Context: an optimization exercise on an open-source flow, tuned for small area and a short achievable clock period. The choices shown serve that exercise and are no tape-out recipe. In this exercise RTL edits were held to simulation tests only and were not proved equivalent to the original. The series may have gaps, and a smaller design here may also do less where the tests do not look. Power is estimated from default activity; no workload was simulated.

run_1/met2.png
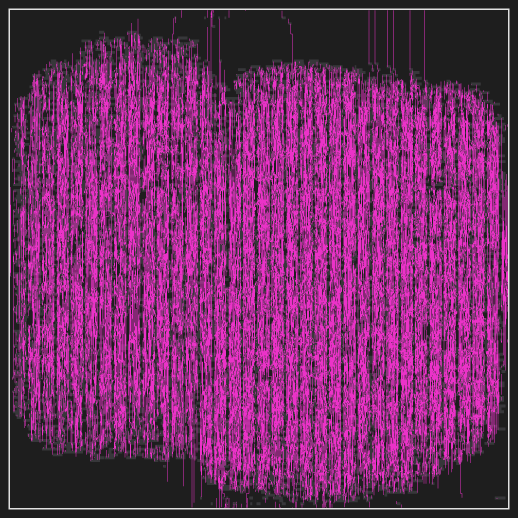
run_1/cts_layout.png
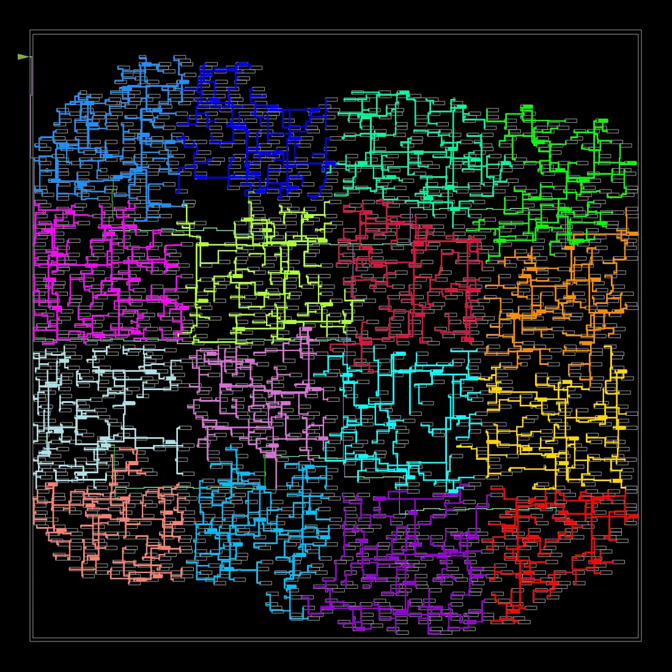
run_1/final_placement.png
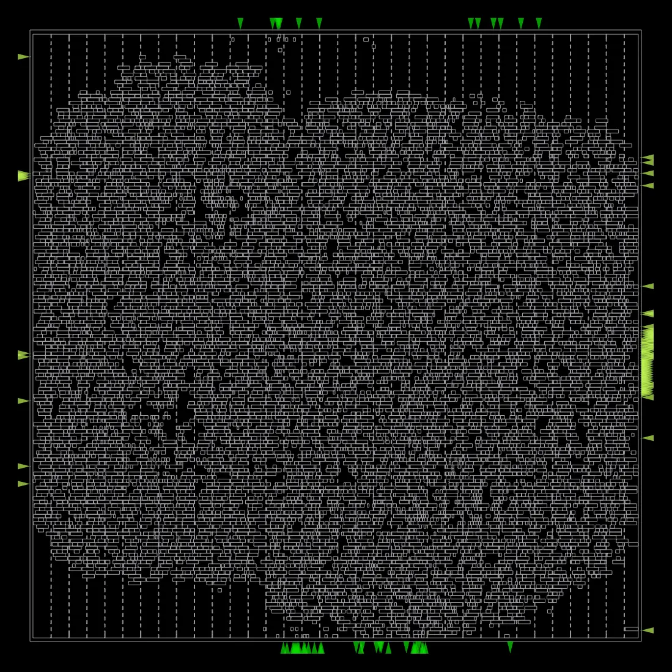
--- design/flow/config.mk ---
export PLATFORM = sky130hd
export DESIGN_NAME = cache
export DESIGN_NICKNAME = cache
export VERILOG_FILES = /design/flow/design.v
export SDC_FILE = /design/flow/constraint.sdc
export NUM_CORES = 4
export LEC_CHECK = 0
export CAP_MARGIN = 20
export CORE_MARGIN = 2
export CORE_UTILIZATION = 45
export SLEW_MARGIN = 20
--- design/flow/constraint.sdc ---
create_clock -name core_clock -period 8.0 [get_ports {clk}]
set_input_delay 1.6000 -clock core_clock [delete_from_list [all_inputs] [get_ports {clk}]]
set_output_delay 1.6000 -clock core_clock [all_outputs]
set_load 0.01 [all_outputs]
--- design/flow/design.v ---
`timescale 1ns/1ps
module cache (
    input  logic        clk,
    input  logic        rst_n,
    input  logic        read_en,
    input  logic        write_en,
    input  logic [31:0] address,
    input  logic [31:0] write_data,
    output logic [31:0] read_data,
    output logic        hit
);
    localparam NSETS       = 16;
    localparam OFFSET_BITS = 2;
    localparam INDEX_BITS  = 4;
    localparam TAG_BITS    = 32 - OFFSET_BITS - INDEX_BITS;
    localparam NWAYS       = 2;
    logic [TAG_BITS-1:0]    tag;
    logic [INDEX_BITS-1:0]  index;
    logic [OFFSET_BITS-1:0] offset;
    always_comb begin
        tag    = address[31:OFFSET_BITS+INDEX_BITS];
        index  = address[OFFSET_BITS+INDEX_BITS-1:OFFSET_BITS];
        offset = address[OFFSET_BITS-1:0];
    end
    logic [TAG_BITS-1:0]  cache_tag   [0:NWAYS-1][0:NSETS-1];
    logic [31:0]         cache_data  [0:NWAYS-1][0:NSETS-1];
    logic                valid       [0:NWAYS-1][0:NSETS-1];
    logic                lru         [0:NSETS-1];
    logic chosen_way;
    logic w0_hit, w1_hit;
    logic [31:0] data_out;
    always_comb begin
        w0_hit = valid[0][index] && (cache_tag[0][index] == tag);
        w1_hit = valid[1][index] && (cache_tag[1][index] == tag);
        hit = w0_hit || w1_hit;
        data_out = w0_hit ? cache_data[0][index] : (w1_hit ? cache_data[1][index] : 32'b0);
    end
    always_comb begin
        if (!valid[0][index]) chosen_way = 0;
        else if (!valid[1][index]) chosen_way = 1;
        else chosen_way = lru[index];  
    end
    always_ff @(posedge clk or negedge rst_n) begin
        if (!rst_n) begin
            integer i, w;
            for (i = 0; i < NSETS; i++) begin
                lru[i] <= 0;
                for (w = 0; w < NWAYS; w++) begin
                    valid[w][i] <= 0;
                    cache_tag[w][i] <= 0;
                    cache_data[w][i] <= 0;
                end
            end
            read_data <= 0;
        end else if (read_en || write_en) begin
            if (hit) begin
                if (w0_hit) begin
                    lru[index] <= 1'b1;  
                    if (write_en) cache_data[0][index] <= write_data;
                end else begin
                    lru[index] <= 1'b0;  
                    if (write_en) cache_data[1][index] <= write_data;
                end
            end else begin
                valid[chosen_way][index] <= 1;
                cache_tag[chosen_way][index] <= tag;
                if (read_en) begin
                    cache_data[chosen_way][index] <= address;  
                end
                if (write_en) cache_data[chosen_way][index] <= write_data;
                lru[index] <= (chosen_way == 0) ? 1'b1 : 1'b0;
            end
            read_data <= data_out;
        end
    end
endmodule
--- design/flow/run.sh ---
#!/bin/bash
# synth_recipe.tcl (not shown) runs the flow's synth.tcl, then flattens the netlist and writes it again
# the make line also repeats each setting of config.mk as NAME=value (left out here)
make -C /OpenROAD-flow-scripts/flow DESIGN_CONFIG=/design/flow/config.mk WORK_HOME=/design/flow/orfs CLKGATE_MAP_FILE= SYNTH_SCRIPT=/design/flow/synth_recipe.tcl finish
==> impl_metrics.csv, run 1 <==
group,metric,value,unit
die,start_util,0.453,
synthesis,synthTopCellsByArea,"dfrtp_1, mux2_2, a22o_1",
layout,areaGrowthSynthToFinish,12.8,%
drt,wl_per_cell,42.3,um
grt,grtUsageTotal,0.416,
layout,largest_reg_flops,1024,
power_and_ir_drop,switching_share,0.309,
power_and_ir_drop,powerDensity,302,mW/mm2
clock_tree,clockBufferDepth,3,
synthesis,synthSimpleGateAreaFrac,0.0647,
grt,busiest_layer,"met2",
clock_tree,cts_tree,"built",
synthesis,synth_warnings,5,
power_and_ir_drop,power_leader,"registers",
worst_setup_path,worst-setup-path-type,"in -> out",
layout,multi_input_comb_cells,5358,
synthesis,yosys.area_share.xor_xnor,0.00232,
sta,fmax,127,MHz
layout,final-seq-area,0.0484,mm2
outcome,outcome,"no timing/DRC/antenna violations",
synthesis,syn-instance-count,8525,
synthesis,synth_compound_area_frac,0.239,
layout,fin_cells,11200,
worst_setup_path,reg2reg_setup_slack,2400,ps
drt,wl,475000,um
layout,nNetsFinal,8267,
layout,fin_util,0.511,
grt,grt_max_degree,182,
hold_path,min_from,"valid[26]$_DFFE_PN0P_",
drt,viasPerCell,7.72,
drt,routed-wl-met3,63900,um
worst_setup_path,cp_data_arrival_time,6270,ps
layout,nClkBuffers,309,
sta,setup_ws,133,ps
power_and_ir_drop,power.switching,10.3,mW
synthesis,netlist_area,0.0982,mm2
synthesis,synth_seq_area_share,0.493,
drt,drt-pass1-iter-count,13,
sta,worst_pin_slew,1310,ps
die,io-pin-count,101,
sta,finalSetupTns,0,ps
power_and_ir_drop,ir_drop,0.227,mV
Back to the opening pictures, met2.png:
main direction: vertical
longest straight run: 126 um
nets with wire on the layer: 7306
wire length on this layer: 200 mm
share of all routed wire: 42%

Back to the opening pictures, cts_layout.png:
clk sinks: 1936
CTS buffer count: 209
clk root buf: clkbuf_16
Seq cells: 1936
H-tree level count: 4

Back to the opening pictures, final_placement.png:
num tapcells: 2854
filler cell count: 18900
Core ar.: 0.217 mm2
Seq/total area: 0.437

[run 1: synthesized netlist by cell type (175+ instances only)]
| library cell | instances |
|---|---|
| nor3_1 | 209 |
| mux2_2 | 1057 |
| buf_2 | 241 |
| nor2_1 | 186 |
| dfrtp_1 | 1936 |
| mux2i_1 | 231 |
| o32ai_1 | 268 |
| a2bb2oi_1 | 483 |
| nand2_1 | 269 |
| a22o_1 | 525 |
| a221oi_1 | 175 |
| clkbuf_1 | 761 |
| o22a_1 | 191 |
| a22oi_1 | 335 |
[run 1: cell usage in the layout, fill, tap and decap left out, types with 45 or more instances in the layout]
master and count:
dfrtp_1 1936, mux2_2 1057, a22o_1 525, a2bb2oi_1 483
buf_4 429, a22oi_1 335, o32ai_1 268, nand2_1 253
mux2i_1 231, clkbuf_16 210, nor3_1 202, o22a_1 191
a221oi_1 175, nand3_1 154, o2bb2ai_1 153, nor2_1 148
o32a_1 136, a21oi_1 111, o21ai_0 97, inv_1 85
buf_12 73, clkdlybuf4s50_1 67, nand4_1 53, clkbuf_1 51
clkbuf_8 50, o22ai_1 48, nand3b_1 45
==> run 1 -> run 2 <==
==> design/flow/design.v (replaced) <==
`timescale 1ns/1ps
module cache (
    input  logic        clk,
    input  logic        rst_n,
    input  logic        read_en,
    input  logic        write_en,
    input  logic [31:0] address,
    input  logic [31:0] write_data,
    output logic [31:0] read_data,
    output logic        hit
);
    localparam NSETS = 16;
    logic [25:0] tag;
    logic [3:0]  index;
    logic        access;
    assign tag    = address[31:6];
    assign index  = address[5:2];
    assign access = read_en | write_en;
    logic [25:0] tag0  [0:NSETS-1];
    logic [25:0] tag1  [0:NSETS-1];
    logic [31:0] data0 [0:NSETS-1];
    logic [31:0] data1 [0:NSETS-1];
    logic [NSETS-1:0] v1;
    logic [NSETS-1:0] lru;
    logic [NSETS-1:0] sel;
    always_comb begin
        for (int s = 0; s < NSETS; s++) sel[s] = (index == s);
    end
    logic [NSETS-1:0] m0, m1, h0, h1;
    always_comb begin
        for (int s = 0; s < NSETS; s++) begin
            m0[s] = (v1[s] | lru[s]) & (tag0[s] == tag);
            m1[s] = v1[s] & (tag1[s] == tag);
            h0[s] = sel[s] & m0[s];
            h1[s] = sel[s] & m1[s];
        end
    end
    logic w0_hit, w1_hit;
    assign w0_hit = |h0;
    assign w1_hit = |h1;
    assign hit    = w0_hit | w1_hit;
    logic [31:0] data_out;
    always_comb begin
        data_out = '0;
        for (int s = 0; s < NSETS; s++) begin
            data_out = data_out | ({32{h0[s]}} & data0[s]) | ({32{h1[s]}} & data1[s]);
        end
    end
    logic [31:0] fill;
    assign fill = write_en ? write_data : address;
    always_ff @(posedge clk or negedge rst_n) begin
        if (!rst_n) begin
            v1        <= '0;
            lru       <= '0;
            read_data <= '0;
        end else if (access) begin
            read_data <= data_out;
            for (int s = 0; s < NSETS; s++) begin
                if (sel[s]) begin
                    if (hit) begin
                        lru[s] <= w0_hit;
                    end else begin
                        lru[s] <= ~lru[s];
                        if (lru[s]) v1[s] <= 1'b1;
                    end
                end
            end
        end
    end
    always_ff @(posedge clk) begin
        for (int s = 0; s < NSETS; s++) begin
            if (access && sel[s]) begin
                if (!hit && !lru[s]) tag0[s] <= tag;
                if (!hit &&  lru[s]) tag1[s] <= tag;
                if ((m0[s] && write_en) || (!hit && !lru[s])) data0[s] <= fill;
                if ((m1[s] && write_en) || (!hit &&  lru[s])) data1[s] <= fill;
            end
        end
    end
endmodule
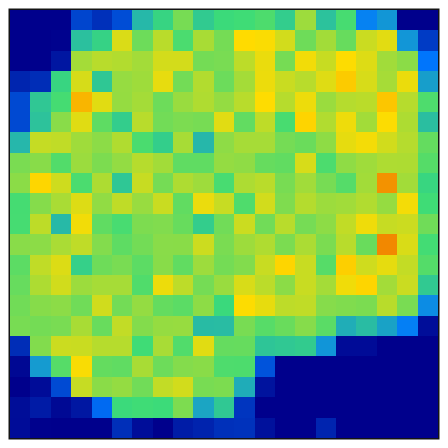
run_2/density.png
21 x 21 tiles, from dark blue (low) to red (high), 0 to 100% covered.
emptiest ninth of the die: bottom right
tiles over 75% full: 2.5%
mean over tiles: 49%
fullest tile: 85%
nearly empty tiles: 12%

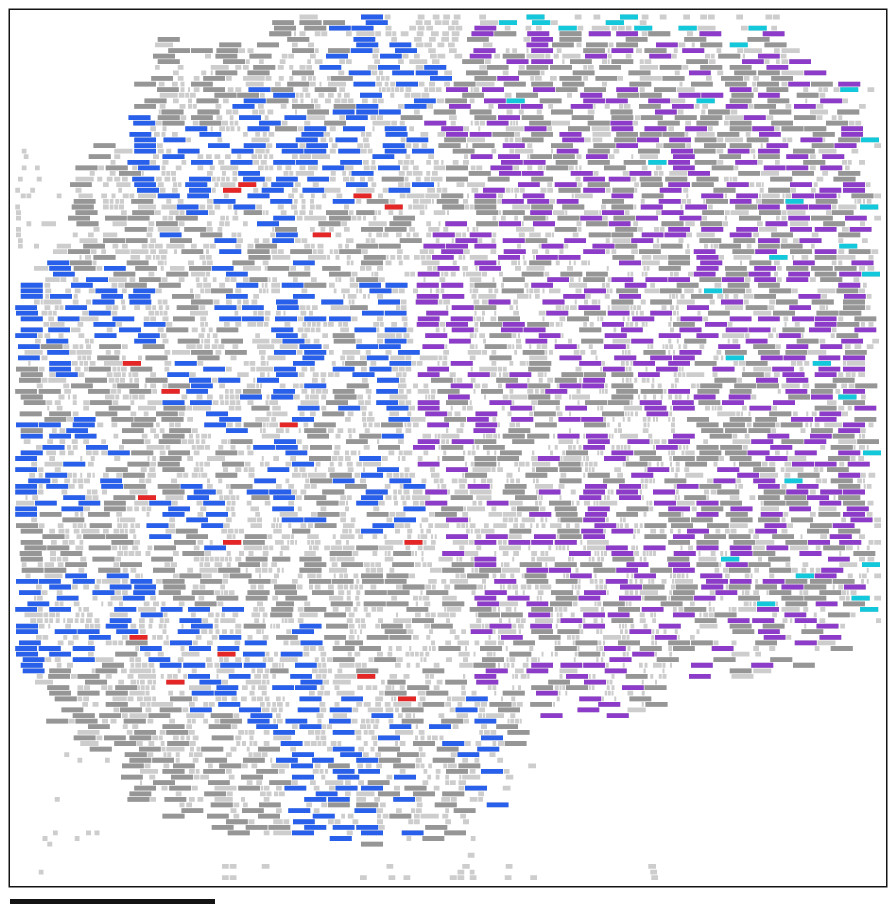
run_2/registers.png
Bar = 100 um. Other sequential cells in the stronger grey, the rest of the logic in the fainter grey.
[purple] data1 | flops: 512
[red] v1 | flops: 16
[blue] tag1 | flops: 416
[cyan] read_data | flops: 32
not coloured: 944

==> impl_metrics.csv, run 2 <==
group,metric,value,unit
grt,busiest_layer,"met2",
die,start_util,0.451,
sta,fmax,137,MHz
grt,grt_max_degree,57,
die,io-pin-count,101,
layout,fill_cells,14600,
power_and_ir_drop,power_leader,"registers",
power_and_ir_drop,power.switching,5.12,mW
layout,nClkBuffers,288,
layout,areaGrowthSynthToFinish,14.8,%
synthesis,synthTopCellsByArea,"edfxtp_1, xnor2_1, nand4_1",
worst_setup_path,worst-setup-path-type,"in -> out",
grt,grtUsageTotal,0.329,
synthesis,netlist_area,0.0803,mm2
drt,drt-pass1-iter-count,8,
synthesis,synthSimpleGateAreaFrac,0.110,
drt,wl_per_cell,37.5,um
power_and_ir_drop,ir_drop,0.206,mV
layout,seq_share,0.622,
power_and_ir_drop,switching_share,0.232,
clock_tree,clockBufferDepth,3,
die,n_tap_cell,2355,
clock_tree,cts_root_buffer,"clkbuf_16",
synthesis,synth_common_cells,"edfxtp_1, xnor2_1, nand4_1",
die,core_area,0.178,mm2
sta,worst_pin_slew,1320,ps
layout,fin_util,0.518,
layout,final_common_cell,"edfxtp_1",
clock_tree,cts-buffers-inserted,194,
synthesis,syn-instance-count,5205,
clock_tree,clock_sinks,1920,
outcome,outcome,"no timing/DRC/antenna violations",
worst_setup_path,cp_data_arrival_time,5720,ps
layout,seq_cells,1920,
layout,multi_input_comb_cells,2951,
drt,wl,302000,um
drt,viasPerCell,6.62,
layout,nNetsFinal,5578,
clock_tree,cts_max_level,4,
layout,most-common-layout-cells,"edfxtp_1, xnor2_1, nand4_1",
==> run 2: per-stage QoR <==
stage	instances	worst slack, ps	power, mW
2_1_floorplan	5205	1390	12.3
3_3_place_gp	7667	641	13.0
3_5_place_dp	7667	642	13.0
4_1_cts	8032	607	22.0
5_1_grt	8036	595	22.5
6_report	8044	676	22.0
==> run 2: final timing paths <==
| check | end | cells after the start | slack, ps | start |
|---|---|---|---|---|
| max in group asynchronous | lru[10]$_DFFE_PN0P_ | 2 | 5840 | rst_n |
| min in group asynchronous | read_data[12]$_DFFE_PN0N_ | 1 | 810 | rst_n |
| setup reg to reg | data1[2][12]$_DFFE_PP_ | 11 | 2930 | tag0[3][11]$_DFFE_PP_ |
| hold reg to reg | read_data[14]$_DFFE_PN0N_ | 1 | 510 | read_data[14]$_DFFE_PN0N_ |
| hold / removal | read_data[14]$_DFFE_PN0N_ | 1 | 510 | read_data[14]$_DFFE_PN0N_ |
| setup / recovery | hit | 9 | 680 | address[5] |
==> run 2: logic make-up after synthesis <==
family / after synthesis
AOI/OAI and AO/OA: 556
xor gates and xnor gates: 832
buffers and inverters: 334
DFF: 1920
muxes: 32
and+or+nand+nor: 1531
==> run 2 -> run 3 <==
--- a/design/flow/config.mk
+++ b/design/flow/config.mk
@@ -7,5 +7,9 @@
 export LEC_CHECK = 0
 export CAP_MARGIN = 20
 export CORE_MARGIN = 2
-export CORE_UTILIZATION = 45
+export CORE_UTILIZATION = 55
+export CTS_BUF_LIST = sky130_fd_sc_hd__clkbuf_8
+export CTS_CLUSTER_SIZE = 30
+export SETUP_SLACK_MARGIN = 4.0
 export SLEW_MARGIN = 20
+export TNS_END_PERCENT = 5
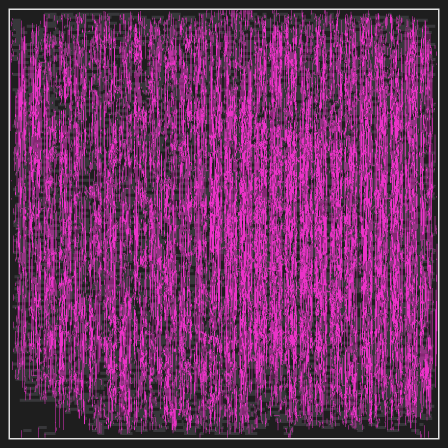
run_3/met2.png
longest straight run: 128 um
wire length on this layer: 132 mm
main direction: vertical
share of all routed wire: 43%

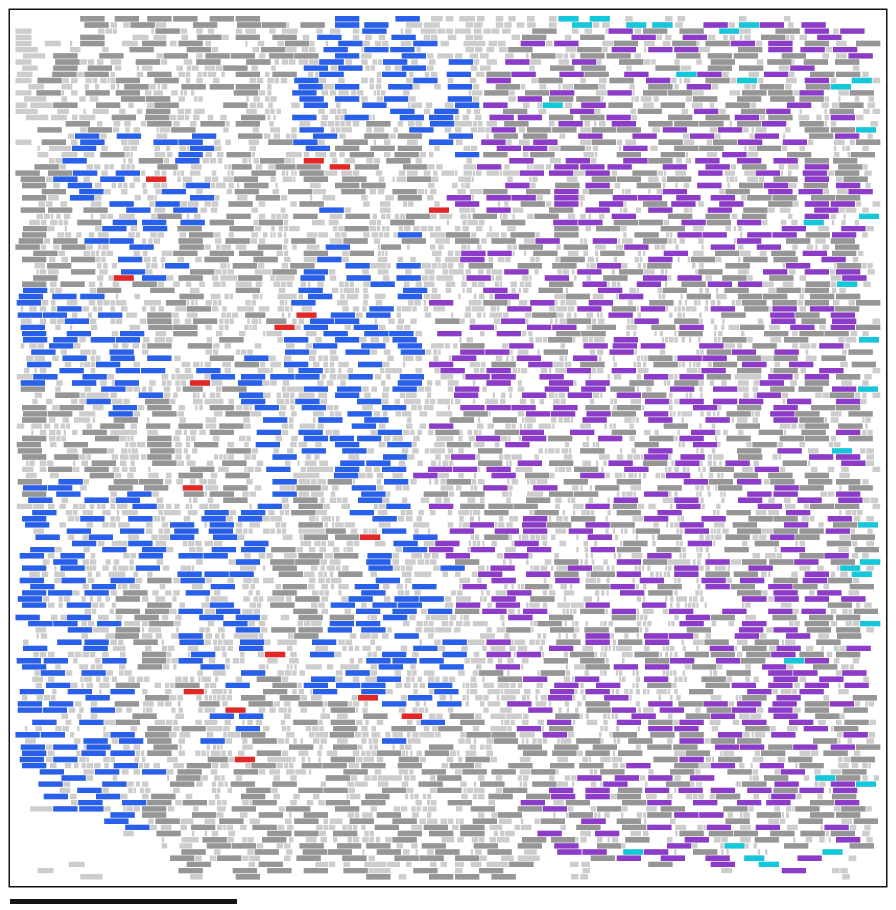
run_3/registers.png
Bar = 100 um. Other sequential cells in the stronger grey, the rest of the logic in the fainter grey.
[cyan] read_data | flops: 32
[red] v1 | flops: 16
[blue] tag1 | flops: 416
[purple] data1 | flops: 512
not coloured: 944

==> impl_metrics.csv, run 3 <==
group,metric,value,unit
die,n_tap_cell,1917,
synthesis,synthSimpleGateAreaFrac,0.110,
outcome,outcome,"no timing/DRC/antenna violations",
power_and_ir_drop,p_total,21.0,mW
sta,worst_pin_slew,1350,ps
worst_setup_path,worst-setup-path-type,"in -> out",
drt,wl_per_cell,39.0,um
synthesis,synth_seq_area_share,0.714,
clock_tree,clock_sinks,1920,
synthesis,netlist_area,0.0803,mm2
worst_setup_path,reg2reg_to,"data0[11][15]$_DFFE_PP_",
power_and_ir_drop,power_leader,"registers",
layout,fin_cells,7812,
die,core_area,0.145,mm2
power_and_ir_drop,switching_share,0.242,
synthesis,yosys.area_share.xor_xnor,0.0908,
drt,wl,305000,um
placement,numPlacedInstances,7201,
grt,grtUsageTotal,0.408,
clock_tree,clockBufferDepth,4,
layout,seq_share,0.621,
power_and_ir_drop,ir_drop,0.148,mV
layout,fill_cells,10800,
grt,grt_max_degree,56,
layout,nNetsFinal,5724,
drt,drt-pass1-iter-count,6,
clock_tree,cts_max_level,5,
worst_setup_path,reg2reg_setup_slack,3770,ps
layout,areaGrowthSynthToFinish,15.0,%
worst_setup_path,r2r_start,"tag0[5][13]$_DFFE_PP_",
hold_path,min_from,"read_data[8]$_DFFE_PN0N_",
die,io-pin-count,101,
sta,setup_ws,2200,ps
clock_tree,cts-buffers-inserted,328,
drt,viasPerCell,6.95,
layout,nClkBuffers,357,
clock_tree,cts_root_buffer,"clkbuf_8",
sta,fmax,172,MHz
layout,most-common-layout-cells,"edfxtp_1, xnor2_1, nand4_1",
synthesis,post-synth-top-count-cell,"edfxtp_1",
synthesis,synthTopCellsByArea,"edfxtp_1, xnor2_1, nand4_1",
placement,post-place-ws,792,ps
layout,final_common_cell,"edfxtp_1",
clock_tree,cts_tree,"built",
-- run 3: cell counts after synthesis --
Identical to the previous run, type by type.
-- run 3: worst max-delay path by stage --
stage                            from   to  slack [ps]  depth (start not counted)
after detailed placement   address[3]  hit         790                          9
after global placement     address[4]  hit         930                          9
after floorplan            address[7]  hit        2860                         12
after global routing       address[6]  hit        2200                         11
final                      address[6]  hit        2200                         11
after CTS                 address[24]  hit        2200                         11
-- run 3: routing by layer --
layer	vias up	track usage	part of all wire	wire, um
met3	1007	0.117	0.13	39600
met5	-	0	0.00020	62
met2	4430	0.603	0.43	132000
met4	8	0.211	0.065	19900
li1	21500	-	-	-
met1	27400	0.554	0.37	113000
-- run 3: repair_timing --
action                                  in CTS  in global routing
endpoints found under the setup margin    1921               1892
hold buffers                                 0                  0
gates cloned                                 6                  0
hold endpoints to repair                     0                  0
pin swaps                                    8                  6
gates resized for setup                    207                 16
setup buffers                               26                 10
-- run 3: worst max-delay path, stage by stage --
cell and delay, ps:
buf_16 150, buf_6 190, buf_4 140, xnor2_1 140, nand4_1 110, nor4_1 60, nand3_1 180, nand4_1 310
or4_4 620, or4_4 460, buf_2 160
==> run 3 -> run 4 <==
--- a/design/flow/design.v
+++ b/design/flow/design.v
@@ -1,4 +1,62 @@
 `timescale 1ns/1ps
+module cache_xnor2 (input logic a, b, output logic y);
+    assign y = ~(a ^ b);
+endmodule
+module cache_nand4 (input logic a, b, c, d, output logic y);
+    assign y = ~(a & b & c & d);
+endmodule
+module cache_nor4 (input logic a, b, c, d, output logic y);
+    assign y = ~(a | b | c | d);
+endmodule
+module cache_nor3 (input logic a, b, c, output logic y);
+    assign y = ~(a | b | c);
+endmodule
+module cache_nand2 (input logic a, b, output logic y);
+    assign y = ~(a & b);
+endmodule
+module cache_line_match (
+    input  logic [25:0] stored,
+    input  logic [25:0] tag,
+    input  logic        valid,
+    input  logic        sel,
+    output logic        y,
+    output logic        y_n
+);
+    logic [27:0] eq;
+    genvar b;
+    generate
+        for (b = 0; b < 26; b++) begin : g_eq
+            cache_xnor2 u_x (.a(stored[b]), .b(tag[b]), .y(eq[b]));
+        end
+    endgenerate
+    assign eq[26] = valid;
+    assign eq[27] = sel;
+    logic [6:0] n;
+    genvar k;
+    generate
+        for (k = 0; k < 7; k++) begin : g_n
+            cache_nand4 u_n (.a(eq[4*k]), .b(eq[4*k+1]), .c(eq[4*k+2]), .d(eq[4*k+3]), .y(n[k]));
+        end
+    endgenerate
+    logic qa, qb;
+    cache_nor4  u_qa (.a(n[0]), .b(n[1]), .c(n[2]), .d(n[3]), .y(qa));
+    cache_nor3  u_qb (.a(n[4]), .b(n[5]), .c(n[6]), .y(qb));
+    cache_nand2 u_y  (.a(qa), .b(qb), .y(y_n));
+    assign y = qa & qb;
+endmodule
+module cache_or32n (input logic [31:0] in_n, output logic y);
+    logic [7:0] t;
+    genvar j;
+    generate
+        for (j = 0; j < 8; j++) begin : g_t
+            cache_nand4 u_t (.a(in_n[4*j]), .b(in_n[4*j+1]), .c(in_n[4*j+2]), .d(in_n[4*j+3]), .y(t[j]));
+        end
+    endgenerate
+    logic u0, u1;
+    cache_nor4  u_u0 (.a(t[0]), .b(t[1]), .c(t[2]), .d(t[3]), .y(u0));
+    cache_nor4  u_u1 (.a(t[4]), .b(t[5]), .c(t[6]), .d(t[7]), .y(u1));
+    cache_nand2 u_y  (.a(u0), .b(u1), .y(y));
+endmodule
 module cache (
     input  logic        clk,
     input  logic        rst_n,
@@ -26,19 +84,20 @@
     always_comb begin
         for (int s = 0; s < NSETS; s++) sel[s] = (index == s);
     end
-    logic [NSETS-1:0] m0, m1, h0, h1;
-    always_comb begin
-        for (int s = 0; s < NSETS; s++) begin
-            m0[s] = (v1[s] | lru[s]) & (tag0[s] == tag);
-            m1[s] = v1[s] & (tag1[s] == tag);
-            h0[s] = sel[s] & m0[s];
-            h1[s] = sel[s] & m1[s];
+    logic [NSETS-1:0] h0, h1, h0_n, h1_n;
+    genvar gs;
+    generate
+        for (gs = 0; gs < NSETS; gs++) begin : g_set
+            cache_line_match u_m0 (.stored(tag0[gs]), .tag(tag), .valid(v1[gs] | lru[gs]),
+                                   .sel(sel[gs]), .y(h0[gs]), .y_n(h0_n[gs]));
+            cache_line_match u_m1 (.stored(tag1[gs]), .tag(tag), .valid(v1[gs]),
+                                   .sel(sel[gs]), .y(h1[gs]), .y_n(h1_n[gs]));
         end
-    end
+    endgenerate
+    cache_or32n u_hit (.in_n({h1_n, h0_n}), .y(hit));
     logic w0_hit, w1_hit;
     assign w0_hit = |h0;
     assign w1_hit = |h1;
-    assign hit    = w0_hit | w1_hit;
     logic [31:0] data_out;
     always_comb begin
         data_out = '0;
@@ -72,8 +131,8 @@
             if (access && sel[s]) begin
                 if (!hit && !lru[s]) tag0[s] <= tag;
                 if (!hit &&  lru[s]) tag1[s] <= tag;
-                if ((m0[s] && write_en) || (!hit && !lru[s])) data0[s] <= fill;
-                if ((m1[s] && write_en) || (!hit &&  lru[s])) data1[s] <= fill;
+                if ((h0[s] && write_en) || (!hit && !lru[s])) data0[s] <= fill;
+                if ((h1[s] && write_en) || (!hit &&  lru[s])) data1[s] <= fill;
             end
         end
     end
--- a/design/flow/config.mk
+++ b/design/flow/config.mk
@@ -8,8 +8,8 @@
 export CAP_MARGIN = 20
 export CORE_MARGIN = 2
 export CORE_UTILIZATION = 55
-export CTS_BUF_LIST = sky130_fd_sc_hd__clkbuf_8
-export CTS_CLUSTER_SIZE = 30
 export SETUP_SLACK_MARGIN = 4.0
 export SLEW_MARGIN = 20
+export SYNTH_HIERARCHICAL = 1
+export SYNTH_MINIMUM_KEEP_SIZE = 0
 export TNS_END_PERCENT = 5
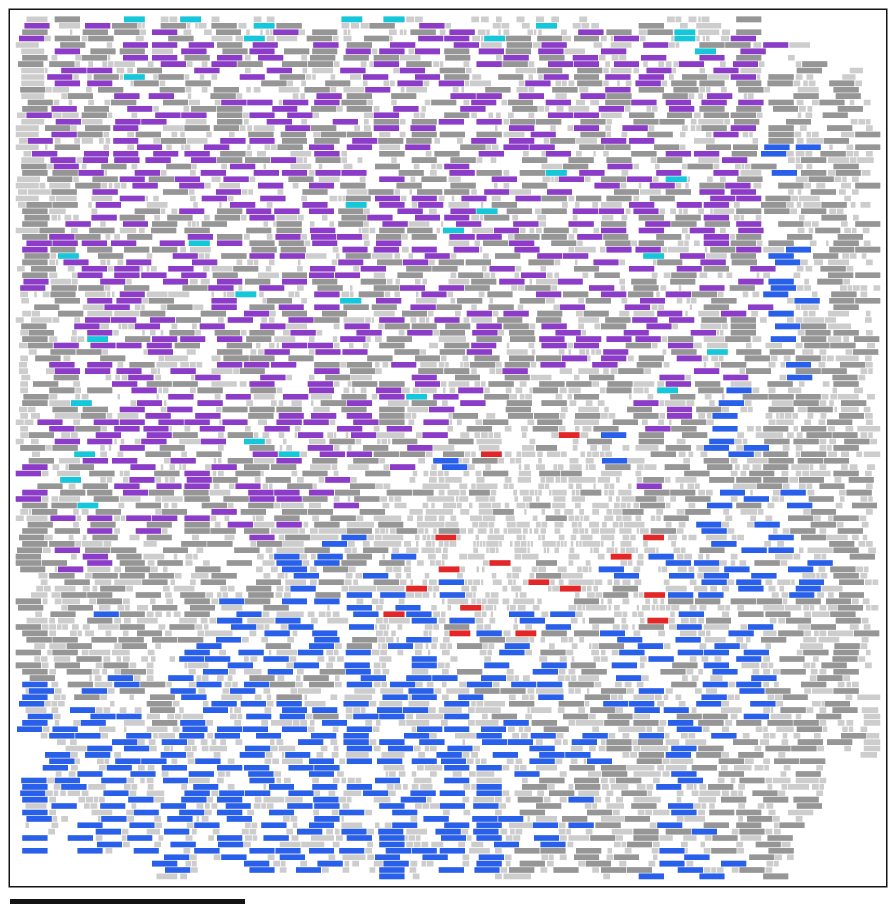
run_4/registers.png
Bar = 100 um. Other sequential cells in the stronger grey, the rest of the logic in the fainter grey.
[purple] data1 | flops: 512
[red] v1 | flops: 16
[blue] tag1 | flops: 416
[cyan] read_data | flops: 32

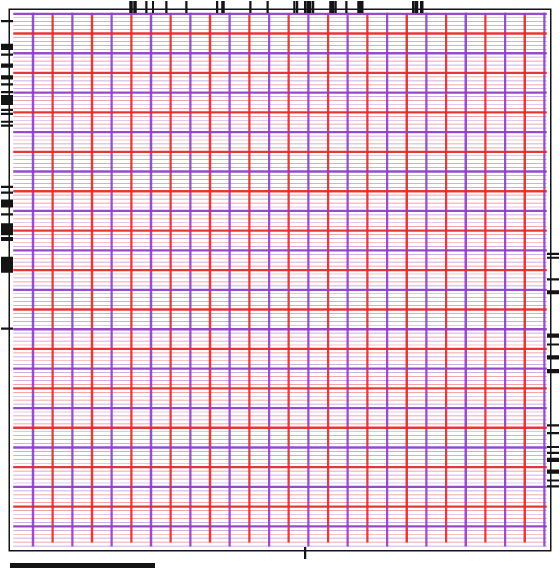
run_4/pdn.png
Bar = 100 um. Pins as bars on the die edge.
[red] VDD
[purple] VSS
met1 rails: 136
met5 straps: 27
signal pins: 101

==> impl_metrics.csv, run 4 <==
group,metric,value,unit
hold_path,min_to,"v1[6]$_DFFE_PN0P_",
drt,dr_wl_met2,114000,um
worst_setup_path,r2r_start,"lru[4]$_DFFE_PN0P_",
drt,routed-wl-met3,35600,um
layout,final_common_cell,"edfxtp_1",
clock_tree,cts-buffers-inserted,190,
sta,setup_ws,2890,ps
clock_tree,clock_sinks,1920,
power_and_ir_drop,powerDensity,243,mW/mm2
outcome,outcome,"no timing/DRC/antenna violations",
synthesis,post-synth-top-count-cell,"edfxtp_1",
die,core_area,0.135,mm2
clock_tree,clockBufferDepth,3,
placement,numPlacedInstances,6132,
layout,most-common-layout-cells,"edfxtp_1, xnor2_1, a22oi_1",
layout,fill_cells,9312,
power_and_ir_drop,power_leader,"registers",
drt,top_layer_used,"met5",
layout,fin_cells,6656,
worst_setup_path,startpoint,"address[25]",
synthesis,syn-instance-count,4254,
grt,busiest_layer,"met2",
die,io-pin-count,101,
power_and_ir_drop,power.switching,4.78,mW
clock_tree,cts_tree,"built",
die,start_util,0.553,
hold_path,min_from,"v1[6]$_DFFE_PN0P_",
worst_setup_path,worst-setup-path-type,"in -> out",
clock_tree,cts_hold_buf,0,
sta,finalSetupTns,0,ps
layout,final-seq-area,0.0573,mm2
sta,fmax,196,MHz
power_and_ir_drop,p_total,21.6,mW
worst_setup_path,cp_data_arrival_time,3510,ps
run 4: worst max-delay path, cell delays in order:
cell	delay (ps)
buf_12	240
buf_4	270
xnor2_1	140
nand4_1	270
nor3_2	350
nand2_4	110
nand4_1	200
nor4_4	60
nand2_2	100
buf_6	130
run 4: final cells by class:
cell class              instances  area share
well taps                    1781      0.0251
diodes                         11    0.000310
flip-flops and latches       1920       0.645
clock buffers                 273      0.0593
inverters                       9    0.000408
repair buffers                394      0.0613
clock inverters                75     0.00903
multi-input cells            2193       0.200
run 4: modules after synthesis (local to each module, per instance), excerpt:
module | area, um2 | times used | cells inside
cache_nand4 | 6.26 | 232 | 1
cache | 64900 | 1 | 3059
cache_nor4 | 12.5 | 34 | 1
cache_nor3 | 10.0 | 32 | 1
cache_nand2 | 3.75 | 33 | 1
cache_line_match | 6.26 | 32 | 1
cache_xnor2 | 8.76 | 832 | 1
run 4: repair_timing:
action,4_1_cts,5_1_grt
cloned,44,6
resized for setup,287,39
buffers inserted,102,12
setup endpoints to repair,1921,1858
pin swaps,70,19
==> run 4 -> run 5 <==
==> design/flow/config.mk (replaced) <==
export PLATFORM = sky130hd
export DESIGN_NAME = cache
export DESIGN_NICKNAME = cache
export VERILOG_FILES = /design/flow/design.v
export SDC_FILE = /design/flow/constraint.sdc
export NUM_CORES = 4
export LEC_CHECK = 0
export CAP_MARGIN = 5
export CORE_MARGIN = 2
export CORE_UTILIZATION = 55
export CTS_CLUSTER_DIAMETER = 60
export CTS_CLUSTER_SIZE = 30
export SETUP_SLACK_MARGIN = 4.0
export SLEW_MARGIN = 5
export SYNTH_HIERARCHICAL = 1
export SYNTH_MINIMUM_KEEP_SIZE = 0
export TNS_END_PERCENT = 5
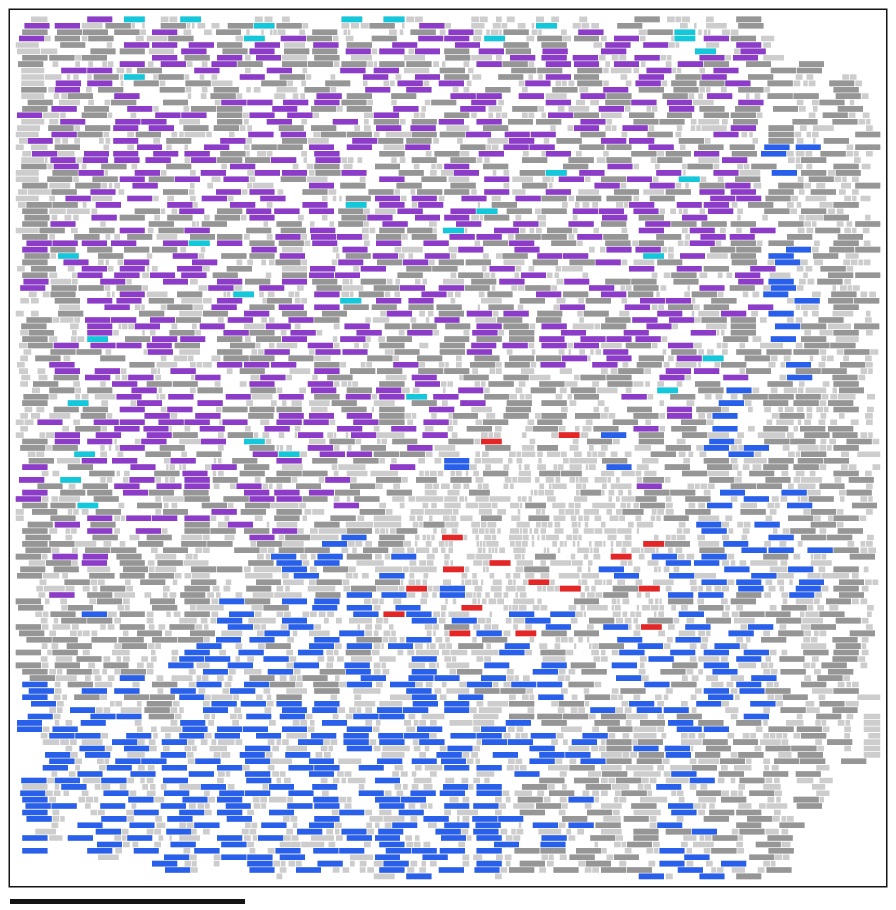
run_5/registers.png
Bar = 100 um. Other sequential cells in the stronger grey, the rest of the logic in the fainter grey.
[blue] tag1 | flops: 416
[purple] data1 | flops: 512
[red] v1 | flops: 16
[cyan] read_data | flops: 32
not coloured: 944

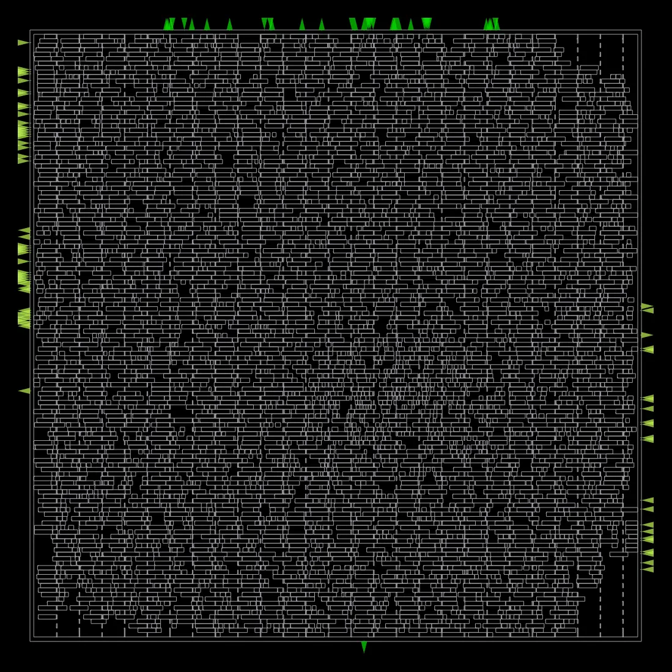
run_5/final_placement.png
filler cell count: 9441
num tapcells: 1781
Seq/total area: 0.654
Seq cells: 1920
Core ar.: 0.135 mm2

==> impl_metrics.csv, run 5 <==
group,metric,value,unit
layout,most-common-layout-cells,"edfxtp_1, xnor2_1, a22oi_1",
layout,fin_cells,6569,
sta,fmax,197,MHz
synthesis,netlist_area,0.0747,mm2
placement,post-place-ws,1240,ps
layout,nNetsFinal,4735,
power_and_ir_drop,powerDensity,231,mW/mm2
layout,inverters,9,
drt,drt-pass1-iter-count,8,
hold_path,min_from,"v1[14]$_DFFE_PN0P_",
synthesis,synth_common_cells,"edfxtp_1, xnor2_1, a22oi_1",
grt,grtUsageTotal,0.372,
synthesis,syn-instance-count,4254,
drt,dr_wl_met2,114000,um
worst_setup_path,cp_data_arrival_time,3460,ps
grt,grt_max_degree,66,
drt,wl,260000,um
layout,fin_util,0.649,
synthesis,synth_warnings,15,
worst_setup_path,r2r_start,"lru[4]$_DFFE_PN0P_",
layout,clkCellAreaFrac,0.0537,
clock_tree,cts_tree,"built",
clock_tree,clockBufferDepth,3,
clock_tree,cts-buffers-inserted,137,
synthesis,synth_seq_area_share,0.767,
outcome,outcome,"no timing/DRC/antenna violations",
layout,multi_input_comb_cells,2194,
grt,met3_usage,0.101,
placement,numPlacedInstances,6131,
drt,routed-wl-met3,35000,um
layout,nonClkBufAreaFrac,0.0630,
grt,busiest_layer,"met1",
drt,wl_per_cell,39.6,um
sta,finalSetupTns,0,ps
clock_tree,cts_max_level,4,
layout,n_antenna_cell,15,
drt,viasPerCell,6.82,
worst_setup_path,reg2reg_to,"data0[13][4]$_DFFE_PP_",
die,io-pin-count,101,
worst_setup_path,reg2reg_setup_slack,3770,ps
layout,final-seq-area,0.0573,mm2
synthesis,synthTopCellsByArea,"edfxtp_1, xnor2_1, a22oi_1",
clock_tree,cts_resized,276,
[run 5: cells by family (layout without fill, tap and decap cells)]
kind of cell	count (synthesis)	count (layout)	synth area share
DFF	1920	1920	0.767
AOI/OAI and AO/OA	577	577	0.0594
xor gates and xnor gates	832	832	0.0975
muxes	32	32	0.00482
other	0	15	0
buffers and inverters	147	659	0.00909
and+or+nand+nor	746	753	0.0617
[run 5: modules after synthesis (local to each module, per instance), a selection]
| module | flops+latches | area [um2] | times used |
|---|---|---|---|
| cache_xnor2 | 0 | 8.76 | 832 |
| cache_nand2 | 0 | 3.75 | 33 |
| cache_line_match | 0 | 6.26 | 32 |
| cache_nor4 | 0 | 12.5 | 34 |
| cache | 1920 | 64900 | 1 |
| cache_nand4 | 0 | 6.26 | 232 |
[run 5: critical path: stages]
cell and delay (ps):
buf_16 150, buf_16 180, buf_4 200, xnor2_1 130, nand4_1 140, nor4_4 50, buf_4 160, nand2_1 70
nand4_1 190, nor4_2 260, nand2_2 120, buf_6 160
[run 5: power by group]
part           total, mW  internal, mW  leakage (nW)  switching [mW]
Combinational       1.38         0.515          7.97           0.862
Sequential          11.4          11.3          17.5           0.141
Clock               7.47          3.78          2.28            3.69
Total               20.3          15.6          27.8            4.69
==> run 5 -> run 6 <==
--- a/design/flow/config.mk
+++ b/design/flow/config.mk
@@ -10,7 +10,7 @@
 export CORE_UTILIZATION = 55
 export CTS_CLUSTER_DIAMETER = 60
 export CTS_CLUSTER_SIZE = 30
-export SETUP_SLACK_MARGIN = 4.0
+export SETUP_SLACK_MARGIN = 3.0
 export SLEW_MARGIN = 5
 export SYNTH_HIERARCHICAL = 1
 export SYNTH_MINIMUM_KEEP_SIZE = 0
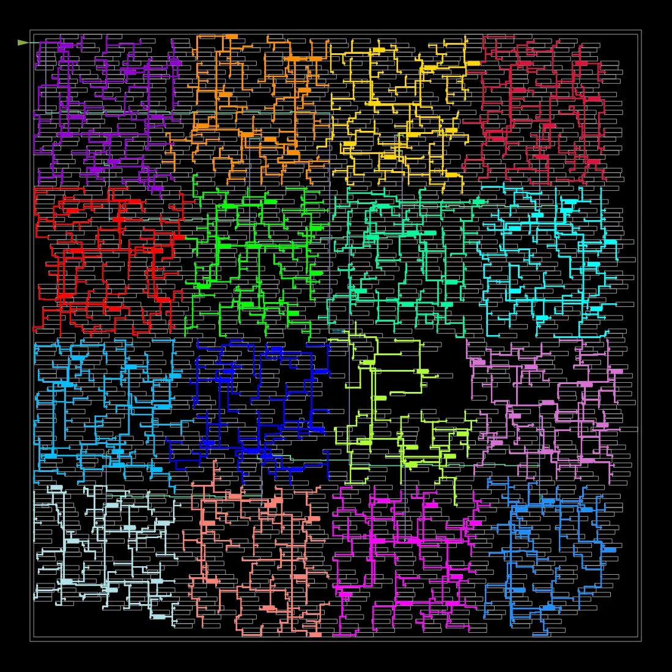
run_6/cts_layout.png
clk sinks: 1920
CTS buffer count: 142

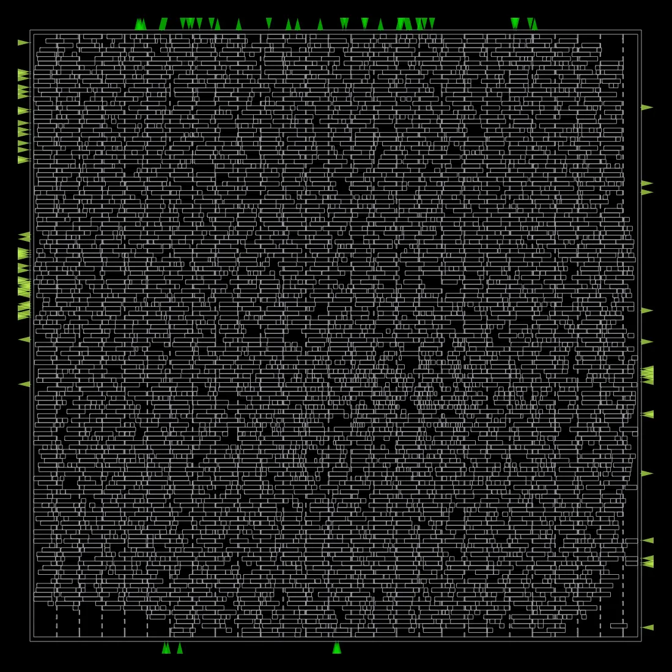
run_6/final_placement.png
Finished Layout Cells: 6498
Seq/total area: 0.659
filler cell count: 9445
row count: 135
post-layout util: 0.644

==> impl_metrics.csv, run 6 <==
group,metric,value,unit
worst_setup_path,reg2reg_to,"data1[0][9]$_DFFE_PP_",
worst_setup_path,critPathMostFrequentCell,"buf_4",
grt,use_met2,0.534,
worst_setup_path,crit_family,"simple AND/OR/NAND/NOR gates",
drt,drt-pass1-iter-count,6,
synthesis,synthAdderAreaFrac,0,
die,io-pin-count,101,
worst_setup_path,r2r_start,"tag1[3][7]$_DFFE_PP_",
clock_tree,clockBufferDepth,3,
synthesis,synth_seq_area_share,0.767,
drt,routed-wl-met3,29700,um
synthesis,synthTopCellsByArea,"edfxtp_1, xnor2_1, a22oi_1",
synthesis,synth_common_cells,"edfxtp_1, xnor2_1, a22oi_1",
power_and_ir_drop,ir_drop,0.209,mV
die,core_area,0.135,mm2
worst_setup_path,crit_buf_inv,5,
worst_setup_path,endpoint,"data1[0][9]$_DFFE_PP_",
sta,fmax,189,MHz
layout,clkCellAreaFrac,0.0590,
outcome,outcome,"no timing/DRC/antenna violations",
synthesis,synth_warnings,15,
layout,nNetsFinal,4662,
layout,nonClkBufAreaFrac,0.0560,
clock_tree,cts_tree,"built",
worst_setup_path,startpoint,"address[30]",
synthesis,syn-instance-count,4254,
synthesis,post-synth-top-count-cell,"edfxtp_1",
worst_setup_path,worst-setup-path-type,"in -> reg",
sta,finalSetupTns,0,ps
sta,worst_pin_slew,1190,ps
power_and_ir_drop,p_total,20.6,mW
synthesis,synthSimpleGateAreaFrac,0.0617,
grt,met3_usage,0.0798,
layout,seq_cells,1920,
worst_setup_path,cp.depth,15,
grt,grtUsageMet1,0.533,
layout,areaGrowthSynthToFinish,16.5,%
clock_tree,cts_resized,258,
hold_path,min_to,"v1[14]$_DFFE_PN0P_",
worst_setup_path,critPathSlowestCell,"buf_4",
drt,dr_wl_met2,111000,um
run 6: changes by cell type in the layout (fill, tap and decap cells not counted), sizes merged, moves of 4 or more:
cell,before,now
and3,15,9
buf,300,231
bufbuf,31,35
clkinv,36,40
diode,15,2
inv,40,49
run 6: per-module statistics from Yosys, one instance, submodules excluded, a selection:
| module | cells | flops+latches | copies in the design | area [um2] |
|---|---|---|---|---|
| cache | 3059 | 1920 | 1 | 64900 |
| cache_nor4 | 1 | 0 | 34 | 12.5 |
| cache_nor3 | 1 | 0 | 32 | 10.0 |
| cache_xnor2 | 1 | 0 | 832 | 8.76 |
| cache_line_match | 1 | 0 | 32 | 6.26 |
| cache_nand4 | 1 | 0 | 232 | 6.26 |
| cache_nand2 | 1 | 0 | 33 | 3.75 |
run 6: stage by stage:
stage	util	hold slack, ps	setup slack, ps	instance area [um2]
floorplan	-	449	2830	74900
global placement	0.583	472	1410	78800
detailed placement	0.583	477	1370	78800
CTS	0.644	493	2970	87000
global route	0.644	510	2690	87000
finish	0.644	496	2710	87000
run 6: power breakdown:
group	total [mW]	internal (mW)	leakage, nW	switching (mW)
combinational	1.33	0.494	7.45	0.831
clock	7.89	4.05	2.49	3.83
sequential	11.4	11.3	17.5	0.121
==> run 6 -> run 7 <==
--- a/design/flow/design.v
+++ b/design/flow/design.v
@@ -95,9 +95,8 @@
         end
     endgenerate
     cache_or32n u_hit (.in_n({h1_n, h0_n}), .y(hit));
-    logic w0_hit, w1_hit;
-    assign w0_hit = |h0;
-    assign w1_hit = |h1;
+    logic [NSETS-1:0] hs;
+    assign hs = h0 | h1;
     logic [31:0] data_out;
     always_comb begin
         data_out = '0;
@@ -116,8 +115,8 @@
             read_data <= data_out;
             for (int s = 0; s < NSETS; s++) begin
                 if (sel[s]) begin
-                    if (hit) begin
-                        lru[s] <= w0_hit;
+                    if (hs[s]) begin
+                        lru[s] <= h0[s];
                     end else begin
                         lru[s] <= ~lru[s];
                         if (lru[s]) v1[s] <= 1'b1;
@@ -129,10 +128,10 @@
     always_ff @(posedge clk) begin
         for (int s = 0; s < NSETS; s++) begin
             if (access && sel[s]) begin
-                if (!hit && !lru[s]) tag0[s] <= tag;
-                if (!hit &&  lru[s]) tag1[s] <= tag;
-                if ((h0[s] && write_en) || (!hit && !lru[s])) data0[s] <= fill;
-                if ((h1[s] && write_en) || (!hit &&  lru[s])) data1[s] <= fill;
+                if (!hs[s] && !lru[s]) tag0[s] <= tag;
+                if (!hs[s] &&  lru[s]) tag1[s] <= tag;
+                if ((h0[s] && write_en) || (!hs[s] && !lru[s])) data0[s] <= fill;
+                if ((h1[s] && write_en) || (!hs[s] &&  lru[s])) data1[s] <= fill;
             end
         end
     end
--- a/design/flow/config.mk
+++ b/design/flow/config.mk
@@ -10,7 +10,7 @@
 export CORE_UTILIZATION = 55
 export CTS_CLUSTER_DIAMETER = 60
 export CTS_CLUSTER_SIZE = 30
-export SETUP_SLACK_MARGIN = 3.0
+export SETUP_SLACK_MARGIN = 4.0
 export SLEW_MARGIN = 5
 export SYNTH_HIERARCHICAL = 1
 export SYNTH_MINIMUM_KEEP_SIZE = 0
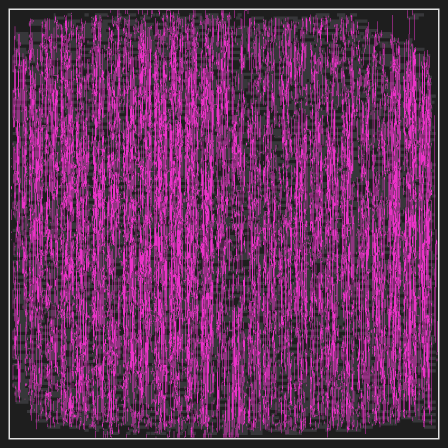
run_7/met2.png
nets with wire on the layer: 3788
wire length on this layer: 113 mm
share of all routed wire: 47%
longest straight run: 168 um

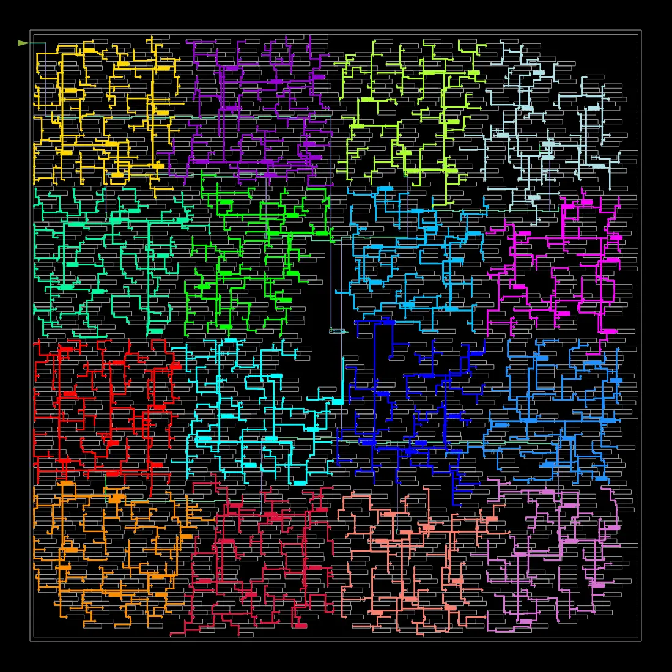
run_7/cts_layout.png
CTS buffer count: 140

==> impl_metrics.csv, run 7 <==
group,metric,value,unit
synthesis,yosys.area_share.xor_xnor,0.0974,
outcome,outcome,"no timing/DRC/antenna violations",
clock_tree,clock_sinks,1920,
layout,areaGrowthSynthToFinish,17.2,%
layout,fin_util,0.648,
drt,routedLengthMet1,95500,um
drt,wl_per_cell,37.2,um
clock_tree,cts_root_buffer,"clkbuf_16",
layout,seq_share,0.654,
drt,routed-wl-met3,24000,um
drt,top_layer_used,"met5",
die,start_util,0.553,
power_and_ir_drop,powerDensity,233,mW/mm2
power_and_ir_drop,switching_share,0.229,
power_and_ir_drop,power.switching,4.66,mW
drt,dr_wl_met2,113000,um
power_and_ir_drop,ir_drop,0.178,mV
power_and_ir_drop,power_leader,"registers",
layout,multi_input_comb_cells,2214,
grt,use_met2,0.540,
clock_tree,cts_resized,293,
synthesis,synthAdderAreaFrac,0,
layout,fin_cells,6540,
layout,fill_cells,9444,
placement,numPlacedInstances,6155,
drt,drt-pass1-iter-count,6,
worst_setup_path,worst-setup-path-type,"in -> out",
synthesis,syn-instance-count,4288,
synthesis,muxShareOfSynthArea,0.00482,
layout,final_common_cell,"edfxtp_1",
grt,grt_max_degree,66,
clock_tree,cts_tree,"built",
clock_tree,postCtsSetupRepairBufs,60,
die,io-pin-count,101,
layout,multi_input_area_share,0.207,
drt,viasPerCell,6.68,
grt,busiest_layer,"met2",
synthesis,post-synth-top-count-cell,"edfxtp_1",
layout,clkCellAreaFrac,0.0546,
synthesis,synthSimpleGateAreaFrac,0.0640,
layout,inverters,7,
sta,finalSetupTns,0,ps
grt,grtUsageTotal,0.345,
sta,fmax,195,MHz
layout,n_all_buffers,369,
placement,post-place-ws,1590,ps
power_and_ir_drop,p_total,20.4,mW
layout,n_antenna_cell,0,
synthesis,netlist_area,0.0748,mm2
placement,post_dp_cell_area,0.0791,mm2
layout,final-seq-area,0.0573,mm2
layout,nNetsFinal,4720,
power_and_ir_drop,p_clk,7.56,mW
sta,setup_ws,2870,ps
clock_tree,clockBufferDepth,3,
die,core_area,0.135,mm2
layout,nonClkBufAreaFrac,0.0583,
==> run 7: cell count changes in the layout (fill, tap and decap cells not counted), moves of 12 or more <==
cell and change:
nor2_4 +17, buf_6 +15, buf_16 -17, nor3_4 -17
a21o_2 -18, nor3_1 +16, nor4_4 +15, buf_4 +23
a22oi_1 +14, nor4b_4 +12, xnor2_1 -22, nand3b_1 -15
a21oi_1 +18, xnor2_2 +21
==> run 7: path summary, 6_finish.rpt <==
path,start,end,slack [ps],cells past startpoint
worst max-delay path,address[17],hit,2870,10
worst min-delay path,v1[5]$_DFFE_PN0P_,v1[5]$_DFFE_PN0P_,490,1
worst max register to register,tag0[13][8]$_DFFE_PP_,data0[13][23]$_DFFE_PP_,4370,8
worst min register to register,v1[5]$_DFFE_PN0P_,v1[5]$_DFFE_PN0P_,490,1
max in group asynchronous,rst_n,lru[3]$_DFFE_PN0P_,5920,2
min in group asynchronous,rst_n,read_data[24]$_DFFE_PN0N_,780,1
==> run 7: worst max-delay path: stages <==
cell and delay, ps:
buf_16 150, buf_12 180, xnor2_2 140, nand4_1 200, nor4_4 410, nand2_2 130
nand4_1 230, nor4_2 100, nand2_1 160, buf_2 160
==> run 7 -> run 8 <==
--- a/design/flow/config.mk
+++ b/design/flow/config.mk
@@ -10,6 +10,7 @@
 export CORE_UTILIZATION = 55
 export CTS_CLUSTER_DIAMETER = 60
 export CTS_CLUSTER_SIZE = 30
+export PLACE_DENSITY = 0.72
 export SETUP_SLACK_MARGIN = 4.0
 export SLEW_MARGIN = 5
 export SYNTH_HIERARCHICAL = 1
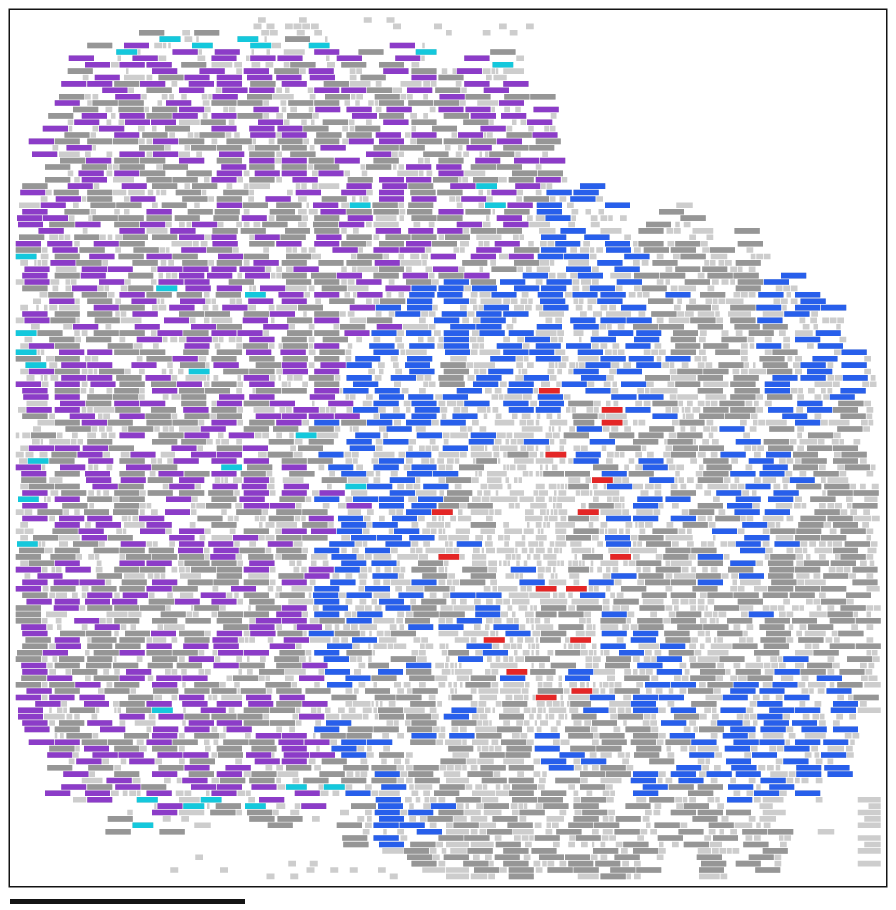
run_8/registers.png
Bar = 100 um. Other sequential cells in the stronger grey, the rest of the logic in the fainter grey.
[purple] data1 | flops: 512
[cyan] read_data | flops: 32
[blue] tag1 | flops: 416
[red] v1 | flops: 16
not coloured: 944

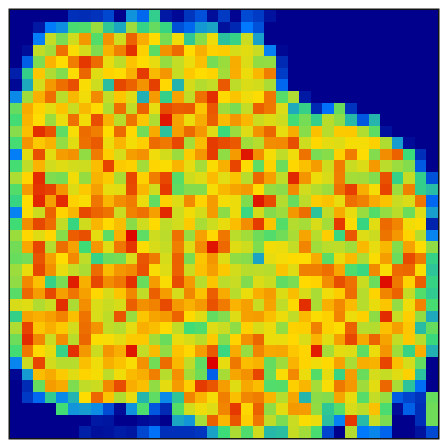
run_8/density.png
37 x 37 tiles, from dark blue (low) to red (high), 0 to 100% covered.
tiles over 75% full: 38%
fullest tile: 100%
nearly empty tiles: 13%
emptiest ninth of the die: top right

==> impl_metrics.csv, run 8 <==
group,metric,value,unit
outcome,outcome,"no timing/DRC/antenna violations",
worst_setup_path,reg2reg_depth,9,
synthesis,synth_seq_area_share,0.766,
worst_setup_path,reg2reg_to,"data0[2][25]$_DFFE_PP_",
power_and_ir_drop,p_seq_frac,0.590,
grt,grtUsageTotal,0.312,
power_and_ir_drop,pg_comb,1.24,mW
synthesis,synthTopCellsByArea,"edfxtp_1, xnor2_1, a22oi_1",
die,start_util,0.553,
clock_tree,cts-buffers-inserted,115,
power_and_ir_drop,power_leader,"registers",
power_and_ir_drop,power.switching,4.54,mW
layout,fill_cells,9217,
placement,numPlacedInstances,6156,
worst_setup_path,r2r_start,"lru[2]$_DFFE_PN0P_",
hold_path,hold_path_depth,1,
power_and_ir_drop,ir_drop,0.237,mV
power_and_ir_drop,p_clk,6.73,mW
clock_tree,cts_tree,"built",
power_and_ir_drop,powerDensity,229,mW/mm2
grt,grt_max_degree,66,
worst_setup_path,startpoint,"address[11]",
worst_setup_path,reg2reg_setup_slack,4320,ps
layout,fin_util,0.628,
layout,fin_cells,6419,
worst_setup_path,worst-setup-path-type,"in -> out",
power_and_ir_drop,p_int,14.9,mW
clock_tree,cts_root_buffer,"clkbuf_16",
hold_path,min_to,"v1[3]$_DFFE_PN0P_",
hold_path,min_from,"v1[3]$_DFFE_PN0P_",
clock_tree,cts_max_level,3,
die,core_area,0.135,mm2
drt,wl,222000,um
die,io-pin-count,101,
worst_setup_path,cp_data_arrival_time,3530,ps
layout,nNetsFinal,4604,
layout,fin_area,0.0849,mm2
power_and_ir_drop,switching_share,0.234,
synthesis,syn-instance-count,4288,
power_and_ir_drop,comb_power_share,0.064,
clock_tree,cts_hold_buf,0,
synthesis,post-synth-top-count-cell,"edfxtp_1",
layout,n_antenna_cell,0,
clock_tree,clock_sinks,1920,
sta,setup_ws,2870,ps
synthesis,synth_common_cells,"edfxtp_1, xnor2_1, a22oi_1",
sta,fmax,195,MHz
drt,drt-pass1-iter-count,9,
placement,post-place-ws,1690,ps
synthesis,netlist_area,0.0748,mm2
clock_tree,clockBufferDepth,3,
drt,wl_per_cell,34.6,um
placement,post_dp_cell_area,0.0792,mm2
worst_setup_path,endpoint,"hit",
worst_setup_path,end_kind,"primary output",
power_and_ir_drop,pwr-share-clk,0.347,
sta,hold_ws,493,ps
drt,viasPerCell,6.74,
-- run 8: cell counts after synthesis --
No cell type changed its count.
-- run 8: cell type report --
cell class	instances	share of cell area
clock inverter	90	0.0136
inverter	5	0.000221
timing repair buffer	277	0.0395
clock buffer	129	0.0350
sequential	1920	0.675
multi-input combinational	2217	0.211
tap	1781	0.0262
-- run 8: worst max-delay path, stage by stage --
cell,delay (ps)
buf_16,160
buf_4,210
xnor2_1,180
nand4_1,220
nor4_4,380
nand2_1,140
nand4_1,230
nor4_4,80
nand2_2,160
buf_6,130
-- run 8: kinds of logic (layout without fill, tap and decap cells) --
logic type	after synthesis	in the layout	synth area share
and+or+nand+nor	766	769	0.0640
buffers and inverters	156	501	0.00866
DFF	1920	1920	0.766
xor gates and xnor gates	832	832	0.0974
muxes	32	32	0.00482
AOI/OAI and AO/OA	582	584	0.0587
-- run 8: layer usage --
metal	vias up	GRT usage	wire length, um
li1	17500	-	-
met1	22000	0.434	80700
met2	3235	0.479	100000
met3	612	0.0651	28900
met4	8	0.139	11800
met5	-	0	55
-- run 8: repair_timing --
item	in CTS	in global routing
gates cloned	10	5
setup endpoints to repair	1763	1028
buffers inserted	23	6
gates resized for setup	183	40
pin swaps	25	21
==> run 8 -> run 9 <==
--- a/design/flow/config.mk
+++ b/design/flow/config.mk
@@ -10,7 +10,7 @@
 export CORE_UTILIZATION = 55
 export CTS_CLUSTER_DIAMETER = 60
 export CTS_CLUSTER_SIZE = 30
-export PLACE_DENSITY = 0.72
+export PLACE_DENSITY = 0.85
 export SETUP_SLACK_MARGIN = 4.0
 export SLEW_MARGIN = 5
 export SYNTH_HIERARCHICAL = 1
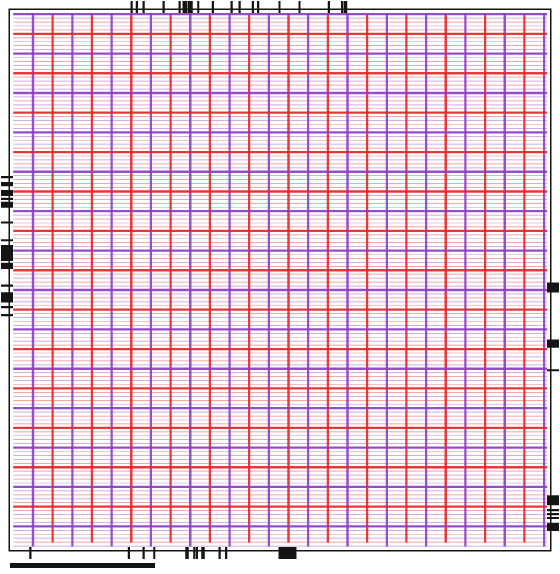
run_9/pdn.png
Bar = 100 um. Pins as bars on the die edge.
[purple] VSS
[red] VDD
rows: 135
signal pins: 101
met1 rails: 136
met4 straps: 27
met5 straps: 27

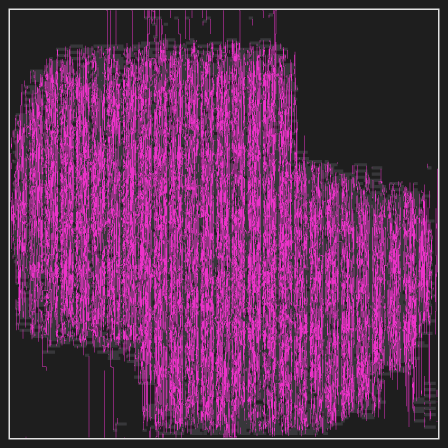
run_9/met2.png
share of all routed wire: 44%
wire length on this layer: 108 mm
main direction: vertical
nets with wire on the layer: 4095

==> impl_metrics.csv, run 9 <==
group,metric,value,unit
worst_setup_path,crit_family,"simple AND/OR/NAND/NOR gates",
worst_setup_path,reg2reg_setup_slack,3860,ps
synthesis,netlist_area,0.0748,mm2
grt,busiest_layer,"met2",
layout,inverters,5,
grt,grtUsageMet1,0.431,
layout,most-common-layout-cells,"edfxtp_1, xnor2_1, a22oi_1",
placement,numPlacedInstances,6123,
clock_tree,clockBufferDepth,3,
outcome,violations,"max-capacitance violations, max-slew violations",
worst_setup_path,startpoint,"address[10]",
outcome,outcome,"finished with violations",
drt,wl,245000,um
clock_tree,cts_max_level,3,
clock_tree,postCtsSetupRepairBufs,36,
worst_setup_path,cp_data_arrival_time,3620,ps
sta,drv_slew,6,
power_and_ir_drop,p_seq_frac,0.592,
power_and_ir_drop,power.switching,4.62,mW
power_and_ir_drop,seq_power,11.5,mW
power_and_ir_drop,power_leader,"registers",
flow_run,maxCapViolCount,1,
worst_setup_path,reg2reg_to,"data0[12][21]$_DFFE_PP_",
layout,fin_area,0.0861,mm2
layout,final-seq-area,0.0573,mm2
worst_setup_path,cp.depth,11,
layout,largestClassByArea,"flip-flops and latches",
power_and_ir_drop,pg_comb,1.41,mW
die,start_util,0.553,
die,n_tap_cell,1781,
worst_setup_path,r2r_start,"tag0[12][8]$_DFFE_PP_",
hold_path,hold_path_depth,1,
hold_path,min_from,"v1[12]$_DFFE_PN0P_",
layout,fin_cells,6459,
sta,fmax,191,MHz
die,core_area,0.135,mm2
power_and_ir_drop,p_int,14.7,mW
grt,grtUsageTotal,0.339,
worst_setup_path,crit_buf_inv,4,
placement,post_dp_cell_area,0.0789,mm2
drt,drt-pass1-iter-count,8,
grt,met3_usage,0.115,
worst_setup_path,critPathMostFrequentCell,"nand4_1",
layout,seq_cells,1920,
hold_path,min_to,"v1[12]$_DFFE_PN0P_",
## run 9: cell types whose count changed in the layout (fill, tap and decap cells not counted), moves of 11 or more
cell	delta
buf_4	+13
xnor2_2	+14
xnor2_1	-15
buf_16	+19
inv_8	-11
bufbuf_16	+26
## run 9: cells by family after synthesis
group,after synthesis,share of synthesized area
AOI/OAI and AO/OA,582,0.0587
muxes,32,0.00482
DFF,1920,0.766
and+or+nand+nor,766,0.0640
xor gates and xnor gates,832,0.0974
buffers and inverters,156,0.00866
## run 9: per-module statistics from Yosys, one instance, submodules excluded, a selection
| module | copies in the design | cells inside |
|---|---|---|
| cache_nand2 | 33 | 1 |
| cache_nor4 | 34 | 1 |
| cache_nand4 | 232 | 1 |
| cache | 1 | 3093 |
| cache_nor3 | 32 | 1 |
| cache_xnor2 | 832 | 1 |
| cache_line_match | 32 | 1 |
## run 9: routing by layer
| layer | up-vias | wire [um] |
|---|---|---|
| met3 | 1207 | 44500 |
| li1 | 17600 | - |
| met1 | 22700 | 74300 |
| met2 | 5098 | 108000 |
| met5 | - | 78 |
| met4 | 8 | 18500 |
==> run 9 -> run 10 <==
--- a/design/flow/config.mk
+++ b/design/flow/config.mk
@@ -10,8 +10,7 @@
 export CORE_UTILIZATION = 55
 export CTS_CLUSTER_DIAMETER = 60
 export CTS_CLUSTER_SIZE = 30
-export PLACE_DENSITY = 0.85
-export SETUP_SLACK_MARGIN = 4.0
+export SETUP_SLACK_MARGIN = 5.0
 export SLEW_MARGIN = 5
 export SYNTH_HIERARCHICAL = 1
 export SYNTH_MINIMUM_KEEP_SIZE = 0
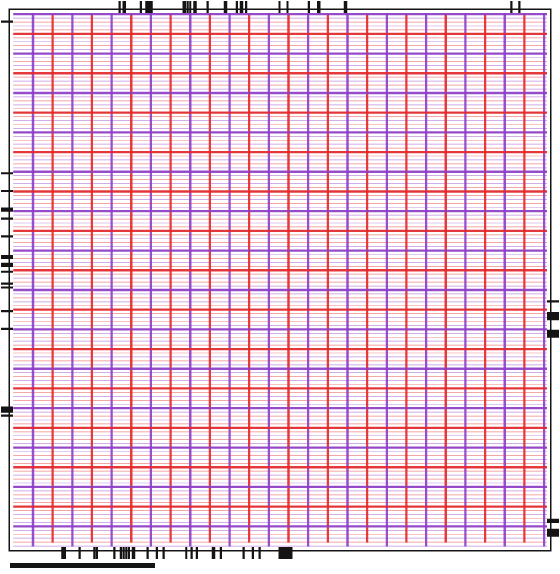
run_10/pdn.png
Bar = 100 um. Pins as bars on the die edge.
[red] VDD
[purple] VSS
signal pins: 101
met1 rails: 136
met4 straps: 27
met5 straps: 27

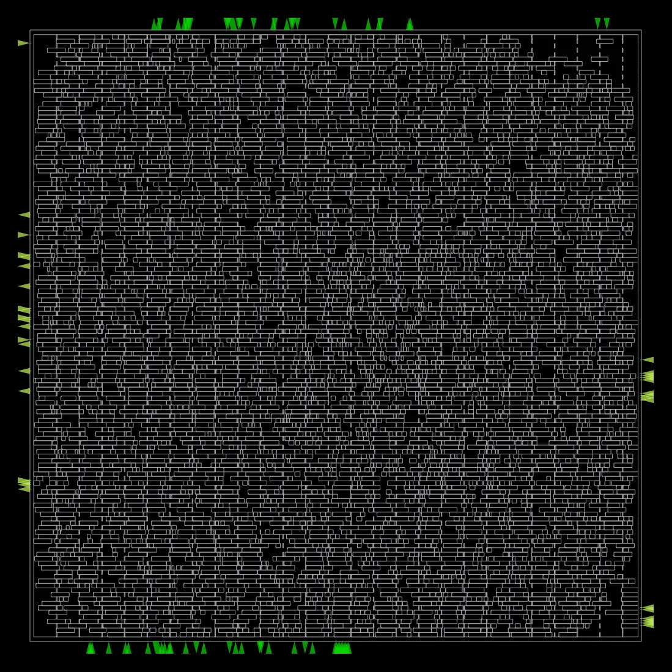
run_10/final_placement.png
post-layout util: 0.660
filler cell count: 9338

==> impl_metrics.csv, run 10 <==
group,metric,value,unit
worst_setup_path,crit_family,"simple AND/OR/NAND/NOR gates",
sta,finalSetupTns,0,ps
drt,drt-pass1-iter-count,8,
die,start_util,0.553,
power_and_ir_drop,pwr-share-clk,0.375,
drt,dr_wl_met2,117000,um
synthesis,synthTopCellsByArea,"edfxtp_1, xnor2_1, a22oi_1",
drt,wl_per_cell,38.4,um
clock_tree,clock_sinks,1920,
worst_setup_path,critPathSlowestCell,"nor4_4",
die,core_area,0.135,mm2
flow_run,maxCapViolCount,0,
die,io-pin-count,101,
layout,areaGrowthSynthToFinish,19.3,%
drt,viasPerCell,6.71,
sta,setup_ws,2760,ps
placement,post_dp_cell_area,0.0793,mm2
hold_path,min_from,"v1[9]$_DFFE_PN0P_",
die,rows,135,
placement,numPlacedInstances,6175,
power_and_ir_drop,power_leader,"registers",
hold_path,hold_path_depth,1,
synthesis,synth_seq_area_share,0.766,
power_and_ir_drop,ir_drop,0.214,mV
layout,nNetsFinal,4827,
synthesis,netlist_area,0.0748,mm2
worst_setup_path,cp.depth,13,
outcome,outcome,"no timing/DRC/antenna violations",
worst_setup_path,startpoint,"address[17]",
worst_setup_path,cp_data_arrival_time,3640,ps
worst_setup_path,cpPeakStageDelay,310,ps
worst_setup_path,worst-setup-path-type,"in -> out",
synthesis,syn-instance-count,4288,
placement,post-place-ws,1540,ps
drt,top_layer_used,"met5",
worst_setup_path,crit_buf_inv,6,
clock_tree,cts_root_buffer,"clkbuf_16",
power_and_ir_drop,power.switching,4.80,mW
power_and_ir_drop,comb_power_share,0.068,
layout,fin_cells,6666,
worst_setup_path,r2r_start,"tag1[13][7]$_DFFE_PP_",
worst_setup_path,endpoint,"hit",
worst_setup_path,reg2reg_depth,9,
power_and_ir_drop,switching_share,0.233,
drt,wl,256000,um
worst_setup_path,reg2reg_to,"data0[13][27]$_DFFE_PP_",
power_and_ir_drop,p_seq_frac,0.557,
power_and_ir_drop,p_total,20.6,mW
synthesis,synth_warnings,15,
sta,worst_pin_slew,1230,ps
drt,routed-wl-met3,29700,um
clock_tree,cts-buffers-inserted,142,
layout,final_common_cell,"edfxtp_1",
synthesis,synth_common_cells,"edfxtp_1, xnor2_1, a22oi_1",
sta,fmax,191,MHz
hold_path,min_to,"v1[9]$_DFFE_PN0P_",
==> run 10: routing by layer <==
layer  GRT usage  vias up
li1            -    18000
met1       0.506    23200
met2       0.546     2907
met3      0.0629      538
met4       0.120        2
met5           0        -
==> run 10: cell type report <==
class / count / area [um2]
inverters: 5 / 18.8
repair buffers: 471 / 6450
diodes: 5 / 12.5
multi-input cells: 2219 / 18200
well taps: 1781 / 2230
fillers: 9338 / 46000
clock buffers: 170 / 3920
flip-flops and latches: 1920 / 57300
clock inverters: 95 / 1070
==> run 10: cells by family after synthesis <==
kind of cell / synth area share
compound gates: 0.0587
buf+inv: 0.00866
xor+xnor: 0.0974
mux: 0.00482
flops: 0.766
simple gates: 0.0640
==> run 10: per-module statistics from Yosys (local to each module, per instance), excerpt <==
module	area, um2	times used	cells
cache_nor4	12.5	34	1
cache_nand4	6.26	232	1
cache_nor3	10.0	32	1
cache	65000	1	3093
cache_line_match	6.26	32	1
cache_xnor2	8.76	832	1
cache_nand2	3.75	33	1
==> run 10: what timing repair did <==
action,4_1_cts,5_1_grt
endpoints found under the setup margin,1985,1948
hold buffers,0,0
gates cloned,37,24
pin swaps,58,40
gates resized for setup,292,130
buffers inserted,71,89
==> run 10 -> run 11 <==
--- a/design/flow/design.v
+++ b/design/flow/design.v
@@ -1,6 +1,12 @@
 `timescale 1ns/1ps
-module cache_xnor2 (input logic a, b, output logic y);
-    assign y = ~(a ^ b);
+module cache_xor2 (input logic a, b, output logic y);
+    assign y = a ^ b;
+endmodule
+module cache_nor2 (input logic a, b, output logic y);
+    assign y = ~(a | b);
+endmodule
+module cache_nand3 (input logic a, b, c, output logic y);
+    assign y = ~(a & b & c);
 endmodule
 module cache_nand4 (input logic a, b, c, d, output logic y);
     assign y = ~(a & b & c & d);
@@ -17,32 +23,30 @@
 module cache_line_match (
     input  logic [25:0] stored,
     input  logic [25:0] tag,
-    input  logic        valid,
-    input  logic        sel,
-    output logic        y,
+    input  logic        en,
     output logic        y_n
 );
-    logic [27:0] eq;
-    genvar b;
+    logic [25:0] x;
+    logic [13:0] a;
+    logic [6:0]  b;
+    logic [2:0]  c;
+    genvar k;
     generate
-        for (b = 0; b < 26; b++) begin : g_eq
-            cache_xnor2 u_x (.a(stored[b]), .b(tag[b]), .y(eq[b]));
+        for (k = 0; k < 26; k++) begin : g_x
+            cache_xor2 u_x (.a(stored[k]), .b(tag[k]), .y(x[k]));
+        end
+        for (k = 0; k < 13; k++) begin : g_a
+            cache_nor2 u_a (.a(x[2*k]), .b(x[2*k+1]), .y(a[k]));
+        end
+        for (k = 0; k < 7; k++) begin : g_b
+            cache_nand2 u_b (.a(a[2*k]), .b(a[2*k+1]), .y(b[k]));
         end
     endgenerate
-    assign eq[26] = valid;
-    assign eq[27] = sel;
-    logic [6:0] n;
-    genvar k;
-    generate
-        for (k = 0; k < 7; k++) begin : g_n
-            cache_nand4 u_n (.a(eq[4*k]), .b(eq[4*k+1]), .c(eq[4*k+2]), .d(eq[4*k+3]), .y(n[k]));
-        end
-    endgenerate
-    logic qa, qb;
-    cache_nor4  u_qa (.a(n[0]), .b(n[1]), .c(n[2]), .d(n[3]), .y(qa));
-    cache_nor3  u_qb (.a(n[4]), .b(n[5]), .c(n[6]), .y(qb));
-    cache_nand2 u_y  (.a(qa), .b(qb), .y(y_n));
-    assign y = qa & qb;
+    assign a[13] = en;
+    cache_nor2  u_c0 (.a(b[0]), .b(b[1]), .y(c[0]));
+    cache_nor2  u_c1 (.a(b[2]), .b(b[3]), .y(c[1]));
+    cache_nor3  u_c2 (.a(b[4]), .b(b[5]), .c(b[6]), .y(c[2]));
+    cache_nand3 u_y  (.a(c[0]), .b(c[1]), .c(c[2]), .y(y_n));
 endmodule
 module cache_or32n (input logic [31:0] in_n, output logic y);
     logic [7:0] t;
@@ -88,12 +92,14 @@
     genvar gs;
     generate
         for (gs = 0; gs < NSETS; gs++) begin : g_set
-            cache_line_match u_m0 (.stored(tag0[gs]), .tag(tag), .valid(v1[gs] | lru[gs]),
-                                   .sel(sel[gs]), .y(h0[gs]), .y_n(h0_n[gs]));
-            cache_line_match u_m1 (.stored(tag1[gs]), .tag(tag), .valid(v1[gs]),
-                                   .sel(sel[gs]), .y(h1[gs]), .y_n(h1_n[gs]));
+            cache_line_match u_m0 (.stored(tag0[gs]), .tag(tag), .en(sel[gs] & (v1[gs] | lru[gs])),
+                                   .y_n(h0_n[gs]));
+            cache_line_match u_m1 (.stored(tag1[gs]), .tag(tag), .en(sel[gs] & v1[gs]),
+                                   .y_n(h1_n[gs]));
         end
     endgenerate
+    assign h0 = ~h0_n;
+    assign h1 = ~h1_n;
     cache_or32n u_hit (.in_n({h1_n, h0_n}), .y(hit));
     logic [NSETS-1:0] hs;
     assign hs = h0 | h1;
--- a/design/flow/config.mk
+++ b/design/flow/config.mk
@@ -10,7 +10,8 @@
 export CORE_UTILIZATION = 55
 export CTS_CLUSTER_DIAMETER = 60
 export CTS_CLUSTER_SIZE = 30
-export SETUP_SLACK_MARGIN = 5.0
+export PLACE_DENSITY = 0.72
+export SETUP_SLACK_MARGIN = 4.0
 export SLEW_MARGIN = 5
 export SYNTH_HIERARCHICAL = 1
 export SYNTH_MINIMUM_KEEP_SIZE = 0
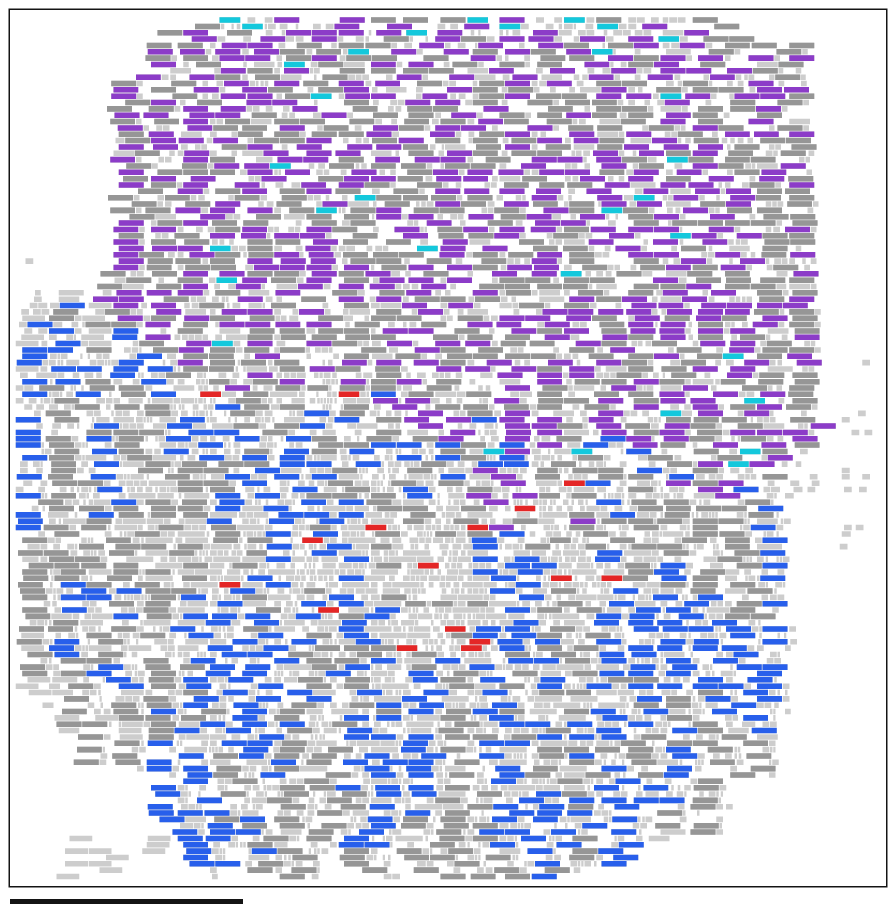
run_11/registers.png
Bar = 100 um. Other sequential cells in the stronger grey, the rest of the logic in the fainter grey.
[purple] data1 | flops: 512
[blue] tag1 | flops: 416
[cyan] read_data | flops: 32
[red] v1 | flops: 16
not coloured: 944

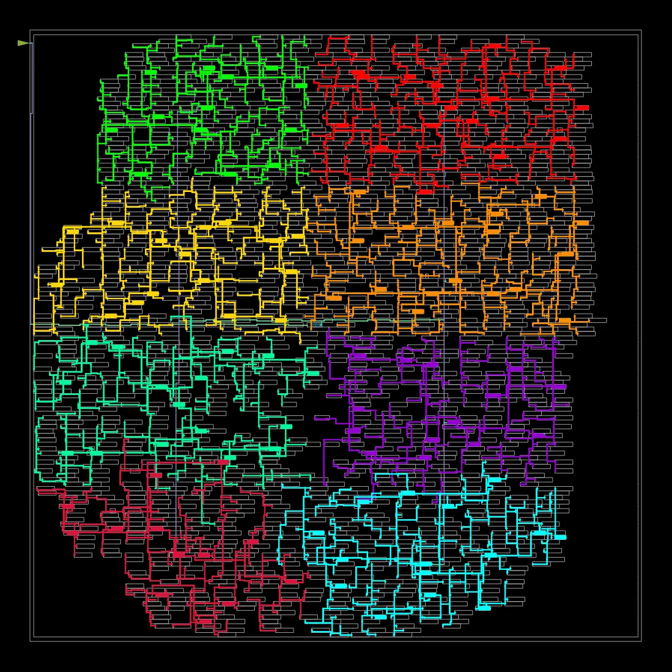
run_11/cts_layout.png
CTS buffer count: 121
H-tree level count: 3

==> impl_metrics.csv, run 11 <==
group,metric,value,unit
worst_setup_path,critPathSlowestCell,"nor4_2",
synthesis,synthAdderAreaFrac,0,
worst_setup_path,cp_cell_sequence,"buf_16 > buf_16 > xor2_2 > nor2_1 > nand2_1 > nor2_1 > nand3_1 > buf_6 > nand4_1 > nor4_2 > nand2_2 > buf_6",
synthesis,synth_compound_area_frac,0.0582,
layout,fin_area,0.0896,mm2
synthesis,synthSimpleGateAreaFrac,0.0746,
worst_setup_path,cp.depth,12,
worst_setup_path,reg2reg_depth,9,
worst_setup_path,end_kind,"primary output",
layout,fin_util,0.652,
drt,drt-pass1-iter-count,8,
die,rows,136,
synthesis,synth_top_family_by_area,"XOR/XNOR gates",
outcome,outcome,"no timing/DRC/antenna violations",
worst_setup_path,cp_data_arrival_time,3610,ps
die,core_area,0.137,mm2
sta,drv_slew,0,
synthesis,post-synth-top-count-cell,"edfxtp_1",
die,start_util,0.553,
sta,fmax,192,MHz
grt,grt_max_degree,43,
clock_tree,clock_sinks,1920,
die,io-pin-count,101,
worst_setup_path,r2r_start,"tag1[10][19]$_DFFE_PP_",
worst_setup_path,reg2reg_setup_slack,4440,ps
-- run 11: cell types whose count changed after synthesis, moves of 32 or more --
cell / previous run / this run
nand2_1: 74 / 251
and4_1: 0 / 89
nor4_2: 34 / 2
nor2b_1: 3 / 49
nor4_1: 41 / 7
nor2_1: 86 / 545
a22oi_1: 432 / 375
xnor2_1: 832 / 0
nand4_1: 321 / 50
xor2_1: 0 / 832
-- run 11: layout make-up --
type	instances	area, um2
sequential	1920	57300
fill	8972	47800
multi-input combinational	2635	18800
timing repair buffer	445	6410
clock buffer	131	3150
tap	1794	2240
clock inverter	101	1430
inverter	52	203
antenna	5	12.5
-- run 11: per-layer routing --
metal  share of wire  track usage  up-vias
met5        0.000093      0.00515        -
met4           0.052        0.157        4
met3            0.15       0.0827      689
met2            0.44        0.520     3998
met1            0.35        0.484    23500
li1                -            -    18700
-- run 11: timing repair --
action,in CTS,in global routing
resized for setup,316,34
gates cloned,65,0
buffers inserted,89,67
setup endpoints to repair,1382,364
pin swaps,24,34
-- run 11: report_power, final --
part	total [mW]	internal, mW	switching, mW
logic	1.45	0.536	0.915
registers	11.5	11.4	0.172
clock network	7.25	3.37	3.88
total	20.2	15.3	4.96
--- run 12 (changed files replaced; the others as in run 11) ---
==> design/flow/design.v <==
`timescale 1ns/1ps
module cache_xnor2 (input logic a, b, output logic y);
    assign y = ~(a ^ b);
endmodule
module cache_nand3 (input logic a, b, c, output logic y);
    assign y = ~(a & b & c);
endmodule
module cache_nor3 (input logic a, b, c, output logic y);
    assign y = ~(a | b | c);
endmodule
module cache_nand2 (input logic a, b, output logic y);
    assign y = ~(a & b);
endmodule
module cache_nor2 (input logic a, b, output logic y);
    assign y = ~(a | b);
endmodule
module cache_line_match (
    input  logic [25:0] stored,
    input  logic [25:0] tag,
    input  logic        en,
    output logic        y_n
);
    logic [26:0] eq;
    genvar b;
    generate
        for (b = 0; b < 26; b++) begin : g_eq
            cache_xnor2 u_x (.a(stored[b]), .b(tag[b]), .y(eq[b]));
        end
    endgenerate
    assign eq[26] = en;
    logic [8:0] n;
    genvar k;
    generate
        for (k = 0; k < 9; k++) begin : g_n
            cache_nand3 u_n (.a(eq[3*k]), .b(eq[3*k+1]), .c(eq[3*k+2]), .y(n[k]));
        end
    endgenerate
    logic [2:0] g;
    generate
        for (k = 0; k < 3; k++) begin : g_g
            cache_nor3 u_g (.a(n[3*k]), .b(n[3*k+1]), .c(n[3*k+2]), .y(g[k]));
        end
    endgenerate
    cache_nand3 u_y (.a(g[0]), .b(g[1]), .c(g[2]), .y(y_n));
endmodule
module cache_or32n (input logic [31:0] in_n, output logic y);
    logic [15:0] l1;
    logic [7:0]  l2;
    logic [3:0]  l3;
    logic [1:0]  l4;
    genvar j;
    generate
        for (j = 0; j < 16; j++) begin : g_l1
            cache_nand2 u (.a(in_n[2*j]), .b(in_n[2*j+1]), .y(l1[j]));
        end
        for (j = 0; j < 8; j++) begin : g_l2
            cache_nor2 u (.a(l1[2*j]), .b(l1[2*j+1]), .y(l2[j]));
        end
        for (j = 0; j < 4; j++) begin : g_l3
            cache_nand2 u (.a(l2[2*j]), .b(l2[2*j+1]), .y(l3[j]));
        end
        for (j = 0; j < 2; j++) begin : g_l4
            cache_nor2 u (.a(l3[2*j]), .b(l3[2*j+1]), .y(l4[j]));
        end
    endgenerate
    cache_nand2 u_y (.a(l4[0]), .b(l4[1]), .y(y));
endmodule
module cache (
    input  logic        clk,
    input  logic        rst_n,
    input  logic        read_en,
    input  logic        write_en,
    input  logic [31:0] address,
    input  logic [31:0] write_data,
    output logic [31:0] read_data,
    output logic        hit
);
    localparam NSETS = 16;
    logic [25:0] tag;
    logic [3:0]  index;
    logic        access;
    assign tag    = address[31:6];
    assign index  = address[5:2];
    assign access = read_en | write_en;
    logic [25:0] tag0  [0:NSETS-1];
    logic [25:0] tag1  [0:NSETS-1];
    logic [31:0] data0 [0:NSETS-1];
    logic [31:0] data1 [0:NSETS-1];
    logic [NSETS-1:0] v1;
    logic [NSETS-1:0] lru;
    logic [NSETS-1:0] sel;
    always_comb begin
        for (int s = 0; s < NSETS; s++) sel[s] = (index == s);
    end
    logic [NSETS-1:0] h0, h1, h0_n, h1_n;
    genvar gs;
    generate
        for (gs = 0; gs < NSETS; gs++) begin : g_set
            cache_line_match u_m0 (.stored(tag0[gs]), .tag(tag), .en(sel[gs] & (v1[gs] | lru[gs])),
                                   .y_n(h0_n[gs]));
            cache_line_match u_m1 (.stored(tag1[gs]), .tag(tag), .en(sel[gs] & v1[gs]),
                                   .y_n(h1_n[gs]));
        end
    endgenerate
    assign h0 = ~h0_n;
    assign h1 = ~h1_n;
    cache_or32n u_hit (.in_n({h1_n, h0_n}), .y(hit));
    logic w0_hit, w1_hit;
    assign w0_hit = |h0;
    assign w1_hit = |h1;
    logic [31:0] data_out;
    always_comb begin
        data_out = '0;
        for (int s = 0; s < NSETS; s++) begin
            data_out = data_out | ({32{h0[s]}} & data0[s]) | ({32{h1[s]}} & data1[s]);
        end
    end
    logic [31:0] fill;
    assign fill = write_en ? write_data : address;
    always_ff @(posedge clk or negedge rst_n) begin
        if (!rst_n) begin
            v1        <= '0;
            lru       <= '0;
            read_data <= '0;
        end else if (access) begin
            read_data <= data_out;
            for (int s = 0; s < NSETS; s++) begin
                if (sel[s]) begin
                    if (hit) begin
                        lru[s] <= w0_hit;
                    end else begin
                        lru[s] <= ~lru[s];
                        if (lru[s]) v1[s] <= 1'b1;
                    end
                end
            end
        end
    end
    always_ff @(posedge clk) begin
        for (int s = 0; s < NSETS; s++) begin
            if (access && sel[s]) begin
                if (!hit && !lru[s]) tag0[s] <= tag;
                if (!hit &&  lru[s]) tag1[s] <= tag;
                if ((h0[s] && write_en) || (!hit && !lru[s])) data0[s] <= fill;
                if ((h1[s] && write_en) || (!hit &&  lru[s])) data1[s] <= fill;
            end
        end
    end
endmodule
==> design/flow/config.mk <==
export PLATFORM = sky130hd
export DESIGN_NAME = cache
export DESIGN_NICKNAME = cache
export VERILOG_FILES = /design/flow/design.v
export SDC_FILE = /design/flow/constraint.sdc
export NUM_CORES = 4
export LEC_CHECK = 0
export CAP_MARGIN = 20
export CORE_MARGIN = 2
export CORE_UTILIZATION = 65
export CTS_CLUSTER_DIAMETER = 60
export CTS_CLUSTER_SIZE = 30
export SETUP_SLACK_MARGIN = 4.0
export SLEW_MARGIN = 20
export SYNTH_HIERARCHICAL = 1
export SYNTH_MINIMUM_KEEP_SIZE = 0
export TNS_END_PERCENT = 5
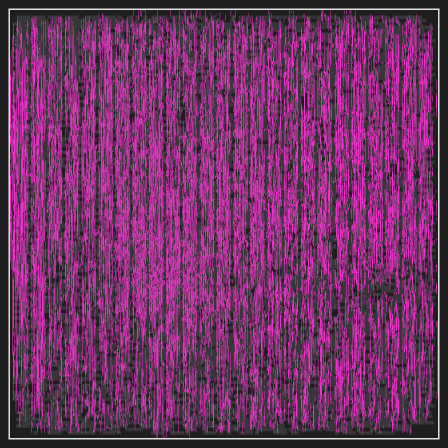
run_12/met2.png
wire length on this layer: 113 mm
nets with wire on the layer: 4374
longest straight run: 110 um
main direction: vertical

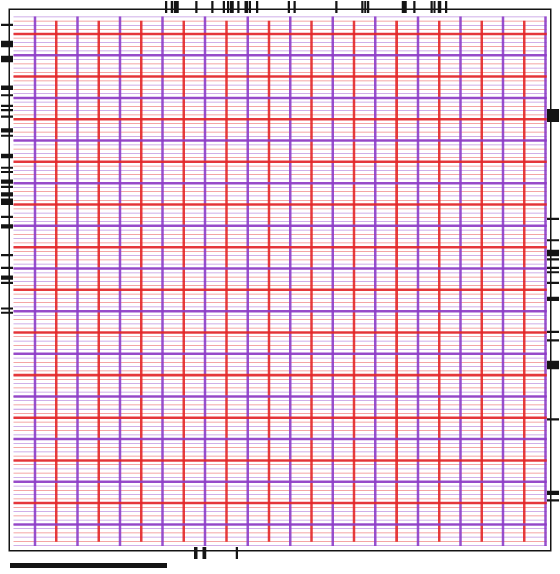
run_12/pdn.png
Bar = 100 um. Pins as bars on the die edge.
[red] VDD
[purple] VSS
rows: 124
met1 rails: 125

==> impl_metrics.csv, run 12 <==
group,metric,value,unit
outcome,outcome,"no timing/DRC/antenna violations",
drt,drt-pass1-iter-count,8,
power_and_ir_drop,comb_power_share,0.074,
grt,busiest_layer,"met2",
placement,numPlacedInstances,6129,
placement,post-place-ws,1070,ps
clock_tree,postCtsSetupRepairBufs,116,
layout,final_common_cell,"edfxtp_1",
power_and_ir_drop,powerDensity,223,mW/mm2
drt,routed-wl-met3,40100,um
placement,post_dp_cell_area,0.0800,mm2
power_and_ir_drop,p_clk,7.44,mW
drt,dr_wl_met2,113000,um
clock_tree,cts_hold_buf,0,
sta,setup_ws,2810,ps
power_and_ir_drop,pwr-share-clk,0.366,
grt,met3_usage,0.117,
worst_setup_path,cp_data_arrival_time,3590,ps
clock_tree,clockBufferDepth,3,
die,start_util,0.657,
synthesis,post-synth-top-count-cell,"edfxtp_1",
worst_setup_path,cp_cell_sequence,"buf_16 > buf_4 > buf_4 > xnor2_2 > nand3_2 > nor3_4 > nand3_4 > nand2_1 > nor2_1 > nand2_1 > nor2_2 > nand2_2 > buf_8 > buf_6",
power_and_ir_drop,p_int,15.7,mW
die,io-pin-count,101,
clock_tree,cts_tree,"built",
sta,finalSetupTns,0,ps
layout,fin_util,0.797,
power_and_ir_drop,pg_comb,1.50,mW
drt,wl,256000,um
power_and_ir_drop,p_total,20.4,mW
synthesis,synth_warnings,15,
## run 12: path summary, 6_finish.rpt
path | startpoint | to | slack, ps | cells after the start
setup / recovery | address[19] | hit | 2810 | 14
hold / removal | v1[15]$_DFFE_PN0P_ | v1[15]$_DFFE_PN0P_ | 500 | 1
max in group asynchronous | rst_n | v1[8]$_DFFE_PN0P_ | 6010 | 2
hold reg to reg | v1[15]$_DFFE_PN0P_ | v1[15]$_DFFE_PN0P_ | 500 | 1
setup reg to reg | lru[9]$_DFFE_PN0P_ | tag0[8][13]$_DFFE_PP_ | 3720 | 16
min in group asynchronous | rst_n | read_data[13]$_DFFE_PN0N_ | 840 | 1
## run 12: cells by family after synthesis
family / Yosys count / share of synthesized area
buffers and inverters: 155 / 0.00773
muxes: 32 / 0.00479
and+or+nand+nor: 895 / 0.0704
AOI/OAI and AO/OA: 592 / 0.0589
DFF: 1920 / 0.761
xor gates and xnor gates: 832 / 0.0968
## run 12: final cells by class
type,count,area (um2)
Clock inverter,90,1040
Timing Repair Buffer,586,7400
Fill cell,6082,23300
Sequential cell,1920,57300
Multi-Input combinational cell,2353,19900
Antenna cell,6,15.0
Clock buffer,157,3660
Inverter,32,131
Tap cell,1512,1890

==> screenshots <==
Register map, names as in the netlist.
Bar = 100 um. Other sequential cells in the stronger grey, the rest of the logic in the fainter grey.
shot_01.png
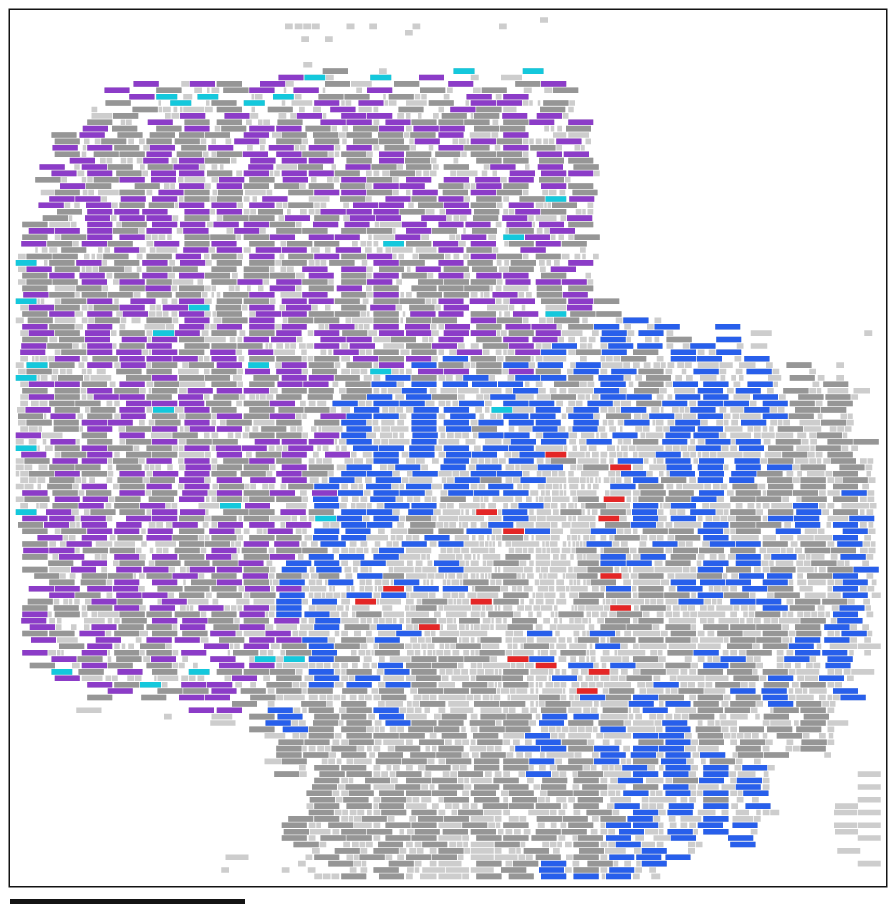
shot_02.png
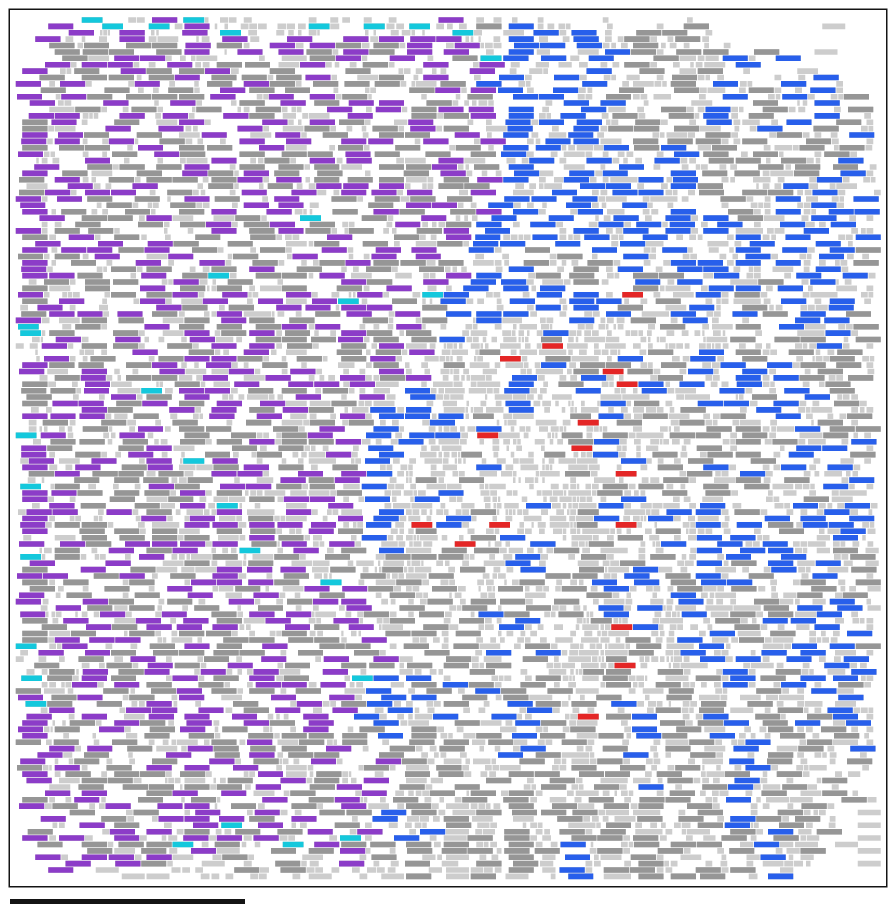
shot_03.png
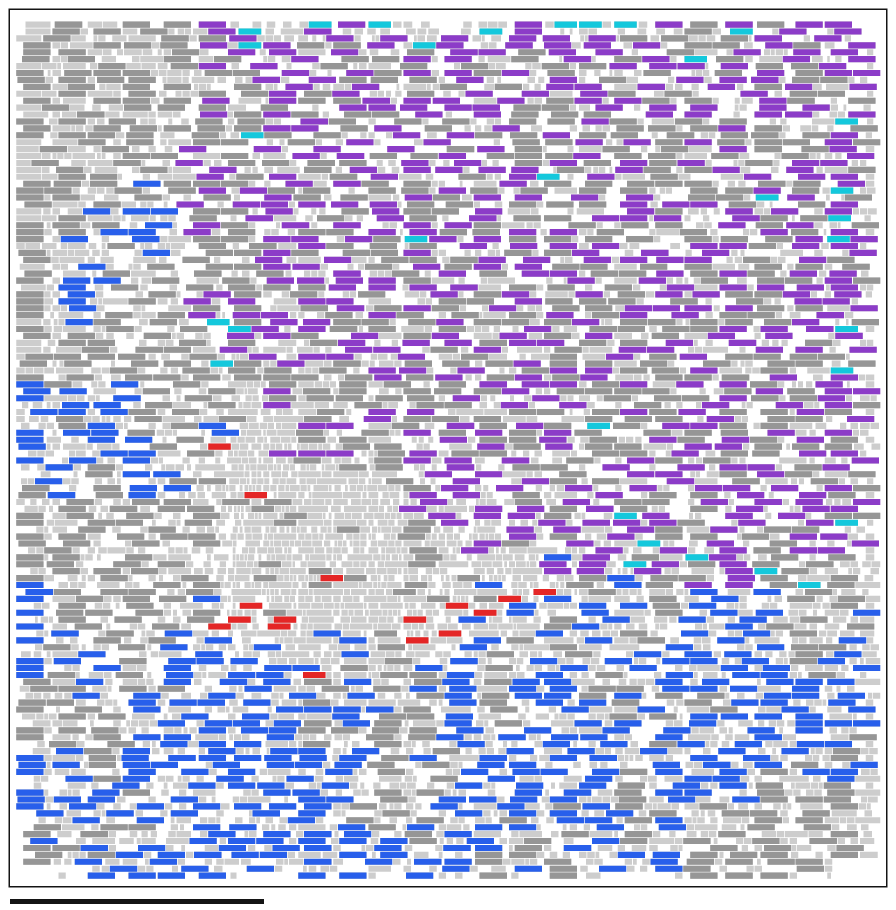
shot_04.png
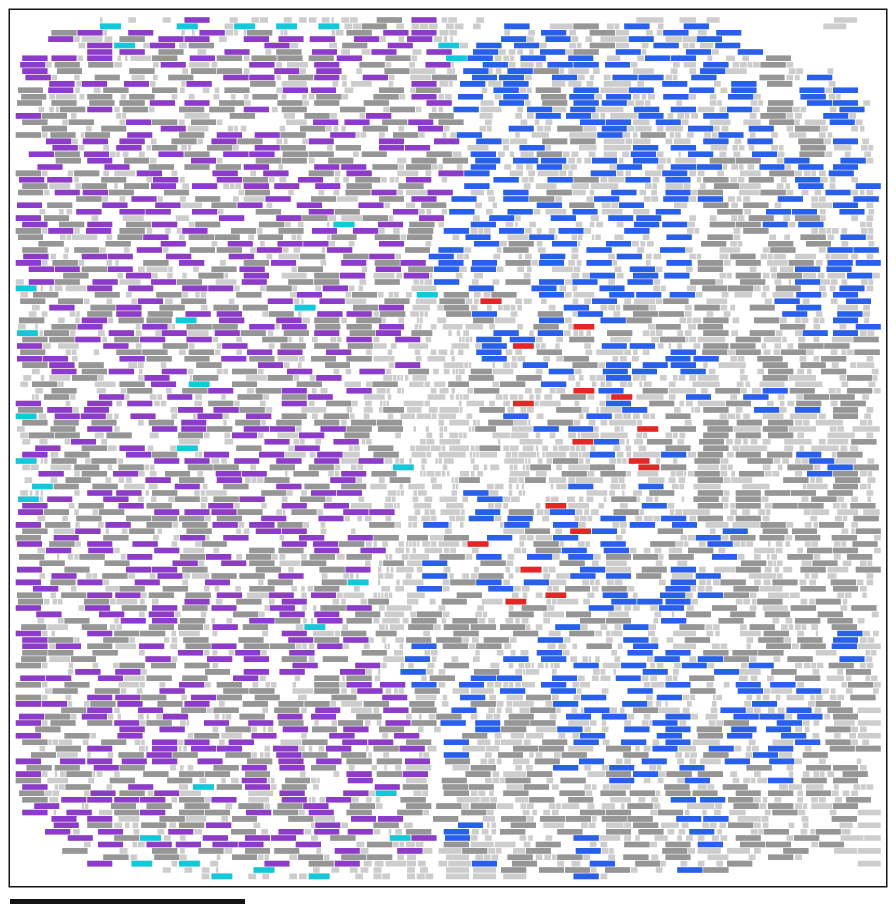
shot_05.png
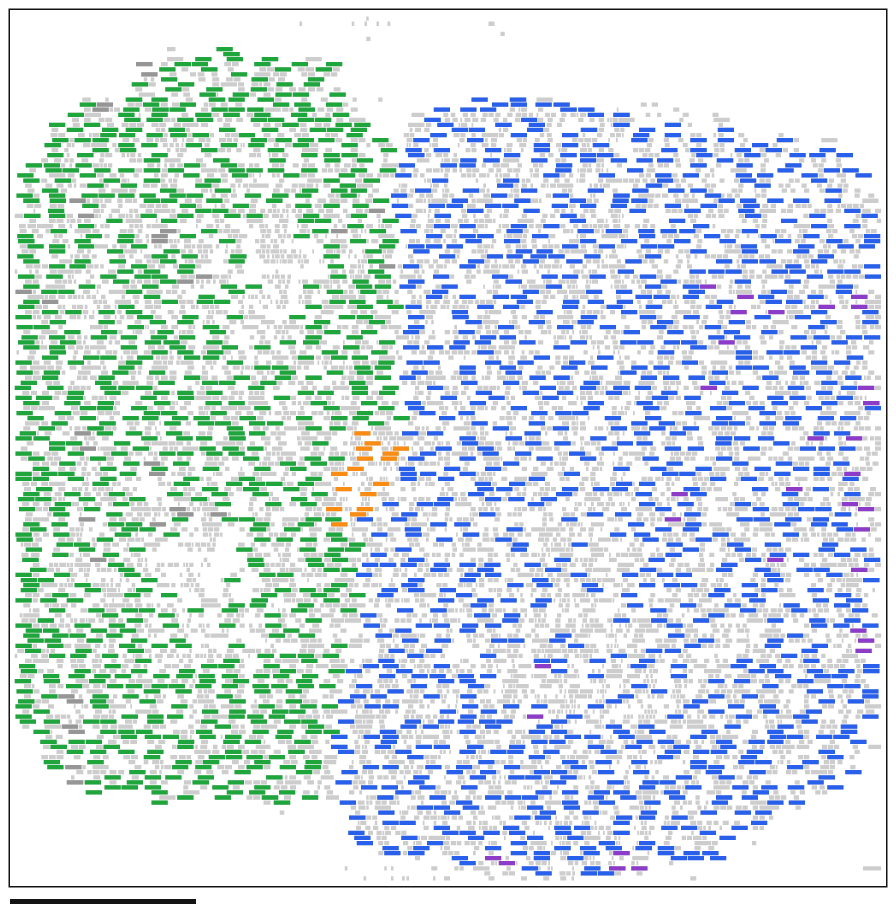
shot_06.png
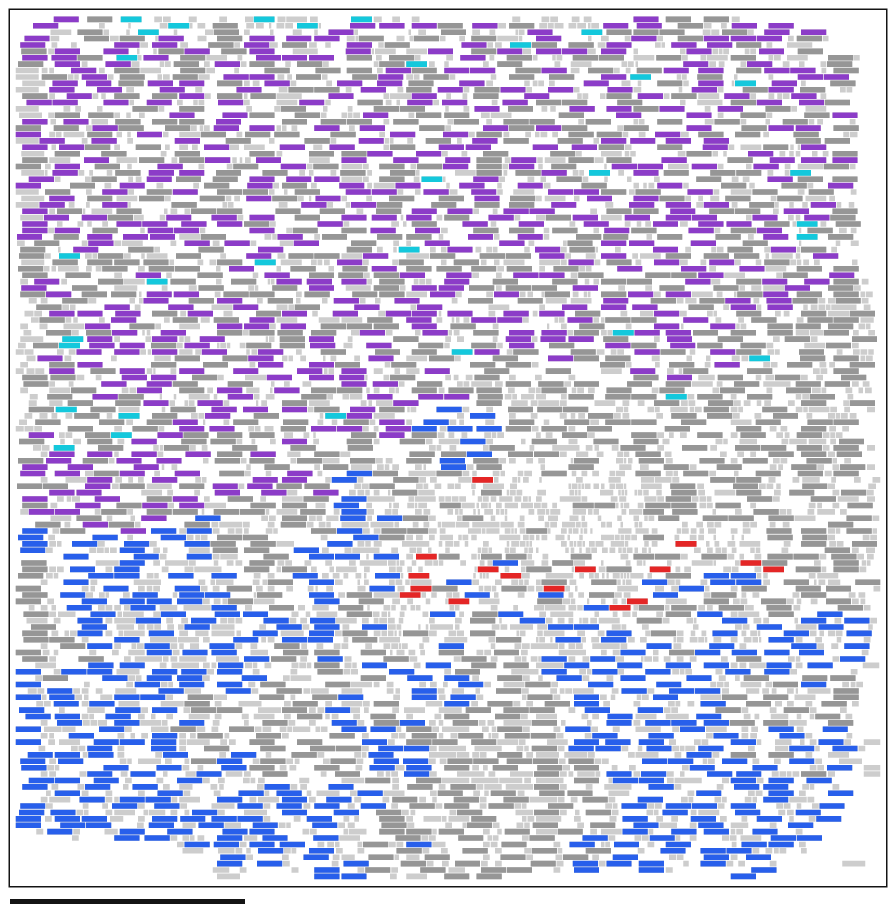
- most cells: shot_05.png
- smallest die: shot_03.png
shot_05.png -> run 1
shot_01.png -> run 9
shot_02.png -> run 10
shot_04.png -> run 7
shot_06.png -> run 6
shot_03.png -> run 12


## Gallery

Supply network.
Bar = 100 um. Pins as bars on the die edge.
panel A
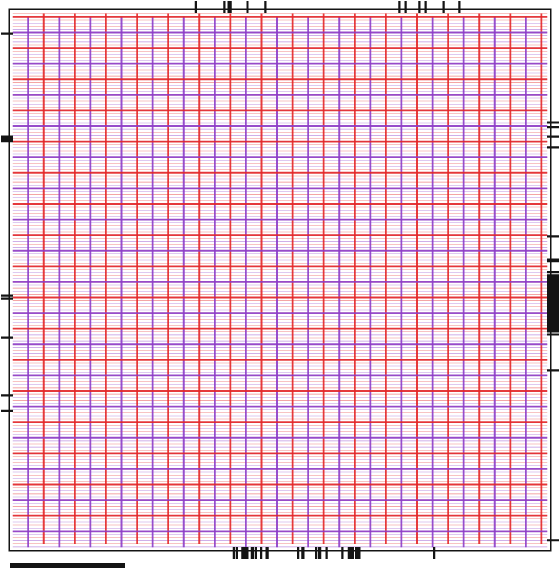
panel B
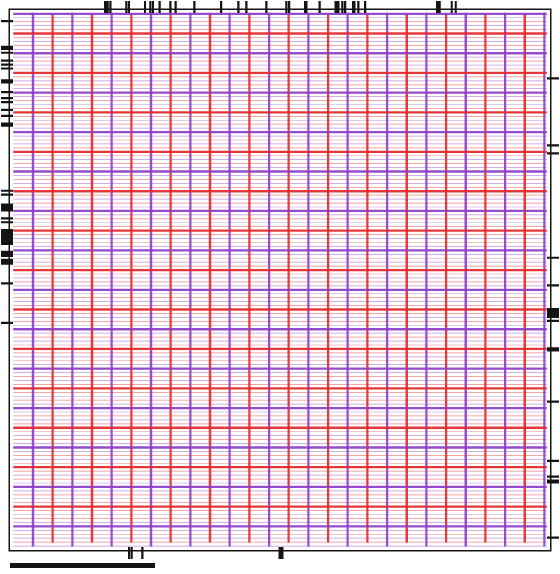
panel C
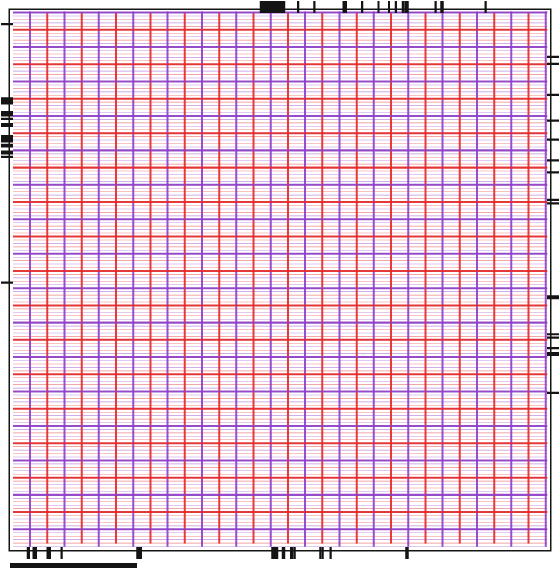
run 6: panel B
run 2: panel C
run 1: panel A
The one with the largest die is panel A.
The one with the smallest die is panel B.

Key to panel B:
[red] VDD
[purple] VSS
met1 rails: 136
signal pins: 101

-- re-timing with driven ports --
Ports are ideal in the flow. The routed layouts listed here were re-timed in OpenROAD. Step 1 sets driving cells, clkbuf_16 on the clock port and buf_2 on the other inputs (assumed; they add their load-dependent delay and slew). Step 2 adds t to the input delays and takes it off the output delays; t is the mean of the earliest and latest rising clock arrival at the registers after step 1. Input paths then give back, and output paths get back, about the clock's delay inside the block. a / b / c = ideal / step 1 / step 2; a / b = the first two.
run	shift t [ns]	setup slack, ns	worst register clock-pin slew, ns	worst slew at a driven data input, ns	cell pins on the clock port's net
run 1	0.994	0.133 / 0.101 / 0.101	0.07 / 0.07	0.30	1
run 2	0.947	0.676 / 0.649 / 0.649	0.07 / 0.07	0.05	1
run 3	1.098	2.202 / 1.931 / 1.843	0.07 / 0.07	0.35	1
run 4	0.903	2.891 / 2.546 / 1.935	0.07 / 0.07	0.44	1
run 5	0.870	2.935 / 2.629 / 1.942	0.10 / 0.10	0.42	1
run 6	0.885	2.705 / 2.512 / 1.626	0.10 / 0.10	0.41	1
run 7	0.862	2.874 / 2.596 / 2.486	0.10 / 0.10	0.37	1
run 8	0.859	2.869 / 2.622 / 2.439	0.11 / 0.11	0.27	1
run 9	0.858	2.775 / 2.585 / 2.091	0.11 / 0.11	0.30	1
run 10	0.885	2.765 / 2.442 / 2.442	0.10 / 0.10	0.53	1
run 11	0.857	2.788 / 2.512 / 2.512	0.11 / 0.11	0.35	1
run 12	0.855	2.810 / 2.485 / 1.956	0.10 / 0.10	0.50	1
The setup slack of run 6, which loses most, moves by -0.193 ns with the drivers and by -1.079 ns with both steps.
